What follows belongs to an exercise in optimizing a design on an open flow for small area, a short achievable clock period and few clock cycles; a production flow would make more cautious choices.
In this exercise RTL edits were held to simulation tests only and were not proved equivalent to the original.
No activity file was given, so power comes from the tool's default toggle rates.

==> design/flow/design.v <==
module mul32cs(input [31:0] a, input [31:0] b, output [31:0] ra, output [31:0] rb);
  wire pp0_0 = a[0] & b[0];
  wire pp0_1 = a[1] & b[0];
  wire pp0_2 = a[2] & b[0];
  wire pp0_3 = a[3] & b[0];
  wire pp0_4 = a[4] & b[0];
  wire pp0_5 = a[5] & b[0];
  wire pp0_6 = a[6] & b[0];
  wire pp0_7 = a[7] & b[0];
  wire pp0_8 = a[8] & b[0];
  wire pp0_9 = a[9] & b[0];
  wire pp0_10 = a[10] & b[0];
  wire pp0_11 = a[11] & b[0];
  wire pp0_12 = a[12] & b[0];
  wire pp0_13 = a[13] & b[0];
  wire pp0_14 = a[14] & b[0];
  wire pp0_15 = a[15] & b[0];
  wire pp0_16 = a[16] & b[0];
  wire pp0_17 = a[17] & b[0];
  wire pp0_18 = a[18] & b[0];
  wire pp0_19 = a[19] & b[0];
  wire pp0_20 = a[20] & b[0];
  wire pp0_21 = a[21] & b[0];
  wire pp0_22 = a[22] & b[0];
  wire pp0_23 = a[23] & b[0];
  wire pp0_24 = a[24] & b[0];
  wire pp0_25 = a[25] & b[0];
  wire pp0_26 = a[26] & b[0];
  wire pp0_27 = a[27] & b[0];
  wire pp0_28 = a[28] & b[0];
  wire pp0_29 = a[29] & b[0];
  wire pp0_30 = a[30] & b[0];
  wire pp0_31 = a[31] & b[0];
  wire pp1_0 = a[0] & b[1];
  wire pp1_1 = a[1] & b[1];
  wire pp1_2 = a[2] & b[1];
  wire pp1_3 = a[3] & b[1];
  wire pp1_4 = a[4] & b[1];
  wire pp1_5 = a[5] & b[1];
  wire pp1_6 = a[6] & b[1];
  wire pp1_7 = a[7] & b[1];
  wire pp1_8 = a[8] & b[1];
  wire pp1_9 = a[9] & b[1];
  wire pp1_10 = a[10] & b[1];
  wire pp1_11 = a[11] & b[1];
  wire pp1_12 = a[12] & b[1];
  wire pp1_13 = a[13] & b[1];
  wire pp1_14 = a[14] & b[1];
  wire pp1_15 = a[15] & b[1];
  wire pp1_16 = a[16] & b[1];
  wire pp1_17 = a[17] & b[1];
  wire pp1_18 = a[18] & b[1];
  wire pp1_19 = a[19] & b[1];
  wire pp1_20 = a[20] & b[1];
  wire pp1_21 = a[21] & b[1];
  wire pp1_22 = a[22] & b[1];
  wire pp1_23 = a[23] & b[1];
  wire pp1_24 = a[24] & b[1];
  wire pp1_25 = a[25] & b[1];
  wire pp1_26 = a[26] & b[1];
  wire pp1_27 = a[27] & b[1];
  wire pp1_28 = a[28] & b[1];
  wire pp1_29 = a[29] & b[1];
  wire pp1_30 = a[30] & b[1];
  wire pp2_0 = a[0] & b[2];
  wire pp2_1 = a[1] & b[2];
  wire pp2_2 = a[2] & b[2];
  wire pp2_3 = a[3] & b[2];
  wire pp2_4 = a[4] & b[2];
  wire pp2_5 = a[5] & b[2];
  wire pp2_6 = a[6] & b[2];
  wire pp2_7 = a[7] & b[2];
  wire pp2_8 = a[8] & b[2];
  wire pp2_9 = a[9] & b[2];
  wire pp2_10 = a[10] & b[2];
  wire pp2_11 = a[11] & b[2];
  wire pp2_12 = a[12] & b[2];
  wire pp2_13 = a[13] & b[2];
  wire pp2_14 = a[14] & b[2];
  wire pp2_15 = a[15] & b[2];
  wire pp2_16 = a[16] & b[2];
  wire pp2_17 = a[17] & b[2];
  wire pp2_18 = a[18] & b[2];
  wire pp2_19 = a[19] & b[2];
  wire pp2_20 = a[20] & b[2];
  wire pp2_21 = a[21] & b[2];
  wire pp2_22 = a[22] & b[2];
  wire pp2_23 = a[23] & b[2];
  wire pp2_24 = a[24] & b[2];
  wire pp2_25 = a[25] & b[2];
  wire pp2_26 = a[26] & b[2];
  wire pp2_27 = a[27] & b[2];
  wire pp2_28 = a[28] & b[2];
  wire pp2_29 = a[29] & b[2];
  wire pp3_0 = a[0] & b[3];
  wire pp3_1 = a[1] & b[3];
  wire pp3_2 = a[2] & b[3];
  wire pp3_3 = a[3] & b[3];
  wire pp3_4 = a[4] & b[3];
  wire pp3_5 = a[5] & b[3];
  wire pp3_6 = a[6] & b[3];
  wire pp3_7 = a[7] & b[3];
  wire pp3_8 = a[8] & b[3];
  wire pp3_9 = a[9] & b[3];
  wire pp3_10 = a[10] & b[3];
  wire pp3_11 = a[11] & b[3];
  wire pp3_12 = a[12] & b[3];
  wire pp3_13 = a[13] & b[3];
  wire pp3_14 = a[14] & b[3];
  wire pp3_15 = a[15] & b[3];
  wire pp3_16 = a[16] & b[3];
  wire pp3_17 = a[17] & b[3];
  wire pp3_18 = a[18] & b[3];
  wire pp3_19 = a[19] & b[3];
  wire pp3_20 = a[20] & b[3];
  wire pp3_21 = a[21] & b[3];
  wire pp3_22 = a[22] & b[3];
  wire pp3_23 = a[23] & b[3];
  wire pp3_24 = a[24] & b[3];
  wire pp3_25 = a[25] & b[3];
  wire pp3_26 = a[26] & b[3];
  wire pp3_27 = a[27] & b[3];
  wire pp3_28 = a[28] & b[3];
  wire pp4_0 = a[0] & b[4];
  wire pp4_1 = a[1] & b[4];
  wire pp4_2 = a[2] & b[4];
  wire pp4_3 = a[3] & b[4];
  wire pp4_4 = a[4] & b[4];
  wire pp4_5 = a[5] & b[4];
  wire pp4_6 = a[6] & b[4];
  wire pp4_7 = a[7] & b[4];
  wire pp4_8 = a[8] & b[4];
  wire pp4_9 = a[9] & b[4];
  wire pp4_10 = a[10] & b[4];
  wire pp4_11 = a[11] & b[4];
  wire pp4_12 = a[12] & b[4];
  wire pp4_13 = a[13] & b[4];
  wire pp4_14 = a[14] & b[4];
  wire pp4_15 = a[15] & b[4];
  wire pp4_16 = a[16] & b[4];
  wire pp4_17 = a[17] & b[4];
  wire pp4_18 = a[18] & b[4];
  wire pp4_19 = a[19] & b[4];
  wire pp4_20 = a[20] & b[4];
  wire pp4_21 = a[21] & b[4];
  wire pp4_22 = a[22] & b[4];
  wire pp4_23 = a[23] & b[4];
  wire pp4_24 = a[24] & b[4];
  wire pp4_25 = a[25] & b[4];
  wire pp4_26 = a[26] & b[4];
  wire pp4_27 = a[27] & b[4];
  wire pp5_0 = a[0] & b[5];
  wire pp5_1 = a[1] & b[5];
  wire pp5_2 = a[2] & b[5];
  wire pp5_3 = a[3] & b[5];
  wire pp5_4 = a[4] & b[5];
  wire pp5_5 = a[5] & b[5];
  wire pp5_6 = a[6] & b[5];
  wire pp5_7 = a[7] & b[5];
  wire pp5_8 = a[8] & b[5];
  wire pp5_9 = a[9] & b[5];
  wire pp5_10 = a[10] & b[5];
  wire pp5_11 = a[11] & b[5];
  wire pp5_12 = a[12] & b[5];
  wire pp5_13 = a[13] & b[5];
  wire pp5_14 = a[14] & b[5];
  wire pp5_15 = a[15] & b[5];
  wire pp5_16 = a[16] & b[5];
  wire pp5_17 = a[17] & b[5];
  wire pp5_18 = a[18] & b[5];
  wire pp5_19 = a[19] & b[5];
  wire pp5_20 = a[20] & b[5];
  wire pp5_21 = a[21] & b[5];
  wire pp5_22 = a[22] & b[5];
  wire pp5_23 = a[23] & b[5];
  wire pp5_24 = a[24] & b[5];
  wire pp5_25 = a[25] & b[5];
  wire pp5_26 = a[26] & b[5];
  wire pp6_0 = a[0] & b[6];
  wire pp6_1 = a[1] & b[6];
  wire pp6_2 = a[2] & b[6];
  wire pp6_3 = a[3] & b[6];
  wire pp6_4 = a[4] & b[6];
  wire pp6_5 = a[5] & b[6];
  wire pp6_6 = a[6] & b[6];
  wire pp6_7 = a[7] & b[6];
  wire pp6_8 = a[8] & b[6];
  wire pp6_9 = a[9] & b[6];
  wire pp6_10 = a[10] & b[6];
  wire pp6_11 = a[11] & b[6];
  wire pp6_12 = a[12] & b[6];
  wire pp6_13 = a[13] & b[6];
  wire pp6_14 = a[14] & b[6];
  wire pp6_15 = a[15] & b[6];
  wire pp6_16 = a[16] & b[6];
  wire pp6_17 = a[17] & b[6];
  wire pp6_18 = a[18] & b[6];
  wire pp6_19 = a[19] & b[6];
  wire pp6_20 = a[20] & b[6];
  wire pp6_21 = a[21] & b[6];
  wire pp6_22 = a[22] & b[6];
  wire pp6_23 = a[23] & b[6];
  wire pp6_24 = a[24] & b[6];
  wire pp6_25 = a[25] & b[6];
  wire pp7_0 = a[0] & b[7];
  wire pp7_1 = a[1] & b[7];
  wire pp7_2 = a[2] & b[7];
  wire pp7_3 = a[3] & b[7];
  wire pp7_4 = a[4] & b[7];
  wire pp7_5 = a[5] & b[7];
  wire pp7_6 = a[6] & b[7];
  wire pp7_7 = a[7] & b[7];
  wire pp7_8 = a[8] & b[7];
  wire pp7_9 = a[9] & b[7];
  wire pp7_10 = a[10] & b[7];
  wire pp7_11 = a[11] & b[7];
  wire pp7_12 = a[12] & b[7];
  wire pp7_13 = a[13] & b[7];
  wire pp7_14 = a[14] & b[7];
  wire pp7_15 = a[15] & b[7];
  wire pp7_16 = a[16] & b[7];
  wire pp7_17 = a[17] & b[7];
  wire pp7_18 = a[18] & b[7];
  wire pp7_19 = a[19] & b[7];
  wire pp7_20 = a[20] & b[7];
  wire pp7_21 = a[21] & b[7];
  wire pp7_22 = a[22] & b[7];
  wire pp7_23 = a[23] & b[7];
  wire pp7_24 = a[24] & b[7];
  wire pp8_0 = a[0] & b[8];
  wire pp8_1 = a[1] & b[8];
  wire pp8_2 = a[2] & b[8];
  wire pp8_3 = a[3] & b[8];
  wire pp8_4 = a[4] & b[8];
  wire pp8_5 = a[5] & b[8];
  wire pp8_6 = a[6] & b[8];
  wire pp8_7 = a[7] & b[8];
  wire pp8_8 = a[8] & b[8];
  wire pp8_9 = a[9] & b[8];
  wire pp8_10 = a[10] & b[8];
  wire pp8_11 = a[11] & b[8];
  wire pp8_12 = a[12] & b[8];
  wire pp8_13 = a[13] & b[8];
  wire pp8_14 = a[14] & b[8];
  wire pp8_15 = a[15] & b[8];
  wire pp8_16 = a[16] & b[8];
  wire pp8_17 = a[17] & b[8];
  wire pp8_18 = a[18] & b[8];
  wire pp8_19 = a[19] & b[8];
  wire pp8_20 = a[20] & b[8];
  wire pp8_21 = a[21] & b[8];
  wire pp8_22 = a[22] & b[8];
  wire pp8_23 = a[23] & b[8];
  wire pp9_0 = a[0] & b[9];
  wire pp9_1 = a[1] & b[9];
  wire pp9_2 = a[2] & b[9];
  wire pp9_3 = a[3] & b[9];
  wire pp9_4 = a[4] & b[9];
  wire pp9_5 = a[5] & b[9];
  wire pp9_6 = a[6] & b[9];
  wire pp9_7 = a[7] & b[9];
  wire pp9_8 = a[8] & b[9];
  wire pp9_9 = a[9] & b[9];
  wire pp9_10 = a[10] & b[9];
  wire pp9_11 = a[11] & b[9];
  wire pp9_12 = a[12] & b[9];
  wire pp9_13 = a[13] & b[9];
  wire pp9_14 = a[14] & b[9];
  wire pp9_15 = a[15] & b[9];
  wire pp9_16 = a[16] & b[9];
  wire pp9_17 = a[17] & b[9];
  wire pp9_18 = a[18] & b[9];
  wire pp9_19 = a[19] & b[9];
  wire pp9_20 = a[20] & b[9];
  wire pp9_21 = a[21] & b[9];
  wire pp9_22 = a[22] & b[9];
  wire pp10_0 = a[0] & b[10];
  wire pp10_1 = a[1] & b[10];
  wire pp10_2 = a[2] & b[10];
  wire pp10_3 = a[3] & b[10];
  wire pp10_4 = a[4] & b[10];
  wire pp10_5 = a[5] & b[10];
  wire pp10_6 = a[6] & b[10];
  wire pp10_7 = a[7] & b[10];
  wire pp10_8 = a[8] & b[10];
  wire pp10_9 = a[9] & b[10];
  wire pp10_10 = a[10] & b[10];
  wire pp10_11 = a[11] & b[10];
  wire pp10_12 = a[12] & b[10];
  wire pp10_13 = a[13] & b[10];
  wire pp10_14 = a[14] & b[10];
  wire pp10_15 = a[15] & b[10];
  wire pp10_16 = a[16] & b[10];
  wire pp10_17 = a[17] & b[10];
  wire pp10_18 = a[18] & b[10];
  wire pp10_19 = a[19] & b[10];
  wire pp10_20 = a[20] & b[10];
  wire pp10_21 = a[21] & b[10];
  wire pp11_0 = a[0] & b[11];
  wire pp11_1 = a[1] & b[11];
  wire pp11_2 = a[2] & b[11];
  wire pp11_3 = a[3] & b[11];
  wire pp11_4 = a[4] & b[11];
  wire pp11_5 = a[5] & b[11];
  wire pp11_6 = a[6] & b[11];
  wire pp11_7 = a[7] & b[11];
  wire pp11_8 = a[8] & b[11];
  wire pp11_9 = a[9] & b[11];
  wire pp11_10 = a[10] & b[11];
  wire pp11_11 = a[11] & b[11];
  wire pp11_12 = a[12] & b[11];
  wire pp11_13 = a[13] & b[11];
  wire pp11_14 = a[14] & b[11];
  wire pp11_15 = a[15] & b[11];
  wire pp11_16 = a[16] & b[11];
  wire pp11_17 = a[17] & b[11];
  wire pp11_18 = a[18] & b[11];
  wire pp11_19 = a[19] & b[11];
  wire pp11_20 = a[20] & b[11];
  wire pp12_0 = a[0] & b[12];
  wire pp12_1 = a[1] & b[12];
  wire pp12_2 = a[2] & b[12];
  wire pp12_3 = a[3] & b[12];
  wire pp12_4 = a[4] & b[12];
  wire pp12_5 = a[5] & b[12];
  wire pp12_6 = a[6] & b[12];
  wire pp12_7 = a[7] & b[12];
  wire pp12_8 = a[8] & b[12];
  wire pp12_9 = a[9] & b[12];
  wire pp12_10 = a[10] & b[12];
  wire pp12_11 = a[11] & b[12];
  wire pp12_12 = a[12] & b[12];
  wire pp12_13 = a[13] & b[12];
  wire pp12_14 = a[14] & b[12];
  wire pp12_15 = a[15] & b[12];
  wire pp12_16 = a[16] & b[12];
  wire pp12_17 = a[17] & b[12];
  wire pp12_18 = a[18] & b[12];
  wire pp12_19 = a[19] & b[12];
  wire pp13_0 = a[0] & b[13];
  wire pp13_1 = a[1] & b[13];
  wire pp13_2 = a[2] & b[13];
  wire pp13_3 = a[3] & b[13];
  wire pp13_4 = a[4] & b[13];
  wire pp13_5 = a[5] & b[13];
  wire pp13_6 = a[6] & b[13];
  wire pp13_7 = a[7] & b[13];
  wire pp13_8 = a[8] & b[13];
  wire pp13_9 = a[9] & b[13];
  wire pp13_10 = a[10] & b[13];
  wire pp13_11 = a[11] & b[13];
  wire pp13_12 = a[12] & b[13];
  wire pp13_13 = a[13] & b[13];
  wire pp13_14 = a[14] & b[13];
  wire pp13_15 = a[15] & b[13];
  wire pp13_16 = a[16] & b[13];
  wire pp13_17 = a[17] & b[13];
  wire pp13_18 = a[18] & b[13];
  wire pp14_0 = a[0] & b[14];
  wire pp14_1 = a[1] & b[14];
  wire pp14_2 = a[2] & b[14];
  wire pp14_3 = a[3] & b[14];
  wire pp14_4 = a[4] & b[14];
  wire pp14_5 = a[5] & b[14];
  wire pp14_6 = a[6] & b[14];
  wire pp14_7 = a[7] & b[14];
  wire pp14_8 = a[8] & b[14];
  wire pp14_9 = a[9] & b[14];
  wire pp14_10 = a[10] & b[14];
  wire pp14_11 = a[11] & b[14];
  wire pp14_12 = a[12] & b[14];
  wire pp14_13 = a[13] & b[14];
  wire pp14_14 = a[14] & b[14];
  wire pp14_15 = a[15] & b[14];
  wire pp14_16 = a[16] & b[14];
  wire pp14_17 = a[17] & b[14];
  wire pp15_0 = a[0] & b[15];
  wire pp15_1 = a[1] & b[15];
  wire pp15_2 = a[2] & b[15];
  wire pp15_3 = a[3] & b[15];
  wire pp15_4 = a[4] & b[15];
  wire pp15_5 = a[5] & b[15];
  wire pp15_6 = a[6] & b[15];
  wire pp15_7 = a[7] & b[15];
  wire pp15_8 = a[8] & b[15];
  wire pp15_9 = a[9] & b[15];
  wire pp15_10 = a[10] & b[15];
  wire pp15_11 = a[11] & b[15];
  wire pp15_12 = a[12] & b[15];
  wire pp15_13 = a[13] & b[15];
  wire pp15_14 = a[14] & b[15];
  wire pp15_15 = a[15] & b[15];
  wire pp15_16 = a[16] & b[15];
  wire pp16_0 = a[0] & b[16];
  wire pp16_1 = a[1] & b[16];
  wire pp16_2 = a[2] & b[16];
  wire pp16_3 = a[3] & b[16];
  wire pp16_4 = a[4] & b[16];
  wire pp16_5 = a[5] & b[16];
  wire pp16_6 = a[6] & b[16];
  wire pp16_7 = a[7] & b[16];
  wire pp16_8 = a[8] & b[16];
  wire pp16_9 = a[9] & b[16];
  wire pp16_10 = a[10] & b[16];
  wire pp16_11 = a[11] & b[16];
  wire pp16_12 = a[12] & b[16];
  wire pp16_13 = a[13] & b[16];
  wire pp16_14 = a[14] & b[16];
  wire pp16_15 = a[15] & b[16];
  wire pp17_0 = a[0] & b[17];
  wire pp17_1 = a[1] & b[17];
  wire pp17_2 = a[2] & b[17];
  wire pp17_3 = a[3] & b[17];
  wire pp17_4 = a[4] & b[17];
  wire pp17_5 = a[5] & b[17];
  wire pp17_6 = a[6] & b[17];
  wire pp17_7 = a[7] & b[17];
  wire pp17_8 = a[8] & b[17];
  wire pp17_9 = a[9] & b[17];
  wire pp17_10 = a[10] & b[17];
  wire pp17_11 = a[11] & b[17];
  wire pp17_12 = a[12] & b[17];
  wire pp17_13 = a[13] & b[17];
  wire pp17_14 = a[14] & b[17];
  wire pp18_0 = a[0] & b[18];
  wire pp18_1 = a[1] & b[18];
  wire pp18_2 = a[2] & b[18];
  wire pp18_3 = a[3] & b[18];
  wire pp18_4 = a[4] & b[18];
  wire pp18_5 = a[5] & b[18];
  wire pp18_6 = a[6] & b[18];
  wire pp18_7 = a[7] & b[18];
  wire pp18_8 = a[8] & b[18];
  wire pp18_9 = a[9] & b[18];
  wire pp18_10 = a[10] & b[18];
  wire pp18_11 = a[11] & b[18];
  wire pp18_12 = a[12] & b[18];
  wire pp18_13 = a[13] & b[18];
  wire pp19_0 = a[0] & b[19];
  wire pp19_1 = a[1] & b[19];
  wire pp19_2 = a[2] & b[19];
  wire pp19_3 = a[3] & b[19];
  wire pp19_4 = a[4] & b[19];
  wire pp19_5 = a[5] & b[19];
  wire pp19_6 = a[6] & b[19];
  wire pp19_7 = a[7] & b[19];
  wire pp19_8 = a[8] & b[19];
  wire pp19_9 = a[9] & b[19];
  wire pp19_10 = a[10] & b[19];
  wire pp19_11 = a[11] & b[19];
  wire pp19_12 = a[12] & b[19];
  wire pp20_0 = a[0] & b[20];
  wire pp20_1 = a[1] & b[20];
  wire pp20_2 = a[2] & b[20];
  wire pp20_3 = a[3] & b[20];
  wire pp20_4 = a[4] & b[20];
  wire pp20_5 = a[5] & b[20];
  wire pp20_6 = a[6] & b[20];
  wire pp20_7 = a[7] & b[20];
  wire pp20_8 = a[8] & b[20];
  wire pp20_9 = a[9] & b[20];
  wire pp20_10 = a[10] & b[20];
  wire pp20_11 = a[11] & b[20];
  wire pp21_0 = a[0] & b[21];
  wire pp21_1 = a[1] & b[21];
  wire pp21_2 = a[2] & b[21];
  wire pp21_3 = a[3] & b[21];
  wire pp21_4 = a[4] & b[21];
  wire pp21_5 = a[5] & b[21];
  wire pp21_6 = a[6] & b[21];
  wire pp21_7 = a[7] & b[21];
  wire pp21_8 = a[8] & b[21];
  wire pp21_9 = a[9] & b[21];
  wire pp21_10 = a[10] & b[21];
  wire pp22_0 = a[0] & b[22];
  wire pp22_1 = a[1] & b[22];
  wire pp22_2 = a[2] & b[22];
  wire pp22_3 = a[3] & b[22];
  wire pp22_4 = a[4] & b[22];
  wire pp22_5 = a[5] & b[22];
  wire pp22_6 = a[6] & b[22];
  wire pp22_7 = a[7] & b[22];
  wire pp22_8 = a[8] & b[22];
  wire pp22_9 = a[9] & b[22];
  wire pp23_0 = a[0] & b[23];
  wire pp23_1 = a[1] & b[23];
  wire pp23_2 = a[2] & b[23];
  wire pp23_3 = a[3] & b[23];
  wire pp23_4 = a[4] & b[23];
  wire pp23_5 = a[5] & b[23];
  wire pp23_6 = a[6] & b[23];
  wire pp23_7 = a[7] & b[23];
  wire pp23_8 = a[8] & b[23];
  wire pp24_0 = a[0] & b[24];
  wire pp24_1 = a[1] & b[24];
  wire pp24_2 = a[2] & b[24];
  wire pp24_3 = a[3] & b[24];
  wire pp24_4 = a[4] & b[24];
  wire pp24_5 = a[5] & b[24];
  wire pp24_6 = a[6] & b[24];
  wire pp24_7 = a[7] & b[24];
  wire pp25_0 = a[0] & b[25];
  wire pp25_1 = a[1] & b[25];
  wire pp25_2 = a[2] & b[25];
  wire pp25_3 = a[3] & b[25];
  wire pp25_4 = a[4] & b[25];
  wire pp25_5 = a[5] & b[25];
  wire pp25_6 = a[6] & b[25];
  wire pp26_0 = a[0] & b[26];
  wire pp26_1 = a[1] & b[26];
  wire pp26_2 = a[2] & b[26];
  wire pp26_3 = a[3] & b[26];
  wire pp26_4 = a[4] & b[26];
  wire pp26_5 = a[5] & b[26];
  wire pp27_0 = a[0] & b[27];
  wire pp27_1 = a[1] & b[27];
  wire pp27_2 = a[2] & b[27];
  wire pp27_3 = a[3] & b[27];
  wire pp27_4 = a[4] & b[27];
  wire pp28_0 = a[0] & b[28];
  wire pp28_1 = a[1] & b[28];
  wire pp28_2 = a[2] & b[28];
  wire pp28_3 = a[3] & b[28];
  wire pp29_0 = a[0] & b[29];
  wire pp29_1 = a[1] & b[29];
  wire pp29_2 = a[2] & b[29];
  wire pp30_0 = a[0] & b[30];
  wire pp30_1 = a[1] & b[30];
  wire pp31_0 = a[0] & b[31];
  wire t1 = pp0_28 ^ pp1_27;
  wire t2 = pp0_28 & pp1_27;
  wire t3 = pp0_29 ^ pp1_28 ^ pp2_27;
  wire t4 = (pp0_29 & pp1_28) | (pp2_27 & (pp0_29 ^ pp1_28));
  wire t5 = pp3_26 ^ pp4_25;
  wire t6 = pp3_26 & pp4_25;
  wire t7 = pp0_30 ^ pp1_29 ^ pp2_28;
  wire t8 = (pp0_30 & pp1_29) | (pp2_28 & (pp0_30 ^ pp1_29));
  wire t9 = pp3_27 ^ pp4_26 ^ pp5_25;
  wire t10 = (pp3_27 & pp4_26) | (pp5_25 & (pp3_27 ^ pp4_26));
  wire t11 = pp6_24 ^ pp7_23;
  wire t12 = pp6_24 & pp7_23;
  wire t13 = pp0_31 ^ pp1_30 ^ pp2_29;
  wire t14 = (pp0_31 & pp1_30) | (pp2_29 & (pp0_31 ^ pp1_30));
  wire t15 = pp3_28 ^ pp4_27 ^ pp5_26;
  wire t16 = (pp3_28 & pp4_27) | (pp5_26 & (pp3_28 ^ pp4_27));
  wire t17 = pp6_25 ^ pp7_24 ^ pp8_23;
  wire t18 = (pp6_25 & pp7_24) | (pp8_23 & (pp6_25 ^ pp7_24));
  wire t19 = pp9_22 ^ pp10_21;
  wire t20 = pp9_22 & pp10_21;
  wire t21 = pp0_19 ^ pp1_18;
  wire t22 = pp0_19 & pp1_18;
  wire t23 = pp0_20 ^ pp1_19 ^ pp2_18;
  wire t24 = (pp0_20 & pp1_19) | (pp2_18 & (pp0_20 ^ pp1_19));
  wire t25 = pp3_17 ^ pp4_16;
  wire t26 = pp3_17 & pp4_16;
  wire t27 = pp0_21 ^ pp1_20 ^ pp2_19;
  wire t28 = (pp0_21 & pp1_20) | (pp2_19 & (pp0_21 ^ pp1_20));
  wire t29 = pp3_18 ^ pp4_17 ^ pp5_16;
  wire t30 = (pp3_18 & pp4_17) | (pp5_16 & (pp3_18 ^ pp4_17));
  wire t31 = pp6_15 ^ pp7_14;
  wire t32 = pp6_15 & pp7_14;
  wire t33 = pp0_22 ^ pp1_21 ^ pp2_20;
  wire t34 = (pp0_22 & pp1_21) | (pp2_20 & (pp0_22 ^ pp1_21));
  wire t35 = pp3_19 ^ pp4_18 ^ pp5_17;
  wire t36 = (pp3_19 & pp4_18) | (pp5_17 & (pp3_19 ^ pp4_18));
  wire t37 = pp6_16 ^ pp7_15 ^ pp8_14;
  wire t38 = (pp6_16 & pp7_15) | (pp8_14 & (pp6_16 ^ pp7_15));
  wire t39 = pp9_13 ^ pp10_12;
  wire t40 = pp9_13 & pp10_12;
  wire t41 = pp0_23 ^ pp1_22 ^ pp2_21;
  wire t42 = (pp0_23 & pp1_22) | (pp2_21 & (pp0_23 ^ pp1_22));
  wire t43 = pp3_20 ^ pp4_19 ^ pp5_18;
  wire t44 = (pp3_20 & pp4_19) | (pp5_18 & (pp3_20 ^ pp4_19));
  wire t45 = pp6_17 ^ pp7_16 ^ pp8_15;
  wire t46 = (pp6_17 & pp7_16) | (pp8_15 & (pp6_17 ^ pp7_16));
  wire t47 = pp9_14 ^ pp10_13 ^ pp11_12;
  wire t48 = (pp9_14 & pp10_13) | (pp11_12 & (pp9_14 ^ pp10_13));
  wire t49 = pp12_11 ^ pp13_10;
  wire t50 = pp12_11 & pp13_10;
  wire t51 = pp0_24 ^ pp1_23 ^ pp2_22;
  wire t52 = (pp0_24 & pp1_23) | (pp2_22 & (pp0_24 ^ pp1_23));
  wire t53 = pp3_21 ^ pp4_20 ^ pp5_19;
  wire t54 = (pp3_21 & pp4_20) | (pp5_19 & (pp3_21 ^ pp4_20));
  wire t55 = pp6_18 ^ pp7_17 ^ pp8_16;
  wire t56 = (pp6_18 & pp7_17) | (pp8_16 & (pp6_18 ^ pp7_17));
  wire t57 = pp9_15 ^ pp10_14 ^ pp11_13;
  wire t58 = (pp9_15 & pp10_14) | (pp11_13 & (pp9_15 ^ pp10_14));
  wire t59 = pp12_12 ^ pp13_11 ^ pp14_10;
  wire t60 = (pp12_12 & pp13_11) | (pp14_10 & (pp12_12 ^ pp13_11));
  wire t61 = pp15_9 ^ pp16_8;
  wire t62 = pp15_9 & pp16_8;
  wire t63 = pp0_25 ^ pp1_24 ^ pp2_23;
  wire t64 = (pp0_25 & pp1_24) | (pp2_23 & (pp0_25 ^ pp1_24));
  wire t65 = pp3_22 ^ pp4_21 ^ pp5_20;
  wire t66 = (pp3_22 & pp4_21) | (pp5_20 & (pp3_22 ^ pp4_21));
  wire t67 = pp6_19 ^ pp7_18 ^ pp8_17;
  wire t68 = (pp6_19 & pp7_18) | (pp8_17 & (pp6_19 ^ pp7_18));
  wire t69 = pp9_16 ^ pp10_15 ^ pp11_14;
  wire t70 = (pp9_16 & pp10_15) | (pp11_14 & (pp9_16 ^ pp10_15));
  wire t71 = pp12_13 ^ pp13_12 ^ pp14_11;
  wire t72 = (pp12_13 & pp13_12) | (pp14_11 & (pp12_13 ^ pp13_12));
  wire t73 = pp15_10 ^ pp16_9 ^ pp17_8;
  wire t74 = (pp15_10 & pp16_9) | (pp17_8 & (pp15_10 ^ pp16_9));
  wire t75 = pp18_7 ^ pp19_6;
  wire t76 = pp18_7 & pp19_6;
  wire t77 = pp0_26 ^ pp1_25 ^ pp2_24;
  wire t78 = (pp0_26 & pp1_25) | (pp2_24 & (pp0_26 ^ pp1_25));
  wire t79 = pp3_23 ^ pp4_22 ^ pp5_21;
  wire t80 = (pp3_23 & pp4_22) | (pp5_21 & (pp3_23 ^ pp4_22));
  wire t81 = pp6_20 ^ pp7_19 ^ pp8_18;
  wire t82 = (pp6_20 & pp7_19) | (pp8_18 & (pp6_20 ^ pp7_19));
  wire t83 = pp9_17 ^ pp10_16 ^ pp11_15;
  wire t84 = (pp9_17 & pp10_16) | (pp11_15 & (pp9_17 ^ pp10_16));
  wire t85 = pp12_14 ^ pp13_13 ^ pp14_12;
  wire t86 = (pp12_14 & pp13_13) | (pp14_12 & (pp12_14 ^ pp13_13));
  wire t87 = pp15_11 ^ pp16_10 ^ pp17_9;
  wire t88 = (pp15_11 & pp16_10) | (pp17_9 & (pp15_11 ^ pp16_10));
  wire t89 = pp18_8 ^ pp19_7 ^ pp20_6;
  wire t90 = (pp18_8 & pp19_7) | (pp20_6 & (pp18_8 ^ pp19_7));
  wire t91 = pp21_5 ^ pp22_4;
  wire t92 = pp21_5 & pp22_4;
  wire t93 = pp0_27 ^ pp1_26 ^ pp2_25;
  wire t94 = (pp0_27 & pp1_26) | (pp2_25 & (pp0_27 ^ pp1_26));
  wire t95 = pp3_24 ^ pp4_23 ^ pp5_22;
  wire t96 = (pp3_24 & pp4_23) | (pp5_22 & (pp3_24 ^ pp4_23));
  wire t97 = pp6_21 ^ pp7_20 ^ pp8_19;
  wire t98 = (pp6_21 & pp7_20) | (pp8_19 & (pp6_21 ^ pp7_20));
  wire t99 = pp9_18 ^ pp10_17 ^ pp11_16;
  wire t100 = (pp9_18 & pp10_17) | (pp11_16 & (pp9_18 ^ pp10_17));
  wire t101 = pp12_15 ^ pp13_14 ^ pp14_13;
  wire t102 = (pp12_15 & pp13_14) | (pp14_13 & (pp12_15 ^ pp13_14));
  wire t103 = pp15_12 ^ pp16_11 ^ pp17_10;
  wire t104 = (pp15_12 & pp16_11) | (pp17_10 & (pp15_12 ^ pp16_11));
  wire t105 = pp18_9 ^ pp19_8 ^ pp20_7;
  wire t106 = (pp18_9 & pp19_8) | (pp20_7 & (pp18_9 ^ pp19_8));
  wire t107 = pp21_6 ^ pp22_5 ^ pp23_4;
  wire t108 = (pp21_6 & pp22_5) | (pp23_4 & (pp21_6 ^ pp22_5));
  wire t109 = pp24_3 ^ pp25_2;
  wire t110 = pp24_3 & pp25_2;
  wire t111 = pp2_26 ^ pp3_25 ^ pp4_24;
  wire t112 = (pp2_26 & pp3_25) | (pp4_24 & (pp2_26 ^ pp3_25));
  wire t113 = pp5_23 ^ pp6_22 ^ pp7_21;
  wire t114 = (pp5_23 & pp6_22) | (pp7_21 & (pp5_23 ^ pp6_22));
  wire t115 = pp8_20 ^ pp9_19 ^ pp10_18;
  wire t116 = (pp8_20 & pp9_19) | (pp10_18 & (pp8_20 ^ pp9_19));
  wire t117 = pp11_17 ^ pp12_16 ^ pp13_15;
  wire t118 = (pp11_17 & pp12_16) | (pp13_15 & (pp11_17 ^ pp12_16));
  wire t119 = pp14_14 ^ pp15_13 ^ pp16_12;
  wire t120 = (pp14_14 & pp15_13) | (pp16_12 & (pp14_14 ^ pp15_13));
  wire t121 = pp17_11 ^ pp18_10 ^ pp19_9;
  wire t122 = (pp17_11 & pp18_10) | (pp19_9 & (pp17_11 ^ pp18_10));
  wire t123 = pp20_8 ^ pp21_7 ^ pp22_6;
  wire t124 = (pp20_8 & pp21_7) | (pp22_6 & (pp20_8 ^ pp21_7));
  wire t125 = pp23_5 ^ pp24_4 ^ pp25_3;
  wire t126 = (pp23_5 & pp24_4) | (pp25_3 & (pp23_5 ^ pp24_4));
  wire t127 = pp26_2 ^ pp27_1 ^ pp28_0;
  wire t128 = (pp26_2 & pp27_1) | (pp28_0 & (pp26_2 ^ pp27_1));
  wire t129 = pp5_24 ^ pp6_23 ^ pp7_22;
  wire t130 = (pp5_24 & pp6_23) | (pp7_22 & (pp5_24 ^ pp6_23));
  wire t131 = pp8_21 ^ pp9_20 ^ pp10_19;
  wire t132 = (pp8_21 & pp9_20) | (pp10_19 & (pp8_21 ^ pp9_20));
  wire t133 = pp11_18 ^ pp12_17 ^ pp13_16;
  wire t134 = (pp11_18 & pp12_17) | (pp13_16 & (pp11_18 ^ pp12_17));
  wire t135 = pp14_15 ^ pp15_14 ^ pp16_13;
  wire t136 = (pp14_15 & pp15_14) | (pp16_13 & (pp14_15 ^ pp15_14));
  wire t137 = pp17_12 ^ pp18_11 ^ pp19_10;
  wire t138 = (pp17_12 & pp18_11) | (pp19_10 & (pp17_12 ^ pp18_11));
  wire t139 = pp20_9 ^ pp21_8 ^ pp22_7;
  wire t140 = (pp20_9 & pp21_8) | (pp22_7 & (pp20_9 ^ pp21_8));
  wire t141 = pp23_6 ^ pp24_5 ^ pp25_4;
  wire t142 = (pp23_6 & pp24_5) | (pp25_4 & (pp23_6 ^ pp24_5));
  wire t143 = pp26_3 ^ pp27_2 ^ pp28_1;
  wire t144 = (pp26_3 & pp27_2) | (pp28_1 & (pp26_3 ^ pp27_2));
  wire t145 = pp29_0 ^ t2 ^ t3;
  wire t146 = (pp29_0 & t2) | (t3 & (pp29_0 ^ t2));
  wire t147 = pp8_22 ^ pp9_21 ^ pp10_20;
  wire t148 = (pp8_22 & pp9_21) | (pp10_20 & (pp8_22 ^ pp9_21));
  wire t149 = pp11_19 ^ pp12_18 ^ pp13_17;
  wire t150 = (pp11_19 & pp12_18) | (pp13_17 & (pp11_19 ^ pp12_18));
  wire t151 = pp14_16 ^ pp15_15 ^ pp16_14;
  wire t152 = (pp14_16 & pp15_15) | (pp16_14 & (pp14_16 ^ pp15_15));
  wire t153 = pp17_13 ^ pp18_12 ^ pp19_11;
  wire t154 = (pp17_13 & pp18_12) | (pp19_11 & (pp17_13 ^ pp18_12));
  wire t155 = pp20_10 ^ pp21_9 ^ pp22_8;
  wire t156 = (pp20_10 & pp21_9) | (pp22_8 & (pp20_10 ^ pp21_9));
  wire t157 = pp23_7 ^ pp24_6 ^ pp25_5;
  wire t158 = (pp23_7 & pp24_6) | (pp25_5 & (pp23_7 ^ pp24_6));
  wire t159 = pp26_4 ^ pp27_3 ^ pp28_2;
  wire t160 = (pp26_4 & pp27_3) | (pp28_2 & (pp26_4 ^ pp27_3));
  wire t161 = pp29_1 ^ pp30_0 ^ t4;
  wire t162 = (pp29_1 & pp30_0) | (t4 & (pp29_1 ^ pp30_0));
  wire t163 = t6 ^ t7 ^ t9;
  wire t164 = (t6 & t7) | (t9 & (t6 ^ t7));
  wire t165 = pp11_20 ^ pp12_19 ^ pp13_18;
  wire t166 = (pp11_20 & pp12_19) | (pp13_18 & (pp11_20 ^ pp12_19));
  wire t167 = pp14_17 ^ pp15_16 ^ pp16_15;
  wire t168 = (pp14_17 & pp15_16) | (pp16_15 & (pp14_17 ^ pp15_16));
  wire t169 = pp17_14 ^ pp18_13 ^ pp19_12;
  wire t170 = (pp17_14 & pp18_13) | (pp19_12 & (pp17_14 ^ pp18_13));
  wire t171 = pp20_11 ^ pp21_10 ^ pp22_9;
  wire t172 = (pp20_11 & pp21_10) | (pp22_9 & (pp20_11 ^ pp21_10));
  wire t173 = pp23_8 ^ pp24_7 ^ pp25_6;
  wire t174 = (pp23_8 & pp24_7) | (pp25_6 & (pp23_8 ^ pp24_7));
  wire t175 = pp26_5 ^ pp27_4 ^ pp28_3;
  wire t176 = (pp26_5 & pp27_4) | (pp28_3 & (pp26_5 ^ pp27_4));
  wire t177 = pp29_2 ^ pp30_1 ^ pp31_0;
  wire t178 = (pp29_2 & pp30_1) | (pp31_0 & (pp29_2 ^ pp30_1));
  wire t179 = t8 ^ t10 ^ t12;
  wire t180 = (t8 & t10) | (t12 & (t8 ^ t10));
  wire t181 = t13 ^ t15 ^ t17;
  wire t182 = (t13 & t15) | (t17 & (t13 ^ t15));
  wire t183 = pp0_13 ^ pp1_12;
  wire t184 = pp0_13 & pp1_12;
  wire t185 = pp0_14 ^ pp1_13 ^ pp2_12;
  wire t186 = (pp0_14 & pp1_13) | (pp2_12 & (pp0_14 ^ pp1_13));
  wire t187 = pp3_11 ^ pp4_10;
  wire t188 = pp3_11 & pp4_10;
  wire t189 = pp0_15 ^ pp1_14 ^ pp2_13;
  wire t190 = (pp0_15 & pp1_14) | (pp2_13 & (pp0_15 ^ pp1_14));
  wire t191 = pp3_12 ^ pp4_11 ^ pp5_10;
  wire t192 = (pp3_12 & pp4_11) | (pp5_10 & (pp3_12 ^ pp4_11));
  wire t193 = pp6_9 ^ pp7_8;
  wire t194 = pp6_9 & pp7_8;
  wire t195 = pp0_16 ^ pp1_15 ^ pp2_14;
  wire t196 = (pp0_16 & pp1_15) | (pp2_14 & (pp0_16 ^ pp1_15));
  wire t197 = pp3_13 ^ pp4_12 ^ pp5_11;
  wire t198 = (pp3_13 & pp4_12) | (pp5_11 & (pp3_13 ^ pp4_12));
  wire t199 = pp6_10 ^ pp7_9 ^ pp8_8;
  wire t200 = (pp6_10 & pp7_9) | (pp8_8 & (pp6_10 ^ pp7_9));
  wire t201 = pp9_7 ^ pp10_6;
  wire t202 = pp9_7 & pp10_6;
  wire t203 = pp0_17 ^ pp1_16 ^ pp2_15;
  wire t204 = (pp0_17 & pp1_16) | (pp2_15 & (pp0_17 ^ pp1_16));
  wire t205 = pp3_14 ^ pp4_13 ^ pp5_12;
  wire t206 = (pp3_14 & pp4_13) | (pp5_12 & (pp3_14 ^ pp4_13));
  wire t207 = pp6_11 ^ pp7_10 ^ pp8_9;
  wire t208 = (pp6_11 & pp7_10) | (pp8_9 & (pp6_11 ^ pp7_10));
  wire t209 = pp9_8 ^ pp10_7 ^ pp11_6;
  wire t210 = (pp9_8 & pp10_7) | (pp11_6 & (pp9_8 ^ pp10_7));
  wire t211 = pp12_5 ^ pp13_4;
  wire t212 = pp12_5 & pp13_4;
  wire t213 = pp0_18 ^ pp1_17 ^ pp2_16;
  wire t214 = (pp0_18 & pp1_17) | (pp2_16 & (pp0_18 ^ pp1_17));
  wire t215 = pp3_15 ^ pp4_14 ^ pp5_13;
  wire t216 = (pp3_15 & pp4_14) | (pp5_13 & (pp3_15 ^ pp4_14));
  wire t217 = pp6_12 ^ pp7_11 ^ pp8_10;
  wire t218 = (pp6_12 & pp7_11) | (pp8_10 & (pp6_12 ^ pp7_11));
  wire t219 = pp9_9 ^ pp10_8 ^ pp11_7;
  wire t220 = (pp9_9 & pp10_8) | (pp11_7 & (pp9_9 ^ pp10_8));
  wire t221 = pp12_6 ^ pp13_5 ^ pp14_4;
  wire t222 = (pp12_6 & pp13_5) | (pp14_4 & (pp12_6 ^ pp13_5));
  wire t223 = pp15_3 ^ pp16_2;
  wire t224 = pp15_3 & pp16_2;
  wire t225 = pp2_17 ^ pp3_16 ^ pp4_15;
  wire t226 = (pp2_17 & pp3_16) | (pp4_15 & (pp2_17 ^ pp3_16));
  wire t227 = pp5_14 ^ pp6_13 ^ pp7_12;
  wire t228 = (pp5_14 & pp6_13) | (pp7_12 & (pp5_14 ^ pp6_13));
  wire t229 = pp8_11 ^ pp9_10 ^ pp10_9;
  wire t230 = (pp8_11 & pp9_10) | (pp10_9 & (pp8_11 ^ pp9_10));
  wire t231 = pp11_8 ^ pp12_7 ^ pp13_6;
  wire t232 = (pp11_8 & pp12_7) | (pp13_6 & (pp11_8 ^ pp12_7));
  wire t233 = pp14_5 ^ pp15_4 ^ pp16_3;
  wire t234 = (pp14_5 & pp15_4) | (pp16_3 & (pp14_5 ^ pp15_4));
  wire t235 = pp17_2 ^ pp18_1 ^ pp19_0;
  wire t236 = (pp17_2 & pp18_1) | (pp19_0 & (pp17_2 ^ pp18_1));
  wire t237 = pp5_15 ^ pp6_14 ^ pp7_13;
  wire t238 = (pp5_15 & pp6_14) | (pp7_13 & (pp5_15 ^ pp6_14));
  wire t239 = pp8_12 ^ pp9_11 ^ pp10_10;
  wire t240 = (pp8_12 & pp9_11) | (pp10_10 & (pp8_12 ^ pp9_11));
  wire t241 = pp11_9 ^ pp12_8 ^ pp13_7;
  wire t242 = (pp11_9 & pp12_8) | (pp13_7 & (pp11_9 ^ pp12_8));
  wire t243 = pp14_6 ^ pp15_5 ^ pp16_4;
  wire t244 = (pp14_6 & pp15_5) | (pp16_4 & (pp14_6 ^ pp15_5));
  wire t245 = pp17_3 ^ pp18_2 ^ pp19_1;
  wire t246 = (pp17_3 & pp18_2) | (pp19_1 & (pp17_3 ^ pp18_2));
  wire t247 = pp20_0 ^ t22 ^ t23;
  wire t248 = (pp20_0 & t22) | (t23 & (pp20_0 ^ t22));
  wire t249 = pp8_13 ^ pp9_12 ^ pp10_11;
  wire t250 = (pp8_13 & pp9_12) | (pp10_11 & (pp8_13 ^ pp9_12));
  wire t251 = pp11_10 ^ pp12_9 ^ pp13_8;
  wire t252 = (pp11_10 & pp12_9) | (pp13_8 & (pp11_10 ^ pp12_9));
  wire t253 = pp14_7 ^ pp15_6 ^ pp16_5;
  wire t254 = (pp14_7 & pp15_6) | (pp16_5 & (pp14_7 ^ pp15_6));
  wire t255 = pp17_4 ^ pp18_3 ^ pp19_2;
  wire t256 = (pp17_4 & pp18_3) | (pp19_2 & (pp17_4 ^ pp18_3));
  wire t257 = pp20_1 ^ pp21_0 ^ t24;
  wire t258 = (pp20_1 & pp21_0) | (t24 & (pp20_1 ^ pp21_0));
  wire t259 = t26 ^ t27 ^ t29;
  wire t260 = (t26 & t27) | (t29 & (t26 ^ t27));
  wire t261 = pp11_11 ^ pp12_10 ^ pp13_9;
  wire t262 = (pp11_11 & pp12_10) | (pp13_9 & (pp11_11 ^ pp12_10));
  wire t263 = pp14_8 ^ pp15_7 ^ pp16_6;
  wire t264 = (pp14_8 & pp15_7) | (pp16_6 & (pp14_8 ^ pp15_7));
  wire t265 = pp17_5 ^ pp18_4 ^ pp19_3;
  wire t266 = (pp17_5 & pp18_4) | (pp19_3 & (pp17_5 ^ pp18_4));
  wire t267 = pp20_2 ^ pp21_1 ^ pp22_0;
  wire t268 = (pp20_2 & pp21_1) | (pp22_0 & (pp20_2 ^ pp21_1));
  wire t269 = t28 ^ t30 ^ t32;
  wire t270 = (t28 & t30) | (t32 & (t28 ^ t30));
  wire t271 = t33 ^ t35 ^ t37;
  wire t272 = (t33 & t35) | (t37 & (t33 ^ t35));
  wire t273 = pp14_9 ^ pp15_8 ^ pp16_7;
  wire t274 = (pp14_9 & pp15_8) | (pp16_7 & (pp14_9 ^ pp15_8));
  wire t275 = pp17_6 ^ pp18_5 ^ pp19_4;
  wire t276 = (pp17_6 & pp18_5) | (pp19_4 & (pp17_6 ^ pp18_5));
  wire t277 = pp20_3 ^ pp21_2 ^ pp22_1;
  wire t278 = (pp20_3 & pp21_2) | (pp22_1 & (pp20_3 ^ pp21_2));
  wire t279 = pp23_0 ^ t34 ^ t36;
  wire t280 = (pp23_0 & t34) | (t36 & (pp23_0 ^ t34));
  wire t281 = t38 ^ t40 ^ t41;
  wire t282 = (t38 & t40) | (t41 & (t38 ^ t40));
  wire t283 = t43 ^ t45 ^ t47;
  wire t284 = (t43 & t45) | (t47 & (t43 ^ t45));
  wire t285 = pp17_7 ^ pp18_6 ^ pp19_5;
  wire t286 = (pp17_7 & pp18_6) | (pp19_5 & (pp17_7 ^ pp18_6));
  wire t287 = pp20_4 ^ pp21_3 ^ pp22_2;
  wire t288 = (pp20_4 & pp21_3) | (pp22_2 & (pp20_4 ^ pp21_3));
  wire t289 = pp23_1 ^ pp24_0 ^ t42;
  wire t290 = (pp23_1 & pp24_0) | (t42 & (pp23_1 ^ pp24_0));
  wire t291 = t44 ^ t46 ^ t48;
  wire t292 = (t44 & t46) | (t48 & (t44 ^ t46));
  wire t293 = t50 ^ t51 ^ t53;
  wire t294 = (t50 & t51) | (t53 & (t50 ^ t51));
  wire t295 = t55 ^ t57 ^ t59;
  wire t296 = (t55 & t57) | (t59 & (t55 ^ t57));
  wire t297 = pp20_5 ^ pp21_4 ^ pp22_3;
  wire t298 = (pp20_5 & pp21_4) | (pp22_3 & (pp20_5 ^ pp21_4));
  wire t299 = pp23_2 ^ pp24_1 ^ pp25_0;
  wire t300 = (pp23_2 & pp24_1) | (pp25_0 & (pp23_2 ^ pp24_1));
  wire t301 = t52 ^ t54 ^ t56;
  wire t302 = (t52 & t54) | (t56 & (t52 ^ t54));
  wire t303 = t58 ^ t60 ^ t62;
  wire t304 = (t58 & t60) | (t62 & (t58 ^ t60));
  wire t305 = t63 ^ t65 ^ t67;
  wire t306 = (t63 & t65) | (t67 & (t63 ^ t65));
  wire t307 = t69 ^ t71 ^ t73;
  wire t308 = (t69 & t71) | (t73 & (t69 ^ t71));
  wire t309 = pp23_3 ^ pp24_2 ^ pp25_1;
  wire t310 = (pp23_3 & pp24_2) | (pp25_1 & (pp23_3 ^ pp24_2));
  wire t311 = pp26_0 ^ t64 ^ t66;
  wire t312 = (pp26_0 & t64) | (t66 & (pp26_0 ^ t64));
  wire t313 = t68 ^ t70 ^ t72;
  wire t314 = (t68 & t70) | (t72 & (t68 ^ t70));
  wire t315 = t74 ^ t76 ^ t77;
  wire t316 = (t74 & t76) | (t77 & (t74 ^ t76));
  wire t317 = t79 ^ t81 ^ t83;
  wire t318 = (t79 & t81) | (t83 & (t79 ^ t81));
  wire t319 = t85 ^ t87 ^ t89;
  wire t320 = (t85 & t87) | (t89 & (t85 ^ t87));
  wire t321 = pp26_1 ^ pp27_0 ^ t78;
  wire t322 = (pp26_1 & pp27_0) | (t78 & (pp26_1 ^ pp27_0));
  wire t323 = t80 ^ t82 ^ t84;
  wire t324 = (t80 & t82) | (t84 & (t80 ^ t82));
  wire t325 = t86 ^ t88 ^ t90;
  wire t326 = (t86 & t88) | (t90 & (t86 ^ t88));
  wire t327 = t92 ^ t93 ^ t95;
  wire t328 = (t92 & t93) | (t95 & (t92 ^ t93));
  wire t329 = t97 ^ t99 ^ t101;
  wire t330 = (t97 & t99) | (t101 & (t97 ^ t99));
  wire t331 = t103 ^ t105 ^ t107;
  wire t332 = (t103 & t105) | (t107 & (t103 ^ t105));
  wire t333 = t1 ^ t94 ^ t96;
  wire t334 = (t1 & t94) | (t96 & (t1 ^ t94));
  wire t335 = t98 ^ t100 ^ t102;
  wire t336 = (t98 & t100) | (t102 & (t98 ^ t100));
  wire t337 = t104 ^ t106 ^ t108;
  wire t338 = (t104 & t106) | (t108 & (t104 ^ t106));
  wire t339 = t110 ^ t111 ^ t113;
  wire t340 = (t110 & t111) | (t113 & (t110 ^ t111));
  wire t341 = t115 ^ t117 ^ t119;
  wire t342 = (t115 & t117) | (t119 & (t115 ^ t117));
  wire t343 = t121 ^ t123 ^ t125;
  wire t344 = (t121 & t123) | (t125 & (t121 ^ t123));
  wire t345 = t5 ^ t112 ^ t114;
  wire t346 = (t5 & t112) | (t114 & (t5 ^ t112));
  wire t347 = t116 ^ t118 ^ t120;
  wire t348 = (t116 & t118) | (t120 & (t116 ^ t118));
  wire t349 = t122 ^ t124 ^ t126;
  wire t350 = (t122 & t124) | (t126 & (t122 ^ t124));
  wire t351 = t128 ^ t129 ^ t131;
  wire t352 = (t128 & t129) | (t131 & (t128 ^ t129));
  wire t353 = t133 ^ t135 ^ t137;
  wire t354 = (t133 & t135) | (t137 & (t133 ^ t135));
  wire t355 = t139 ^ t141 ^ t143;
  wire t356 = (t139 & t141) | (t143 & (t139 ^ t141));
  wire t357 = t11 ^ t130 ^ t132;
  wire t358 = (t11 & t130) | (t132 & (t11 ^ t130));
  wire t359 = t134 ^ t136 ^ t138;
  wire t360 = (t134 & t136) | (t138 & (t134 ^ t136));
  wire t361 = t140 ^ t142 ^ t144;
  wire t362 = (t140 & t142) | (t144 & (t140 ^ t142));
  wire t363 = t146 ^ t147 ^ t149;
  wire t364 = (t146 & t147) | (t149 & (t146 ^ t147));
  wire t365 = t151 ^ t153 ^ t155;
  wire t366 = (t151 & t153) | (t155 & (t151 ^ t153));
  wire t367 = t157 ^ t159 ^ t161;
  wire t368 = (t157 & t159) | (t161 & (t157 ^ t159));
  wire t369 = t19 ^ t148 ^ t150;
  wire t370 = (t19 & t148) | (t150 & (t19 ^ t148));
  wire t371 = t152 ^ t154 ^ t156;
  wire t372 = (t152 & t154) | (t156 & (t152 ^ t154));
  wire t373 = t158 ^ t160 ^ t162;
  wire t374 = (t158 & t160) | (t162 & (t158 ^ t160));
  wire t375 = t164 ^ t165 ^ t167;
  wire t376 = (t164 & t165) | (t167 & (t164 ^ t165));
  wire t377 = t169 ^ t171 ^ t173;
  wire t378 = (t169 & t171) | (t173 & (t169 ^ t171));
  wire t379 = t175 ^ t177 ^ t179;
  wire t380 = (t175 & t177) | (t179 & (t175 ^ t177));
  wire t381 = pp0_9 ^ pp1_8;
  wire t382 = pp0_9 & pp1_8;
  wire t383 = pp0_10 ^ pp1_9 ^ pp2_8;
  wire t384 = (pp0_10 & pp1_9) | (pp2_8 & (pp0_10 ^ pp1_9));
  wire t385 = pp3_7 ^ pp4_6;
  wire t386 = pp3_7 & pp4_6;
  wire t387 = pp0_11 ^ pp1_10 ^ pp2_9;
  wire t388 = (pp0_11 & pp1_10) | (pp2_9 & (pp0_11 ^ pp1_10));
  wire t389 = pp3_8 ^ pp4_7 ^ pp5_6;
  wire t390 = (pp3_8 & pp4_7) | (pp5_6 & (pp3_8 ^ pp4_7));
  wire t391 = pp6_5 ^ pp7_4;
  wire t392 = pp6_5 & pp7_4;
  wire t393 = pp0_12 ^ pp1_11 ^ pp2_10;
  wire t394 = (pp0_12 & pp1_11) | (pp2_10 & (pp0_12 ^ pp1_11));
  wire t395 = pp3_9 ^ pp4_8 ^ pp5_7;
  wire t396 = (pp3_9 & pp4_8) | (pp5_7 & (pp3_9 ^ pp4_8));
  wire t397 = pp6_6 ^ pp7_5 ^ pp8_4;
  wire t398 = (pp6_6 & pp7_5) | (pp8_4 & (pp6_6 ^ pp7_5));
  wire t399 = pp9_3 ^ pp10_2;
  wire t400 = pp9_3 & pp10_2;
  wire t401 = pp2_11 ^ pp3_10 ^ pp4_9;
  wire t402 = (pp2_11 & pp3_10) | (pp4_9 & (pp2_11 ^ pp3_10));
  wire t403 = pp5_8 ^ pp6_7 ^ pp7_6;
  wire t404 = (pp5_8 & pp6_7) | (pp7_6 & (pp5_8 ^ pp6_7));
  wire t405 = pp8_5 ^ pp9_4 ^ pp10_3;
  wire t406 = (pp8_5 & pp9_4) | (pp10_3 & (pp8_5 ^ pp9_4));
  wire t407 = pp11_2 ^ pp12_1 ^ pp13_0;
  wire t408 = (pp11_2 & pp12_1) | (pp13_0 & (pp11_2 ^ pp12_1));
  wire t409 = pp5_9 ^ pp6_8 ^ pp7_7;
  wire t410 = (pp5_9 & pp6_8) | (pp7_7 & (pp5_9 ^ pp6_8));
  wire t411 = pp8_6 ^ pp9_5 ^ pp10_4;
  wire t412 = (pp8_6 & pp9_5) | (pp10_4 & (pp8_6 ^ pp9_5));
  wire t413 = pp11_3 ^ pp12_2 ^ pp13_1;
  wire t414 = (pp11_3 & pp12_2) | (pp13_1 & (pp11_3 ^ pp12_2));
  wire t415 = pp14_0 ^ t184 ^ t185;
  wire t416 = (pp14_0 & t184) | (t185 & (pp14_0 ^ t184));
  wire t417 = pp8_7 ^ pp9_6 ^ pp10_5;
  wire t418 = (pp8_7 & pp9_6) | (pp10_5 & (pp8_7 ^ pp9_6));
  wire t419 = pp11_4 ^ pp12_3 ^ pp13_2;
  wire t420 = (pp11_4 & pp12_3) | (pp13_2 & (pp11_4 ^ pp12_3));
  wire t421 = pp14_1 ^ pp15_0 ^ t186;
  wire t422 = (pp14_1 & pp15_0) | (t186 & (pp14_1 ^ pp15_0));
  wire t423 = t188 ^ t189 ^ t191;
  wire t424 = (t188 & t189) | (t191 & (t188 ^ t189));
  wire t425 = pp11_5 ^ pp12_4 ^ pp13_3;
  wire t426 = (pp11_5 & pp12_4) | (pp13_3 & (pp11_5 ^ pp12_4));
  wire t427 = pp14_2 ^ pp15_1 ^ pp16_0;
  wire t428 = (pp14_2 & pp15_1) | (pp16_0 & (pp14_2 ^ pp15_1));
  wire t429 = t190 ^ t192 ^ t194;
  wire t430 = (t190 & t192) | (t194 & (t190 ^ t192));
  wire t431 = t195 ^ t197 ^ t199;
  wire t432 = (t195 & t197) | (t199 & (t195 ^ t197));
  wire t433 = pp14_3 ^ pp15_2 ^ pp16_1;
  wire t434 = (pp14_3 & pp15_2) | (pp16_1 & (pp14_3 ^ pp15_2));
  wire t435 = pp17_0 ^ t196 ^ t198;
  wire t436 = (pp17_0 & t196) | (t198 & (pp17_0 ^ t196));
  wire t437 = t200 ^ t202 ^ t203;
  wire t438 = (t200 & t202) | (t203 & (t200 ^ t202));
  wire t439 = t205 ^ t207 ^ t209;
  wire t440 = (t205 & t207) | (t209 & (t205 ^ t207));
  wire t441 = pp17_1 ^ pp18_0 ^ t204;
  wire t442 = (pp17_1 & pp18_0) | (t204 & (pp17_1 ^ pp18_0));
  wire t443 = t206 ^ t208 ^ t210;
  wire t444 = (t206 & t208) | (t210 & (t206 ^ t208));
  wire t445 = t212 ^ t213 ^ t215;
  wire t446 = (t212 & t213) | (t215 & (t212 ^ t213));
  wire t447 = t217 ^ t219 ^ t221;
  wire t448 = (t217 & t219) | (t221 & (t217 ^ t219));
  wire t449 = t21 ^ t214 ^ t216;
  wire t450 = (t21 & t214) | (t216 & (t21 ^ t214));
  wire t451 = t218 ^ t220 ^ t222;
  wire t452 = (t218 & t220) | (t222 & (t218 ^ t220));
  wire t453 = t224 ^ t225 ^ t227;
  wire t454 = (t224 & t225) | (t227 & (t224 ^ t225));
  wire t455 = t229 ^ t231 ^ t233;
  wire t456 = (t229 & t231) | (t233 & (t229 ^ t231));
  wire t457 = t25 ^ t226 ^ t228;
  wire t458 = (t25 & t226) | (t228 & (t25 ^ t226));
  wire t459 = t230 ^ t232 ^ t234;
  wire t460 = (t230 & t232) | (t234 & (t230 ^ t232));
  wire t461 = t236 ^ t237 ^ t239;
  wire t462 = (t236 & t237) | (t239 & (t236 ^ t237));
  wire t463 = t241 ^ t243 ^ t245;
  wire t464 = (t241 & t243) | (t245 & (t241 ^ t243));
  wire t465 = t31 ^ t238 ^ t240;
  wire t466 = (t31 & t238) | (t240 & (t31 ^ t238));
  wire t467 = t242 ^ t244 ^ t246;
  wire t468 = (t242 & t244) | (t246 & (t242 ^ t244));
  wire t469 = t248 ^ t249 ^ t251;
  wire t470 = (t248 & t249) | (t251 & (t248 ^ t249));
  wire t471 = t253 ^ t255 ^ t257;
  wire t472 = (t253 & t255) | (t257 & (t253 ^ t255));
  wire t473 = t39 ^ t250 ^ t252;
  wire t474 = (t39 & t250) | (t252 & (t39 ^ t250));
  wire t475 = t254 ^ t256 ^ t258;
  wire t476 = (t254 & t256) | (t258 & (t254 ^ t256));
  wire t477 = t260 ^ t261 ^ t263;
  wire t478 = (t260 & t261) | (t263 & (t260 ^ t261));
  wire t479 = t265 ^ t267 ^ t269;
  wire t480 = (t265 & t267) | (t269 & (t265 ^ t267));
  wire t481 = t49 ^ t262 ^ t264;
  wire t482 = (t49 & t262) | (t264 & (t49 ^ t262));
  wire t483 = t266 ^ t268 ^ t270;
  wire t484 = (t266 & t268) | (t270 & (t266 ^ t268));
  wire t485 = t272 ^ t273 ^ t275;
  wire t486 = (t272 & t273) | (t275 & (t272 ^ t273));
  wire t487 = t277 ^ t279 ^ t281;
  wire t488 = (t277 & t279) | (t281 & (t277 ^ t279));
  wire t489 = t61 ^ t274 ^ t276;
  wire t490 = (t61 & t274) | (t276 & (t61 ^ t274));
  wire t491 = t278 ^ t280 ^ t282;
  wire t492 = (t278 & t280) | (t282 & (t278 ^ t280));
  wire t493 = t284 ^ t285 ^ t287;
  wire t494 = (t284 & t285) | (t287 & (t284 ^ t285));
  wire t495 = t289 ^ t291 ^ t293;
  wire t496 = (t289 & t291) | (t293 & (t289 ^ t291));
  wire t497 = t75 ^ t286 ^ t288;
  wire t498 = (t75 & t286) | (t288 & (t75 ^ t286));
  wire t499 = t290 ^ t292 ^ t294;
  wire t500 = (t290 & t292) | (t294 & (t290 ^ t292));
  wire t501 = t296 ^ t297 ^ t299;
  wire t502 = (t296 & t297) | (t299 & (t296 ^ t297));
  wire t503 = t301 ^ t303 ^ t305;
  wire t504 = (t301 & t303) | (t305 & (t301 ^ t303));
  wire t505 = t91 ^ t298 ^ t300;
  wire t506 = (t91 & t298) | (t300 & (t91 ^ t298));
  wire t507 = t302 ^ t304 ^ t306;
  wire t508 = (t302 & t304) | (t306 & (t302 ^ t304));
  wire t509 = t308 ^ t309 ^ t311;
  wire t510 = (t308 & t309) | (t311 & (t308 ^ t309));
  wire t511 = t313 ^ t315 ^ t317;
  wire t512 = (t313 & t315) | (t317 & (t313 ^ t315));
  wire t513 = t109 ^ t310 ^ t312;
  wire t514 = (t109 & t310) | (t312 & (t109 ^ t310));
  wire t515 = t314 ^ t316 ^ t318;
  wire t516 = (t314 & t316) | (t318 & (t314 ^ t316));
  wire t517 = t320 ^ t321 ^ t323;
  wire t518 = (t320 & t321) | (t323 & (t320 ^ t321));
  wire t519 = t325 ^ t327 ^ t329;
  wire t520 = (t325 & t327) | (t329 & (t325 ^ t327));
  wire t521 = t127 ^ t322 ^ t324;
  wire t522 = (t127 & t322) | (t324 & (t127 ^ t322));
  wire t523 = t326 ^ t328 ^ t330;
  wire t524 = (t326 & t328) | (t330 & (t326 ^ t328));
  wire t525 = t332 ^ t333 ^ t335;
  wire t526 = (t332 & t333) | (t335 & (t332 ^ t333));
  wire t527 = t337 ^ t339 ^ t341;
  wire t528 = (t337 & t339) | (t341 & (t337 ^ t339));
  wire t529 = t145 ^ t334 ^ t336;
  wire t530 = (t145 & t334) | (t336 & (t145 ^ t334));
  wire t531 = t338 ^ t340 ^ t342;
  wire t532 = (t338 & t340) | (t342 & (t338 ^ t340));
  wire t533 = t344 ^ t345 ^ t347;
  wire t534 = (t344 & t345) | (t347 & (t344 ^ t345));
  wire t535 = t349 ^ t351 ^ t353;
  wire t536 = (t349 & t351) | (t353 & (t349 ^ t351));
  wire t537 = t163 ^ t346 ^ t348;
  wire t538 = (t163 & t346) | (t348 & (t163 ^ t346));
  wire t539 = t350 ^ t352 ^ t354;
  wire t540 = (t350 & t352) | (t354 & (t350 ^ t352));
  wire t541 = t356 ^ t357 ^ t359;
  wire t542 = (t356 & t357) | (t359 & (t356 ^ t357));
  wire t543 = t361 ^ t363 ^ t365;
  wire t544 = (t361 & t363) | (t365 & (t361 ^ t363));
  wire t545 = t181 ^ t358 ^ t360;
  wire t546 = (t181 & t358) | (t360 & (t181 ^ t358));
  wire t547 = t362 ^ t364 ^ t366;
  wire t548 = (t362 & t364) | (t366 & (t362 ^ t364));
  wire t549 = t368 ^ t369 ^ t371;
  wire t550 = (t368 & t369) | (t371 & (t368 ^ t369));
  wire t551 = t373 ^ t375 ^ t377;
  wire t552 = (t373 & t375) | (t377 & (t373 ^ t375));
  wire t553 = pp0_6 ^ pp1_5;
  wire t554 = pp0_6 & pp1_5;
  wire t555 = pp0_7 ^ pp1_6 ^ pp2_5;
  wire t556 = (pp0_7 & pp1_6) | (pp2_5 & (pp0_7 ^ pp1_6));
  wire t557 = pp3_4 ^ pp4_3;
  wire t558 = pp3_4 & pp4_3;
  wire t559 = pp0_8 ^ pp1_7 ^ pp2_6;
  wire t560 = (pp0_8 & pp1_7) | (pp2_6 & (pp0_8 ^ pp1_7));
  wire t561 = pp3_5 ^ pp4_4 ^ pp5_3;
  wire t562 = (pp3_5 & pp4_4) | (pp5_3 & (pp3_5 ^ pp4_4));
  wire t563 = pp6_2 ^ pp7_1;
  wire t564 = pp6_2 & pp7_1;
  wire t565 = pp2_7 ^ pp3_6 ^ pp4_5;
  wire t566 = (pp2_7 & pp3_6) | (pp4_5 & (pp2_7 ^ pp3_6));
  wire t567 = pp5_4 ^ pp6_3 ^ pp7_2;
  wire t568 = (pp5_4 & pp6_3) | (pp7_2 & (pp5_4 ^ pp6_3));
  wire t569 = pp8_1 ^ pp9_0 ^ t381;
  wire t570 = (pp8_1 & pp9_0) | (t381 & (pp8_1 ^ pp9_0));
  wire t571 = pp5_5 ^ pp6_4 ^ pp7_3;
  wire t572 = (pp5_5 & pp6_4) | (pp7_3 & (pp5_5 ^ pp6_4));
  wire t573 = pp8_2 ^ pp9_1 ^ pp10_0;
  wire t574 = (pp8_2 & pp9_1) | (pp10_0 & (pp8_2 ^ pp9_1));
  wire t575 = t382 ^ t383 ^ t385;
  wire t576 = (t382 & t383) | (t385 & (t382 ^ t383));
  wire t577 = pp8_3 ^ pp9_2 ^ pp10_1;
  wire t578 = (pp8_3 & pp9_2) | (pp10_1 & (pp8_3 ^ pp9_2));
  wire t579 = pp11_0 ^ t384 ^ t386;
  wire t580 = (pp11_0 & t384) | (t386 & (pp11_0 ^ t384));
  wire t581 = t387 ^ t389 ^ t391;
  wire t582 = (t387 & t389) | (t391 & (t387 ^ t389));
  wire t583 = pp11_1 ^ pp12_0 ^ t388;
  wire t584 = (pp11_1 & pp12_0) | (t388 & (pp11_1 ^ pp12_0));
  wire t585 = t390 ^ t392 ^ t393;
  wire t586 = (t390 & t392) | (t393 & (t390 ^ t392));
  wire t587 = t395 ^ t397 ^ t399;
  wire t588 = (t395 & t397) | (t399 & (t395 ^ t397));
  wire t589 = t183 ^ t394 ^ t396;
  wire t590 = (t183 & t394) | (t396 & (t183 ^ t394));
  wire t591 = t398 ^ t400 ^ t401;
  wire t592 = (t398 & t400) | (t401 & (t398 ^ t400));
  wire t593 = t403 ^ t405 ^ t407;
  wire t594 = (t403 & t405) | (t407 & (t403 ^ t405));
  wire t595 = t187 ^ t402 ^ t404;
  wire t596 = (t187 & t402) | (t404 & (t187 ^ t402));
  wire t597 = t406 ^ t408 ^ t409;
  wire t598 = (t406 & t408) | (t409 & (t406 ^ t408));
  wire t599 = t411 ^ t413 ^ t415;
  wire t600 = (t411 & t413) | (t415 & (t411 ^ t413));
  wire t601 = t193 ^ t410 ^ t412;
  wire t602 = (t193 & t410) | (t412 & (t193 ^ t410));
  wire t603 = t414 ^ t416 ^ t417;
  wire t604 = (t414 & t416) | (t417 & (t414 ^ t416));
  wire t605 = t419 ^ t421 ^ t423;
  wire t606 = (t419 & t421) | (t423 & (t419 ^ t421));
  wire t607 = t201 ^ t418 ^ t420;
  wire t608 = (t201 & t418) | (t420 & (t201 ^ t418));
  wire t609 = t422 ^ t424 ^ t425;
  wire t610 = (t422 & t424) | (t425 & (t422 ^ t424));
  wire t611 = t427 ^ t429 ^ t431;
  wire t612 = (t427 & t429) | (t431 & (t427 ^ t429));
  wire t613 = t211 ^ t426 ^ t428;
  wire t614 = (t211 & t426) | (t428 & (t211 ^ t426));
  wire t615 = t430 ^ t432 ^ t433;
  wire t616 = (t430 & t432) | (t433 & (t430 ^ t432));
  wire t617 = t435 ^ t437 ^ t439;
  wire t618 = (t435 & t437) | (t439 & (t435 ^ t437));
  wire t619 = t223 ^ t434 ^ t436;
  wire t620 = (t223 & t434) | (t436 & (t223 ^ t434));
  wire t621 = t438 ^ t440 ^ t441;
  wire t622 = (t438 & t440) | (t441 & (t438 ^ t440));
  wire t623 = t443 ^ t445 ^ t447;
  wire t624 = (t443 & t445) | (t447 & (t443 ^ t445));
  wire t625 = t235 ^ t442 ^ t444;
  wire t626 = (t235 & t442) | (t444 & (t235 ^ t442));
  wire t627 = t446 ^ t448 ^ t449;
  wire t628 = (t446 & t448) | (t449 & (t446 ^ t448));
  wire t629 = t451 ^ t453 ^ t455;
  wire t630 = (t451 & t453) | (t455 & (t451 ^ t453));
  wire t631 = t247 ^ t450 ^ t452;
  wire t632 = (t247 & t450) | (t452 & (t247 ^ t450));
  wire t633 = t454 ^ t456 ^ t457;
  wire t634 = (t454 & t456) | (t457 & (t454 ^ t456));
  wire t635 = t459 ^ t461 ^ t463;
  wire t636 = (t459 & t461) | (t463 & (t459 ^ t461));
  wire t637 = t259 ^ t458 ^ t460;
  wire t638 = (t259 & t458) | (t460 & (t259 ^ t458));
  wire t639 = t462 ^ t464 ^ t465;
  wire t640 = (t462 & t464) | (t465 & (t462 ^ t464));
  wire t641 = t467 ^ t469 ^ t471;
  wire t642 = (t467 & t469) | (t471 & (t467 ^ t469));
  wire t643 = t271 ^ t466 ^ t468;
  wire t644 = (t271 & t466) | (t468 & (t271 ^ t466));
  wire t645 = t470 ^ t472 ^ t473;
  wire t646 = (t470 & t472) | (t473 & (t470 ^ t472));
  wire t647 = t475 ^ t477 ^ t479;
  wire t648 = (t475 & t477) | (t479 & (t475 ^ t477));
  wire t649 = t283 ^ t474 ^ t476;
  wire t650 = (t283 & t474) | (t476 & (t283 ^ t474));
  wire t651 = t478 ^ t480 ^ t481;
  wire t652 = (t478 & t480) | (t481 & (t478 ^ t480));
  wire t653 = t483 ^ t485 ^ t487;
  wire t654 = (t483 & t485) | (t487 & (t483 ^ t485));
  wire t655 = t295 ^ t482 ^ t484;
  wire t656 = (t295 & t482) | (t484 & (t295 ^ t482));
  wire t657 = t486 ^ t488 ^ t489;
  wire t658 = (t486 & t488) | (t489 & (t486 ^ t488));
  wire t659 = t491 ^ t493 ^ t495;
  wire t660 = (t491 & t493) | (t495 & (t491 ^ t493));
  wire t661 = t307 ^ t490 ^ t492;
  wire t662 = (t307 & t490) | (t492 & (t307 ^ t490));
  wire t663 = t494 ^ t496 ^ t497;
  wire t664 = (t494 & t496) | (t497 & (t494 ^ t496));
  wire t665 = t499 ^ t501 ^ t503;
  wire t666 = (t499 & t501) | (t503 & (t499 ^ t501));
  wire t667 = t319 ^ t498 ^ t500;
  wire t668 = (t319 & t498) | (t500 & (t319 ^ t498));
  wire t669 = t502 ^ t504 ^ t505;
  wire t670 = (t502 & t504) | (t505 & (t502 ^ t504));
  wire t671 = t507 ^ t509 ^ t511;
  wire t672 = (t507 & t509) | (t511 & (t507 ^ t509));
  wire t673 = t331 ^ t506 ^ t508;
  wire t674 = (t331 & t506) | (t508 & (t331 ^ t506));
  wire t675 = t510 ^ t512 ^ t513;
  wire t676 = (t510 & t512) | (t513 & (t510 ^ t512));
  wire t677 = t515 ^ t517 ^ t519;
  wire t678 = (t515 & t517) | (t519 & (t515 ^ t517));
  wire t679 = t343 ^ t514 ^ t516;
  wire t680 = (t343 & t514) | (t516 & (t343 ^ t514));
  wire t681 = t518 ^ t520 ^ t521;
  wire t682 = (t518 & t520) | (t521 & (t518 ^ t520));
  wire t683 = t523 ^ t525 ^ t527;
  wire t684 = (t523 & t525) | (t527 & (t523 ^ t525));
  wire t685 = t355 ^ t522 ^ t524;
  wire t686 = (t355 & t522) | (t524 & (t355 ^ t522));
  wire t687 = t526 ^ t528 ^ t529;
  wire t688 = (t526 & t528) | (t529 & (t526 ^ t528));
  wire t689 = t531 ^ t533 ^ t535;
  wire t690 = (t531 & t533) | (t535 & (t531 ^ t533));
  wire t691 = t367 ^ t530 ^ t532;
  wire t692 = (t367 & t530) | (t532 & (t367 ^ t530));
  wire t693 = t534 ^ t536 ^ t537;
  wire t694 = (t534 & t536) | (t537 & (t534 ^ t536));
  wire t695 = t539 ^ t541 ^ t543;
  wire t696 = (t539 & t541) | (t543 & (t539 ^ t541));
  wire t697 = t379 ^ t538 ^ t540;
  wire t698 = (t379 & t538) | (t540 & (t379 ^ t538));
  wire t699 = t542 ^ t544 ^ t545;
  wire t700 = (t542 & t544) | (t545 & (t542 ^ t544));
  wire t701 = t547 ^ t549 ^ t551;
  wire t702 = (t547 & t549) | (t551 & (t547 ^ t549));
  wire t703 = pp0_4 ^ pp1_3;
  wire t704 = pp0_4 & pp1_3;
  wire t705 = pp0_5 ^ pp1_4 ^ pp2_3;
  wire t706 = (pp0_5 & pp1_4) | (pp2_3 & (pp0_5 ^ pp1_4));
  wire t707 = pp3_2 ^ pp4_1;
  wire t708 = pp3_2 & pp4_1;
  wire t709 = pp2_4 ^ pp3_3 ^ pp4_2;
  wire t710 = (pp2_4 & pp3_3) | (pp4_2 & (pp2_4 ^ pp3_3));
  wire t711 = pp5_1 ^ pp6_0 ^ t553;
  wire t712 = (pp5_1 & pp6_0) | (t553 & (pp5_1 ^ pp6_0));
  wire t713 = pp5_2 ^ pp6_1 ^ pp7_0;
  wire t714 = (pp5_2 & pp6_1) | (pp7_0 & (pp5_2 ^ pp6_1));
  wire t715 = t554 ^ t555 ^ t557;
  wire t716 = (t554 & t555) | (t557 & (t554 ^ t555));
  wire t717 = pp8_0 ^ t556 ^ t558;
  wire t718 = (pp8_0 & t556) | (t558 & (pp8_0 ^ t556));
  wire t719 = t559 ^ t561 ^ t563;
  wire t720 = (t559 & t561) | (t563 & (t559 ^ t561));
  wire t721 = t560 ^ t562 ^ t564;
  wire t722 = (t560 & t562) | (t564 & (t560 ^ t562));
  wire t723 = t565 ^ t567 ^ t569;
  wire t724 = (t565 & t567) | (t569 & (t565 ^ t567));
  wire t725 = t566 ^ t568 ^ t570;
  wire t726 = (t566 & t568) | (t570 & (t566 ^ t568));
  wire t727 = t571 ^ t573 ^ t575;
  wire t728 = (t571 & t573) | (t575 & (t571 ^ t573));
  wire t729 = t572 ^ t574 ^ t576;
  wire t730 = (t572 & t574) | (t576 & (t572 ^ t574));
  wire t731 = t577 ^ t579 ^ t581;
  wire t732 = (t577 & t579) | (t581 & (t577 ^ t579));
  wire t733 = t578 ^ t580 ^ t582;
  wire t734 = (t578 & t580) | (t582 & (t578 ^ t580));
  wire t735 = t583 ^ t585 ^ t587;
  wire t736 = (t583 & t585) | (t587 & (t583 ^ t585));
  wire t737 = t584 ^ t586 ^ t588;
  wire t738 = (t584 & t586) | (t588 & (t584 ^ t586));
  wire t739 = t589 ^ t591 ^ t593;
  wire t740 = (t589 & t591) | (t593 & (t589 ^ t591));
  wire t741 = t590 ^ t592 ^ t594;
  wire t742 = (t590 & t592) | (t594 & (t590 ^ t592));
  wire t743 = t595 ^ t597 ^ t599;
  wire t744 = (t595 & t597) | (t599 & (t595 ^ t597));
  wire t745 = t596 ^ t598 ^ t600;
  wire t746 = (t596 & t598) | (t600 & (t596 ^ t598));
  wire t747 = t601 ^ t603 ^ t605;
  wire t748 = (t601 & t603) | (t605 & (t601 ^ t603));
  wire t749 = t602 ^ t604 ^ t606;
  wire t750 = (t602 & t604) | (t606 & (t602 ^ t604));
  wire t751 = t607 ^ t609 ^ t611;
  wire t752 = (t607 & t609) | (t611 & (t607 ^ t609));
  wire t753 = t608 ^ t610 ^ t612;
  wire t754 = (t608 & t610) | (t612 & (t608 ^ t610));
  wire t755 = t613 ^ t615 ^ t617;
  wire t756 = (t613 & t615) | (t617 & (t613 ^ t615));
  wire t757 = t614 ^ t616 ^ t618;
  wire t758 = (t614 & t616) | (t618 & (t614 ^ t616));
  wire t759 = t619 ^ t621 ^ t623;
  wire t760 = (t619 & t621) | (t623 & (t619 ^ t621));
  wire t761 = t620 ^ t622 ^ t624;
  wire t762 = (t620 & t622) | (t624 & (t620 ^ t622));
  wire t763 = t625 ^ t627 ^ t629;
  wire t764 = (t625 & t627) | (t629 & (t625 ^ t627));
  wire t765 = t626 ^ t628 ^ t630;
  wire t766 = (t626 & t628) | (t630 & (t626 ^ t628));
  wire t767 = t631 ^ t633 ^ t635;
  wire t768 = (t631 & t633) | (t635 & (t631 ^ t633));
  wire t769 = t632 ^ t634 ^ t636;
  wire t770 = (t632 & t634) | (t636 & (t632 ^ t634));
  wire t771 = t637 ^ t639 ^ t641;
  wire t772 = (t637 & t639) | (t641 & (t637 ^ t639));
  wire t773 = t638 ^ t640 ^ t642;
  wire t774 = (t638 & t640) | (t642 & (t638 ^ t640));
  wire t775 = t643 ^ t645 ^ t647;
  wire t776 = (t643 & t645) | (t647 & (t643 ^ t645));
  wire t777 = t644 ^ t646 ^ t648;
  wire t778 = (t644 & t646) | (t648 & (t644 ^ t646));
  wire t779 = t649 ^ t651 ^ t653;
  wire t780 = (t649 & t651) | (t653 & (t649 ^ t651));
  wire t781 = t650 ^ t652 ^ t654;
  wire t782 = (t650 & t652) | (t654 & (t650 ^ t652));
  wire t783 = t655 ^ t657 ^ t659;
  wire t784 = (t655 & t657) | (t659 & (t655 ^ t657));
  wire t785 = t656 ^ t658 ^ t660;
  wire t786 = (t656 & t658) | (t660 & (t656 ^ t658));
  wire t787 = t661 ^ t663 ^ t665;
  wire t788 = (t661 & t663) | (t665 & (t661 ^ t663));
  wire t789 = t662 ^ t664 ^ t666;
  wire t790 = (t662 & t664) | (t666 & (t662 ^ t664));
  wire t791 = t667 ^ t669 ^ t671;
  wire t792 = (t667 & t669) | (t671 & (t667 ^ t669));
  wire t793 = t668 ^ t670 ^ t672;
  wire t794 = (t668 & t670) | (t672 & (t668 ^ t670));
  wire t795 = t673 ^ t675 ^ t677;
  wire t796 = (t673 & t675) | (t677 & (t673 ^ t675));
  wire t797 = t674 ^ t676 ^ t678;
  wire t798 = (t674 & t676) | (t678 & (t674 ^ t676));
  wire t799 = t679 ^ t681 ^ t683;
  wire t800 = (t679 & t681) | (t683 & (t679 ^ t681));
  wire t801 = t680 ^ t682 ^ t684;
  wire t802 = (t680 & t682) | (t684 & (t680 ^ t682));
  wire t803 = t685 ^ t687 ^ t689;
  wire t804 = (t685 & t687) | (t689 & (t685 ^ t687));
  wire t805 = t686 ^ t688 ^ t690;
  wire t806 = (t686 & t688) | (t690 & (t686 ^ t688));
  wire t807 = t691 ^ t693 ^ t695;
  wire t808 = (t691 & t693) | (t695 & (t691 ^ t693));
  wire t809 = t692 ^ t694 ^ t696;
  wire t810 = (t692 & t694) | (t696 & (t692 ^ t694));
  wire t811 = t697 ^ t699 ^ t701;
  wire t812 = (t697 & t699) | (t701 & (t697 ^ t699));
  wire t813 = pp0_3 ^ pp1_2;
  wire t814 = pp0_3 & pp1_2;
  wire t815 = pp2_2 ^ pp3_1 ^ pp4_0;
  wire t816 = (pp2_2 & pp3_1) | (pp4_0 & (pp2_2 ^ pp3_1));
  wire t817 = pp5_0 ^ t704 ^ t705;
  wire t818 = (pp5_0 & t704) | (t705 & (pp5_0 ^ t704));
  wire t819 = t706 ^ t708 ^ t709;
  wire t820 = (t706 & t708) | (t709 & (t706 ^ t708));
  wire t821 = t710 ^ t712 ^ t713;
  wire t822 = (t710 & t712) | (t713 & (t710 ^ t712));
  wire t823 = t714 ^ t716 ^ t717;
  wire t824 = (t714 & t716) | (t717 & (t714 ^ t716));
  wire t825 = t718 ^ t720 ^ t721;
  wire t826 = (t718 & t720) | (t721 & (t718 ^ t720));
  wire t827 = t722 ^ t724 ^ t725;
  wire t828 = (t722 & t724) | (t725 & (t722 ^ t724));
  wire t829 = t726 ^ t728 ^ t729;
  wire t830 = (t726 & t728) | (t729 & (t726 ^ t728));
  wire t831 = t730 ^ t732 ^ t733;
  wire t832 = (t730 & t732) | (t733 & (t730 ^ t732));
  wire t833 = t734 ^ t736 ^ t737;
  wire t834 = (t734 & t736) | (t737 & (t734 ^ t736));
  wire t835 = t738 ^ t740 ^ t741;
  wire t836 = (t738 & t740) | (t741 & (t738 ^ t740));
  wire t837 = t742 ^ t744 ^ t745;
  wire t838 = (t742 & t744) | (t745 & (t742 ^ t744));
  wire t839 = t746 ^ t748 ^ t749;
  wire t840 = (t746 & t748) | (t749 & (t746 ^ t748));
  wire t841 = t750 ^ t752 ^ t753;
  wire t842 = (t750 & t752) | (t753 & (t750 ^ t752));
  wire t843 = t754 ^ t756 ^ t757;
  wire t844 = (t754 & t756) | (t757 & (t754 ^ t756));
  wire t845 = t758 ^ t760 ^ t761;
  wire t846 = (t758 & t760) | (t761 & (t758 ^ t760));
  wire t847 = t762 ^ t764 ^ t765;
  wire t848 = (t762 & t764) | (t765 & (t762 ^ t764));
  wire t849 = t766 ^ t768 ^ t769;
  wire t850 = (t766 & t768) | (t769 & (t766 ^ t768));
  wire t851 = t770 ^ t772 ^ t773;
  wire t852 = (t770 & t772) | (t773 & (t770 ^ t772));
  wire t853 = t774 ^ t776 ^ t777;
  wire t854 = (t774 & t776) | (t777 & (t774 ^ t776));
  wire t855 = t778 ^ t780 ^ t781;
  wire t856 = (t778 & t780) | (t781 & (t778 ^ t780));
  wire t857 = t782 ^ t784 ^ t785;
  wire t858 = (t782 & t784) | (t785 & (t782 ^ t784));
  wire t859 = t786 ^ t788 ^ t789;
  wire t860 = (t786 & t788) | (t789 & (t786 ^ t788));
  wire t861 = t790 ^ t792 ^ t793;
  wire t862 = (t790 & t792) | (t793 & (t790 ^ t792));
  wire t863 = t794 ^ t796 ^ t797;
  wire t864 = (t794 & t796) | (t797 & (t794 ^ t796));
  wire t865 = t798 ^ t800 ^ t801;
  wire t866 = (t798 & t800) | (t801 & (t798 ^ t800));
  wire t867 = t802 ^ t804 ^ t805;
  wire t868 = (t802 & t804) | (t805 & (t802 ^ t804));
  wire t869 = t806 ^ t808 ^ t809;
  wire t870 = (t806 & t808) | (t809 & (t806 ^ t808));
  wire t871 = pp0_2 ^ pp1_1;
  wire t872 = pp0_2 & pp1_1;
  wire t873 = pp2_1 ^ pp3_0 ^ t813;
  wire t874 = (pp2_1 & pp3_0) | (t813 & (pp2_1 ^ pp3_0));
  wire t875 = t703 ^ t814 ^ t815;
  wire t876 = (t703 & t814) | (t815 & (t703 ^ t814));
  wire t877 = t707 ^ t816 ^ t817;
  wire t878 = (t707 & t816) | (t817 & (t707 ^ t816));
  wire t879 = t711 ^ t818 ^ t819;
  wire t880 = (t711 & t818) | (t819 & (t711 ^ t818));
  wire t881 = t715 ^ t820 ^ t821;
  wire t882 = (t715 & t820) | (t821 & (t715 ^ t820));
  wire t883 = t719 ^ t822 ^ t823;
  wire t884 = (t719 & t822) | (t823 & (t719 ^ t822));
  wire t885 = t723 ^ t824 ^ t825;
  wire t886 = (t723 & t824) | (t825 & (t723 ^ t824));
  wire t887 = t727 ^ t826 ^ t827;
  wire t888 = (t727 & t826) | (t827 & (t727 ^ t826));
  wire t889 = t731 ^ t828 ^ t829;
  wire t890 = (t731 & t828) | (t829 & (t731 ^ t828));
  wire t891 = t735 ^ t830 ^ t831;
  wire t892 = (t735 & t830) | (t831 & (t735 ^ t830));
  wire t893 = t739 ^ t832 ^ t833;
  wire t894 = (t739 & t832) | (t833 & (t739 ^ t832));
  wire t895 = t743 ^ t834 ^ t835;
  wire t896 = (t743 & t834) | (t835 & (t743 ^ t834));
  wire t897 = t747 ^ t836 ^ t837;
  wire t898 = (t747 & t836) | (t837 & (t747 ^ t836));
  wire t899 = t751 ^ t838 ^ t839;
  wire t900 = (t751 & t838) | (t839 & (t751 ^ t838));
  wire t901 = t755 ^ t840 ^ t841;
  wire t902 = (t755 & t840) | (t841 & (t755 ^ t840));
  wire t903 = t759 ^ t842 ^ t843;
  wire t904 = (t759 & t842) | (t843 & (t759 ^ t842));
  wire t905 = t763 ^ t844 ^ t845;
  wire t906 = (t763 & t844) | (t845 & (t763 ^ t844));
  wire t907 = t767 ^ t846 ^ t847;
  wire t908 = (t767 & t846) | (t847 & (t767 ^ t846));
  wire t909 = t771 ^ t848 ^ t849;
  wire t910 = (t771 & t848) | (t849 & (t771 ^ t848));
  wire t911 = t775 ^ t850 ^ t851;
  wire t912 = (t775 & t850) | (t851 & (t775 ^ t850));
  wire t913 = t779 ^ t852 ^ t853;
  wire t914 = (t779 & t852) | (t853 & (t779 ^ t852));
  wire t915 = t783 ^ t854 ^ t855;
  wire t916 = (t783 & t854) | (t855 & (t783 ^ t854));
  wire t917 = t787 ^ t856 ^ t857;
  wire t918 = (t787 & t856) | (t857 & (t787 ^ t856));
  wire t919 = t791 ^ t858 ^ t859;
  wire t920 = (t791 & t858) | (t859 & (t791 ^ t858));
  wire t921 = t795 ^ t860 ^ t861;
  wire t922 = (t795 & t860) | (t861 & (t795 ^ t860));
  wire t923 = t799 ^ t862 ^ t863;
  wire t924 = (t799 & t862) | (t863 & (t799 ^ t862));
  wire t925 = t803 ^ t864 ^ t865;
  wire t926 = (t803 & t864) | (t865 & (t803 ^ t864));
  wire t927 = t807 ^ t866 ^ t867;
  wire t928 = (t807 & t866) | (t867 & (t807 ^ t866));
  wire t929 = t811 ^ t868 ^ t869;
  wire t930 = (t811 & t868) | (t869 & (t811 ^ t868));
  assign ra = {t928, t926, t924, t922, t920, t918, t916, t914, t912, t910, t908, t906, t904, t902, t900, t898, t896, t894, t892, t890, t888, t886, t884, t882, t880, t878, t876, t874, t872, pp2_0, pp0_1, pp0_0};
  assign rb = {t929, t927, t925, t923, t921, t919, t917, t915, t913, t911, t909, t907, t905, t903, t901, t899, t897, t895, t893, t891, t889, t887, t885, t883, t881, t879, t877, t875, t873, t871, pp1_0, 1'b0};
endmodule
module CPU
(
    clk_i,
    rst_i,
    start_i,
    mem_data_i,
    mem_ack_i,
    mem_data_o,
    mem_addr_o,
    mem_enable_o,
    mem_write_o,
    inst_addr_o,
    inst_i,
    wb_en_o,
    wb_addr_o,
    wb_data_o
);
input               clk_i;
input               rst_i;
input               start_i;
input   [255:0]     mem_data_i;
input               mem_ack_i;
output  [255:0]     mem_data_o;
output  [31:0]      mem_addr_o;
output              mem_enable_o;
output              mem_write_o;
output  [31:0]      inst_addr_o;
input   [31:0]      inst_i;
output              wb_en_o;
output  [4:0]       wb_addr_o;
output  [31:0]      wb_data_o;
localparam OP_R = 6'h00, OP_BEQ = 6'h04, OP_ADDI = 6'h08, OP_LW = 6'h23, OP_SW = 6'h2b;
localparam A_ADD = 3'd0, A_SUB = 3'd1, A_AND = 3'd2, A_OR = 3'd3, A_MUL = 3'd4;
wire        mem_stall;       
wire        ex_hold;         
wire        lu_stall;        
reg  [31:0] pc;
wire [31:0] pc4 = pc + 32'd4;
wire [5:0]  if_op = inst_i[31:26];
wire        if_jump = !(if_op == OP_R || if_op == OP_BEQ || if_op == OP_ADDI ||
                        if_op == OP_LW || if_op == OP_SW);
wire        if_bself = (if_op == OP_BEQ) && (inst_i[25:21] == inst_i[20:16]);
wire [31:0] if_btarget = pc4 + {{14{inst_i[15]}}, inst_i[15:0], 2'b00};
reg  [31:0] ifid_inst;
reg  [31:0] ifid_pc4;
wire [5:0]  id_op = ifid_inst[31:26];
wire [4:0]  id_rs = ifid_inst[25:21];
wire [4:0]  id_rt = ifid_inst[20:16];
wire [4:0]  id_rd = ifid_inst[15:11];
wire [5:0]  id_funct = ifid_inst[5:0];
wire        id_rtype = (id_op == OP_R);
wire        id_addi  = (id_op == OP_ADDI);
wire        id_lw    = (id_op == OP_LW);
wire        id_sw    = (id_op == OP_SW);
wire        id_beq   = (id_op == OP_BEQ);
wire        id_regwrite = id_rtype | id_addi | id_lw;
wire [4:0]  id_dst   = id_rtype ? id_rd : id_rt;
wire        id_use_rs = id_rtype | id_addi | id_lw | id_sw | id_beq;
wire        id_use_rt = id_rtype | id_sw | id_beq;
wire [31:0] id_imm   = {{16{ifid_inst[15]}}, ifid_inst[15:0]};
reg  [2:0]  id_aluop;
always @(*) begin
    id_aluop = A_ADD;
    if (id_rtype) begin
        case (id_funct)
            6'b100010: id_aluop = A_SUB;
            6'b100100: id_aluop = A_AND;
            6'b100101: id_aluop = A_OR;
            6'b011000: id_aluop = A_MUL;
            default:   id_aluop = A_ADD;
        endcase
    end
end
reg  [31:0] rf [1:31];
reg         memwb_wen;
reg  [4:0]  memwb_rd;
reg  [31:0] memwb_data;
wire [31:0] rf_rs = (id_rs == 5'd0) ? 32'd0 :
                    (memwb_wen && memwb_rd == id_rs) ? memwb_data : rf[id_rs];
wire [31:0] rf_rt = (id_rt == 5'd0) ? 32'd0 :
                    (memwb_wen && memwb_rd == id_rt) ? memwb_data : rf[id_rt];
genvar gi, gw;
generate
    for (gi = 1; gi < 32; gi = gi + 1) begin : g_rf
        always @(posedge clk_i)
            if (memwb_wen && memwb_rd == gi)
                rf[gi] <= memwb_data;
    end
endgenerate
wire        id_taken = id_beq && (rf_rs == rf_rt);
wire [31:0] id_target = ifid_pc4 + {id_imm[29:0], 2'b00};
reg         idex_regwrite, idex_lw, idex_sw, idex_mul, idex_alusrc;
reg  [2:0]  idex_aluop;
reg  [4:0]  idex_dst, idex_rs, idex_rt;
reg  [31:0] idex_a, idex_b, idex_imm;
reg         idex_fm_a, idex_fm_b, idex_fw_a, idex_fw_b, idex_fr_a, idex_fr_b;
assign lu_stall = (idex_lw || idex_mul) && (idex_dst != 5'd0) &&
                  ((id_use_rs && id_rs == idex_dst) || (id_use_rt && id_rt == idex_dst));
reg         exmem_regwrite, exmem_lw, exmem_sw, exmem_mul;
reg  [31:0] exmem_ra, exmem_rb;
reg  [4:0]  exmem_dst;
reg  [31:0] exmem_alu;
reg  [31:0] exmem_addr, exmem_sd;
reg         exmem_msw;
reg         exmem_hit;
reg  [31:0] exmem_sel;    
reg  [31:0] exmem_selh;   
reg  [31:0] exmem_wsel;   
wire        id_fm_a = idex_regwrite && (idex_dst != 5'd0) && (idex_dst == id_rs);
wire        id_fm_b = idex_regwrite && (idex_dst != 5'd0) && (idex_dst == id_rt);
wire        id_fw_a = exmem_regwrite && (exmem_dst != 5'd0) && (exmem_dst == id_rs);
wire        id_fw_b = exmem_regwrite && (exmem_dst != 5'd0) && (exmem_dst == id_rt);
wire [31:0] ex_a = ({32{idex_fm_a}} & exmem_alu) | ({32{idex_fw_a}} & memwb_data) | ({32{idex_fr_a}} & idex_a);
wire [31:0] ex_b = ({32{idex_fm_b}} & exmem_alu) | ({32{idex_fw_b}} & memwb_data) | ({32{idex_fr_b}} & idex_b);
wire [31:0] ex_op2 = idex_alusrc ? idex_imm : ex_b;
wire [31:0] ex_ra, ex_rb;
mul32cs u_mul (.a(ex_a), .b(ex_b), .ra(ex_ra), .rb(ex_rb));
reg  [31:0] ex_res;
always @(*) begin
    case (idex_aluop)
        A_SUB:   ex_res = ex_a - ex_b;
        A_AND:   ex_res = ex_a & ex_b;
        A_OR:    ex_res = ex_a | ex_b;
        default: ex_res = ex_a + ex_op2;
    endcase
end
always @(posedge clk_i or negedge rst_i) begin
    if (!rst_i) begin
        pc <= 32'd0;
    end else if (!start_i) begin
        if (!mem_stall) pc <= 32'd0;
    end else if (!mem_stall && !ex_hold && !lu_stall) begin
        if (id_taken)
            pc <= id_target;
        else if (if_bself)
            pc <= if_btarget;
        else if (if_jump)
            pc <= {pc4[31:28], inst_i[25:0], 2'b00};
        else
            pc <= pc4;
    end
end
always @(posedge clk_i or negedge rst_i) begin
    if (!rst_i) begin
        ifid_inst <= 32'd0;
    end else if (!mem_stall && !ex_hold && !lu_stall) begin
        ifid_inst <= (id_taken || if_bself) ? 32'd0 : inst_i;
    end
end
always @(posedge clk_i) begin
    if (!mem_stall && !ex_hold && !lu_stall)
        ifid_pc4 <= pc4;
end
always @(posedge clk_i or negedge rst_i) begin
    if (!rst_i) begin
        idex_regwrite <= 1'b0;
        idex_lw       <= 1'b0;
        idex_sw       <= 1'b0;
        idex_mul      <= 1'b0;
    end else if (!mem_stall && !ex_hold) begin
        idex_regwrite <= id_regwrite && !lu_stall;
        idex_lw       <= id_lw && !lu_stall;
        idex_sw       <= id_sw && !lu_stall;
        idex_mul      <= (id_aluop == A_MUL) && !lu_stall;
    end
end
always @(posedge clk_i) begin
    if (!mem_stall && !ex_hold) begin
        idex_alusrc <= id_addi | id_lw | id_sw;
        idex_aluop  <= id_aluop;
        idex_dst    <= id_dst;
        idex_rs     <= id_rs;
        idex_rt     <= id_rt;
        idex_a      <= rf_rs;
        idex_b      <= rf_rt;
        idex_imm    <= id_imm;
        idex_fm_a   <= id_fm_a;
        idex_fm_b   <= id_fm_b;
        idex_fw_a   <= id_fw_a && !id_fm_a;
        idex_fw_b   <= id_fw_b && !id_fm_b;
        idex_fr_a   <= !id_fw_a && !id_fm_a;
        idex_fr_b   <= !id_fw_b && !id_fm_b;
    end else begin
        idex_a      <= ex_a;
        idex_b      <= ex_b;
        idex_fm_a   <= 1'b0;
        idex_fm_b   <= 1'b0;
        idex_fw_a   <= 1'b0;
        idex_fw_b   <= 1'b0;
        idex_fr_a   <= 1'b1;
        idex_fr_b   <= 1'b1;
    end
end
always @(posedge clk_i or negedge rst_i) begin
    if (!rst_i) begin
        exmem_regwrite <= 1'b0;
        exmem_lw       <= 1'b0;
        exmem_sw       <= 1'b0;
        exmem_mul      <= 1'b0;
    end else if (!mem_stall) begin
        exmem_regwrite <= idex_regwrite && !ex_hold;
        exmem_lw       <= idex_lw && !ex_hold;
        exmem_sw       <= idex_sw && !ex_hold;
        exmem_mul      <= idex_mul && !ex_hold;
    end
end
always @(posedge clk_i) begin
    if (!mem_stall) begin
        exmem_dst <= idex_dst;
        exmem_alu <= ex_res;
        exmem_ra  <= ex_ra;
        exmem_rb  <= ex_rb;
    end
end
wire [4:0]  m_idx = exmem_addr[9:5];
wire [2:0]  m_off = exmem_addr[4:2];
wire [21:0] m_tag = exmem_addr[31:10];
reg  [21:0] tag_q [0:31];
reg  [31:0] valid_q, dirty_q;
wire [255:0] line_q [0:31];
reg  [255:0] line_rd;
integer li;
always @(*) begin
    line_rd = 256'd0;
    for (li = 0; li < 32; li = li + 1)
        line_rd = line_rd | {{128{exmem_selh[li]}} & line_q[li][255:128],
                             {128{exmem_sel[li]}} & line_q[li][127:0]};
end
localparam S_IDLE = 2'd0, S_WBACK = 2'd2, S_READ = 2'd3;
reg  [1:0]   state;
reg          mem_en_q, mem_we_q;
reg  [21:0]  exmem_vtag;    
wire         fill = (state == S_READ) && mem_ack_i;
wire         busy = (state != S_IDLE);
assign mem_stall = exmem_lw && !exmem_hit && !fill;
wire [31:0] e_addr = ex_a + idex_imm;
wire [4:0]  e_idx  = e_addr[9:5];
wire [21:0] e_tag  = e_addr[31:10];
wire        e_req  = idex_lw | idex_sw;
wire        m_pend = exmem_lw | exmem_sw | busy;
wire        e_same = m_pend && (e_idx == m_idx);
assign ex_hold = e_req && busy && !fill;
wire        e_adv  = !mem_stall && !ex_hold && e_req;
wire [21:0] e_ltag  = e_same ? m_tag : tag_q[e_idx];
wire        e_valid = e_same | valid_q[e_idx];
wire        e_dirty = e_same ? (exmem_msw | (dirty_q[e_idx] & !busy)) : dirty_q[e_idx];
wire [31:0] e_match;
generate
    for (gi = 0; gi < 32; gi = gi + 1) begin : g_match
        assign e_match[gi] = valid_q[gi] && (tag_q[gi] == e_tag);
    end
endgenerate
wire        e_hit   = e_same ? (m_tag == e_tag) : e_match[e_idx];
wire        e_wback = e_valid && e_dirty;
wire        e_miss_in = e_adv && !e_hit;
always @(posedge clk_i or negedge rst_i) begin
    if (!rst_i) begin
        exmem_hit <= 1'b0;
    end else if (e_adv) begin
        exmem_hit <= e_hit;
    end
end
always @(posedge clk_i)
    if (e_adv) begin
        exmem_sel  <= 32'd1 << e_idx;
        exmem_addr <= e_addr;
        exmem_sd   <= ex_b;
        exmem_msw  <= idex_sw;
        exmem_vtag <= e_ltag;
    end
always @(posedge clk_i or negedge rst_i)
    if (!rst_i) begin
        exmem_wsel <= 32'd0;
        exmem_selh <= 32'd0;
    end else if (e_adv) begin
        exmem_wsel <= 32'd1 << e_idx;
        exmem_selh <= 32'd1 << e_idx;
    end
always @(posedge clk_i or negedge rst_i) begin
    if (!rst_i) begin
        state    <= S_IDLE;
        mem_en_q <= 1'b0;
        mem_we_q <= 1'b0;
    end else if (e_miss_in) begin
        mem_en_q <= 1'b1;
        mem_we_q <= e_wback;
        state    <= e_wback ? S_WBACK : S_READ;
    end else begin
        case (state)
            S_WBACK:
                if (mem_ack_i) begin
                    mem_we_q <= 1'b0;
                    state    <= S_READ;
                end
            S_READ:
                if (mem_ack_i) begin
                    mem_en_q <= 1'b0;
                    state    <= S_IDLE;
                end
            default: state <= S_IDLE;
        endcase
    end
end
assign mem_enable_o = mem_en_q;
assign mem_write_o  = mem_we_q;
assign mem_addr_o   = {(mem_we_q ? {exmem_vtag, m_idx} : exmem_addr[31:5]), 5'b0};
assign mem_data_o   = line_rd;
wire [31:0]  m_wdata [0:7];
wire [7:0]   m_wsel;
wire         st_hit = exmem_sw && exmem_hit;
generate
    for (gw = 0; gw < 8; gw = gw + 1) begin : g_wd
        wire st_word = exmem_msw && (m_off == gw);
        assign m_wdata[gw] = (state == S_READ && !st_word) ? mem_data_i[gw*32 +: 32] : exmem_sd;
        assign m_wsel[gw]  = fill || (st_hit && m_off == gw);
    end
    for (gi = 0; gi < 32; gi = gi + 1) begin : g_line
        wire sel = exmem_wsel[gi];
        for (gw = 0; gw < 8; gw = gw + 1) begin : g_word
            reg [31:0] d;
            always @(posedge clk_i)
                if (sel && m_wsel[gw])
                    d <= m_wdata[gw];
            assign line_q[gi][gw*32 +: 32] = d;
        end
        always @(posedge clk_i)
            if (sel && fill)
                tag_q[gi] <= m_tag;
    end
endgenerate
always @(posedge clk_i or negedge rst_i) begin
    if (!rst_i) begin
        valid_q <= 32'd0;
        dirty_q <= 32'd0;
    end else if (fill) begin
        valid_q[m_idx] <= 1'b1;
        dirty_q[m_idx] <= exmem_msw;
    end else if (st_hit) begin
        dirty_q[m_idx] <= 1'b1;
    end
end
wire [31:0]  mem_word  = mem_data_i[m_off*32 +: 32];
wire [31:0]  line_word = line_rd[m_off*32 +: 32];
always @(posedge clk_i or negedge rst_i) begin
    if (!rst_i)
        memwb_wen <= 1'b0;
    else
        memwb_wen <= wb_next;
end
wire [31:0]  m_res = exmem_lw ? line_word : exmem_mul ? (exmem_ra + exmem_rb) : exmem_alu;
wire         wb_next = exmem_regwrite && (exmem_dst != 5'd0) && !mem_stall;
always @(posedge clk_i) begin
    memwb_rd   <= exmem_dst;
    memwb_data <= (state == S_READ && exmem_lw) ? mem_word : m_res;
end
reg  [4:0]   wb_addr_q;
reg  [31:0]  wb_data_q;
always @(posedge clk_i)
    if (wb_next) begin
        wb_addr_q <= exmem_dst;
        wb_data_q <= (state == S_READ && exmem_lw) ? mem_word : m_res;
    end
assign inst_addr_o = pc;
assign wb_en_o     = memwb_wen;
assign wb_addr_o   = wb_addr_q;
assign wb_data_o   = wb_data_q;
endmodule
==> design/flow/flow/run.sh <==
#!/bin/bash
set -euo pipefail
export SETUP_SLACK_MARGIN=${FLOW_SETUP_MARGIN:-12}
bash standard.sh > standard.log 2>&1
==> design/flow/standard.sh <==
#!/bin/bash
# synth_recipe.tcl (not shown) runs the flow's synth.tcl, then flattens the netlist and writes it again
# the make line also repeats each setting of config.mk as NAME=value (left out here)
make -C /OpenROAD-flow-scripts/flow DESIGN_CONFIG=/design/flow/config.mk WORK_HOME=/design/flow/orfs CLKGATE_MAP_FILE= SYNTH_SCRIPT=/design/flow/synth_recipe.tcl "${@:-finish}"
==> design/flow/config.mk <==
export PLATFORM = sky130hd
export DESIGN_NAME = CPU
export DESIGN_NICKNAME = CPU
export VERILOG_FILES = /design/flow/design.v
export SDC_FILE = /design/flow/constraint.sdc
export NUM_CORES = 4
export LEC_CHECK = 0
export ABC_CLOCK_PERIOD_IN_PS = 5000
export CAP_MARGIN = 20
export CELL_PAD_IN_SITES_DETAIL_PLACEMENT = 2
export CELL_PAD_IN_SITES_GLOBAL_PLACEMENT = 2
export CORE_MARGIN = 2
export CORE_UTILIZATION = 35
export PLACE_DENSITY = 0.5
export SLEW_MARGIN = 20
export SYNTH_MEMORY_MAX_BITS = 16384
==> design/flow/constraint.sdc <==
create_clock -name core_clock -period 20.0 [get_ports {clk_i}]
set_input_delay 4.0000 -clock core_clock [delete_from_list [all_inputs] [get_ports {clk_i}]]
set_output_delay 4.0000 -clock core_clock [all_outputs]
set_load 0.01 [all_outputs]
==> run_results.csv <==
group,metric,value,unit
layout,area_growth,22.7,%
detailed_routing,postRouteAntennaNets,0,
detailed_routing,drc,0,
critical_path,crit_top_cell,"buf_16",
cts,clk_pin_slew,0.06,ns
synth,ys_types,111,
run,maxCapViolations,0,
layout,post-route-cell-area,521000,µm²
power_and_ir_drop,power_frac_comb,0.409,
detailed_routing,met3_length,303,mm
sta,relSlewSlack,0.101,
detailed_routing,top_layer_used,"met5",
min_path,hold_depth,1,
power_and_ir_drop,p_sw,33.4,mW
cts,htreeDepth,7,
sta,max_freq,0.122,GHz
synth,yosys_register_bits,10500,
grt,grt-ovfl-total,0,
critical_path,cpPeakStageDelay,0.73,ns
synth,yosys_warnings,35,
grt,use_met1,0.563,
sta,holdWs,0.466,ns
sta,rsz0062_at_grt,"true",
min_path,min_path_type,"register to register",
cts,clock-root-buffer,"clkbuf_16",
power_and_ir_drop,top_power_group,"combinational cells",
synth,synth_top_area_frac,0.721,
critical_path,cp_num_buf_inv,6,
grt,top_usage_layer,"met2",
cts,holdBufCountCts,0,
synth,yosysMostFrequentCell,"edfxtp_1",
detailed_routing,dr.pass1.iters,9,
floorplan,io_pins,652,
power_and_ir_drop,ir_worst_vdd,350,µV
power_and_ir_drop,power.combinational.total,33.5,mW
power_and_ir_drop,swShare,0.408,
place,gp_congestion,0.939,
cts,postCtsSetupBuffers,840,
critical_path,worstPathRequired,16.00,ns
cts,insertion_delay,1.34,ns
layout,final_cells,46600,
synth,avgSynthCellArea,16.0,µm²
synth,ys_top_cells_by_count,"edfxtp_1, a22oi_1, clkbuf_1",
detailed_routing,vias_per_cell,6.92,
grt,use_met3,0.104,
cts,cts_buffer_depth,6,
place,placed_cells_incl_taps,42500,
place,dpl_cell_area,456000,µm²
synth,syn_inst,26500,
detailed_routing,drt_iter0_markers,58700,
layout,drive_gt1_frac,0.197,
power_and_ir_drop,seq_cell_power,26.0,mW
synth,synth_ff_type,"edfxtp_1",
critical_path,worstPathMaxFanout,24,
place,io_buffer_count,646,
power_and_ir_drop,seq_power_share,0.317,
sta,hold_viol_final,0,
power_and_ir_drop,internal_power,48.6,mW
grt,antenna_found_initial,443,
place,dp_hpwl,1480,mm
floorplan,initial_utilization,0.351,
critical_path,cp.arrival,4.17,ns
power_and_ir_drop,power.density,157,nW/µm²
power_and_ir_drop,total_power,82.0,mW
power_and_ir_drop,power.clock.fraction,0.274,
layout,largest_register_ffs,8192,
layout,largestRegisters,"g_line.g_word.d (8192), rf (992), tag_q (704)",
sta,slew_violations,0,
cts,cts_tree,"done",
layout,regMostFlops,"g_line.g_word.d",
cts,cts_resized,2385,
grt,grt_pass1_wl,3350,mm
synth,synthArstFlopShare,0.0166,
critical_path,ff2ff_setup_slack,11.89,ns
outcome,outcome,"finished clean",
synth,synth_edf_count,10200,
critical_path,cp_slowest_cell,"or4_4",
critical_path,cp.depth,9,
grt,grt_pass1_vias,302000,
layout,final_nets,29800,
detailed_routing,drt-met1-wl,1020,mm
grt,met2_usage,0.622,
sta,fin_crit_sh,0.409,
critical_path,r2r_cells,25,
power_and_ir_drop,p_leak,171,nW
detailed_routing,met2WireLength,1150,mm
grt,grt_max_degree,67,
layout,fillers,115000,
synth,ys_top_cells_by_area,"edfxtp_1, a22oi_1, fa_1",
Testbench counts, summed over its fixed seeds: cycles 130,011.
-- layout make-up --
cell class | instances | area, µm² | share of cell area
tap | 16000 | 20100 | 0.0385
multi-input combinational | 13600 | 109000 | 0.209
antenna | 747 | 1870 | 0.00359
sequential | 10500 | 313000 | 0.600
inverter | 589 | 2310 | 0.00443
clock buffer | 1614 | 33700 | 0.0647
clock inverter | 552 | 4590 | 0.00880
timing repair buffer | 2947 | 36700 | 0.0704
-- path summary, 6_finish.rpt --
check | endpoint | from
setup / recovery | mem_data_o[98] | exmem_sel[12]
hold / removal | valid_q[6] | valid_q[6]
setup reg to reg | exmem_alu[31] | idex_fr_b
hold reg to reg | valid_q[6] | valid_q[6]
max in group asynchronous | exmem_wsel[7] | rst_i
min in group asynchronous | pc[0] | rst_i
-- cell families after synthesis --
| kind of cell | synth area share |
|---|---|
| compound gates | 0.119 |
| xor+xnor | 0.0211 |
| fa+ha+maj | 0.0248 |
| buf+inv | 0.0219 |
| flops | 0.736 |
| mux | 0.0178 |
| other cells | 0.00000883 |
| simple gates | 0.0591 |
==> images/wire_density.png <==
28 x 28 tiles, from dark blue (low) to red (high), scaled to the fullest tile. Values are wire area over tile area, all layers added.
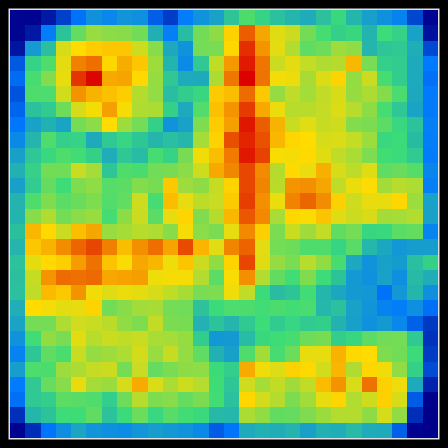
66% of the tiles are over half the peak. The fullest tile reaches 0.67. 1.1% of the tiles are nearly empty.
Total Wirelength: 2660 mm
total track usage: 0.419
per-cell routed wire length: 57.1 µm
vias: 322000

==> images/final_worst_path.png <==
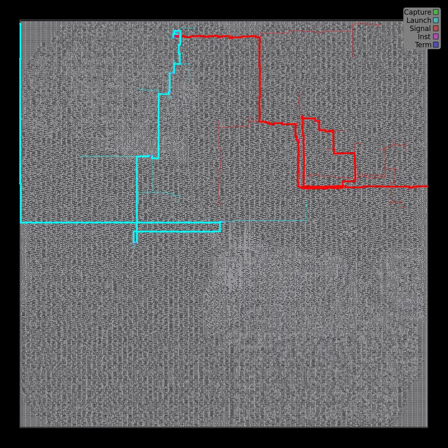
setup ws final: 11.83 ns
final worst path period need: 8.17 ns
Layout Utilization: 0.431

==> images/final_clocks.png <==
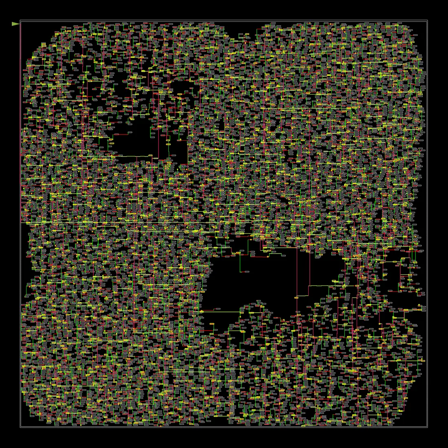
Layout Skew: 0.159 ns
Clock group: 22.5 mW
clock buffers: 1614
total CTS buffers: 1279
CTS Sinks: 10500

## separate check: timing with driven ports
The results above use ideal ports. As a check the final layout listed here was re-extracted and re-timed, cells and wires unchanged. Step 1, drivers: a clkbuf_16 drives clk_i and a buf_2 each remaining input, both assumed. Step 2 times the ports against the registers' clock, not the clock port: input delays grow and output delays shrink by t, the midpoint of the rising clock arrivals with the driver on. Slacks: ideal ports / drivers / drivers and shift; pairs: ideal ports / drivers.
t, ns: 1.437
slack for setup (ns): 11.825 / 11.652 / 10.605
hold WS [ns]: 0.466 / 0.466 / 0.466
worst setup path after step 2: input to register
After both steps setup and hold are still met in this run. For this run, drivers alone change the setup slack by -0.173 ns; drivers and shift together by -1.220 ns.
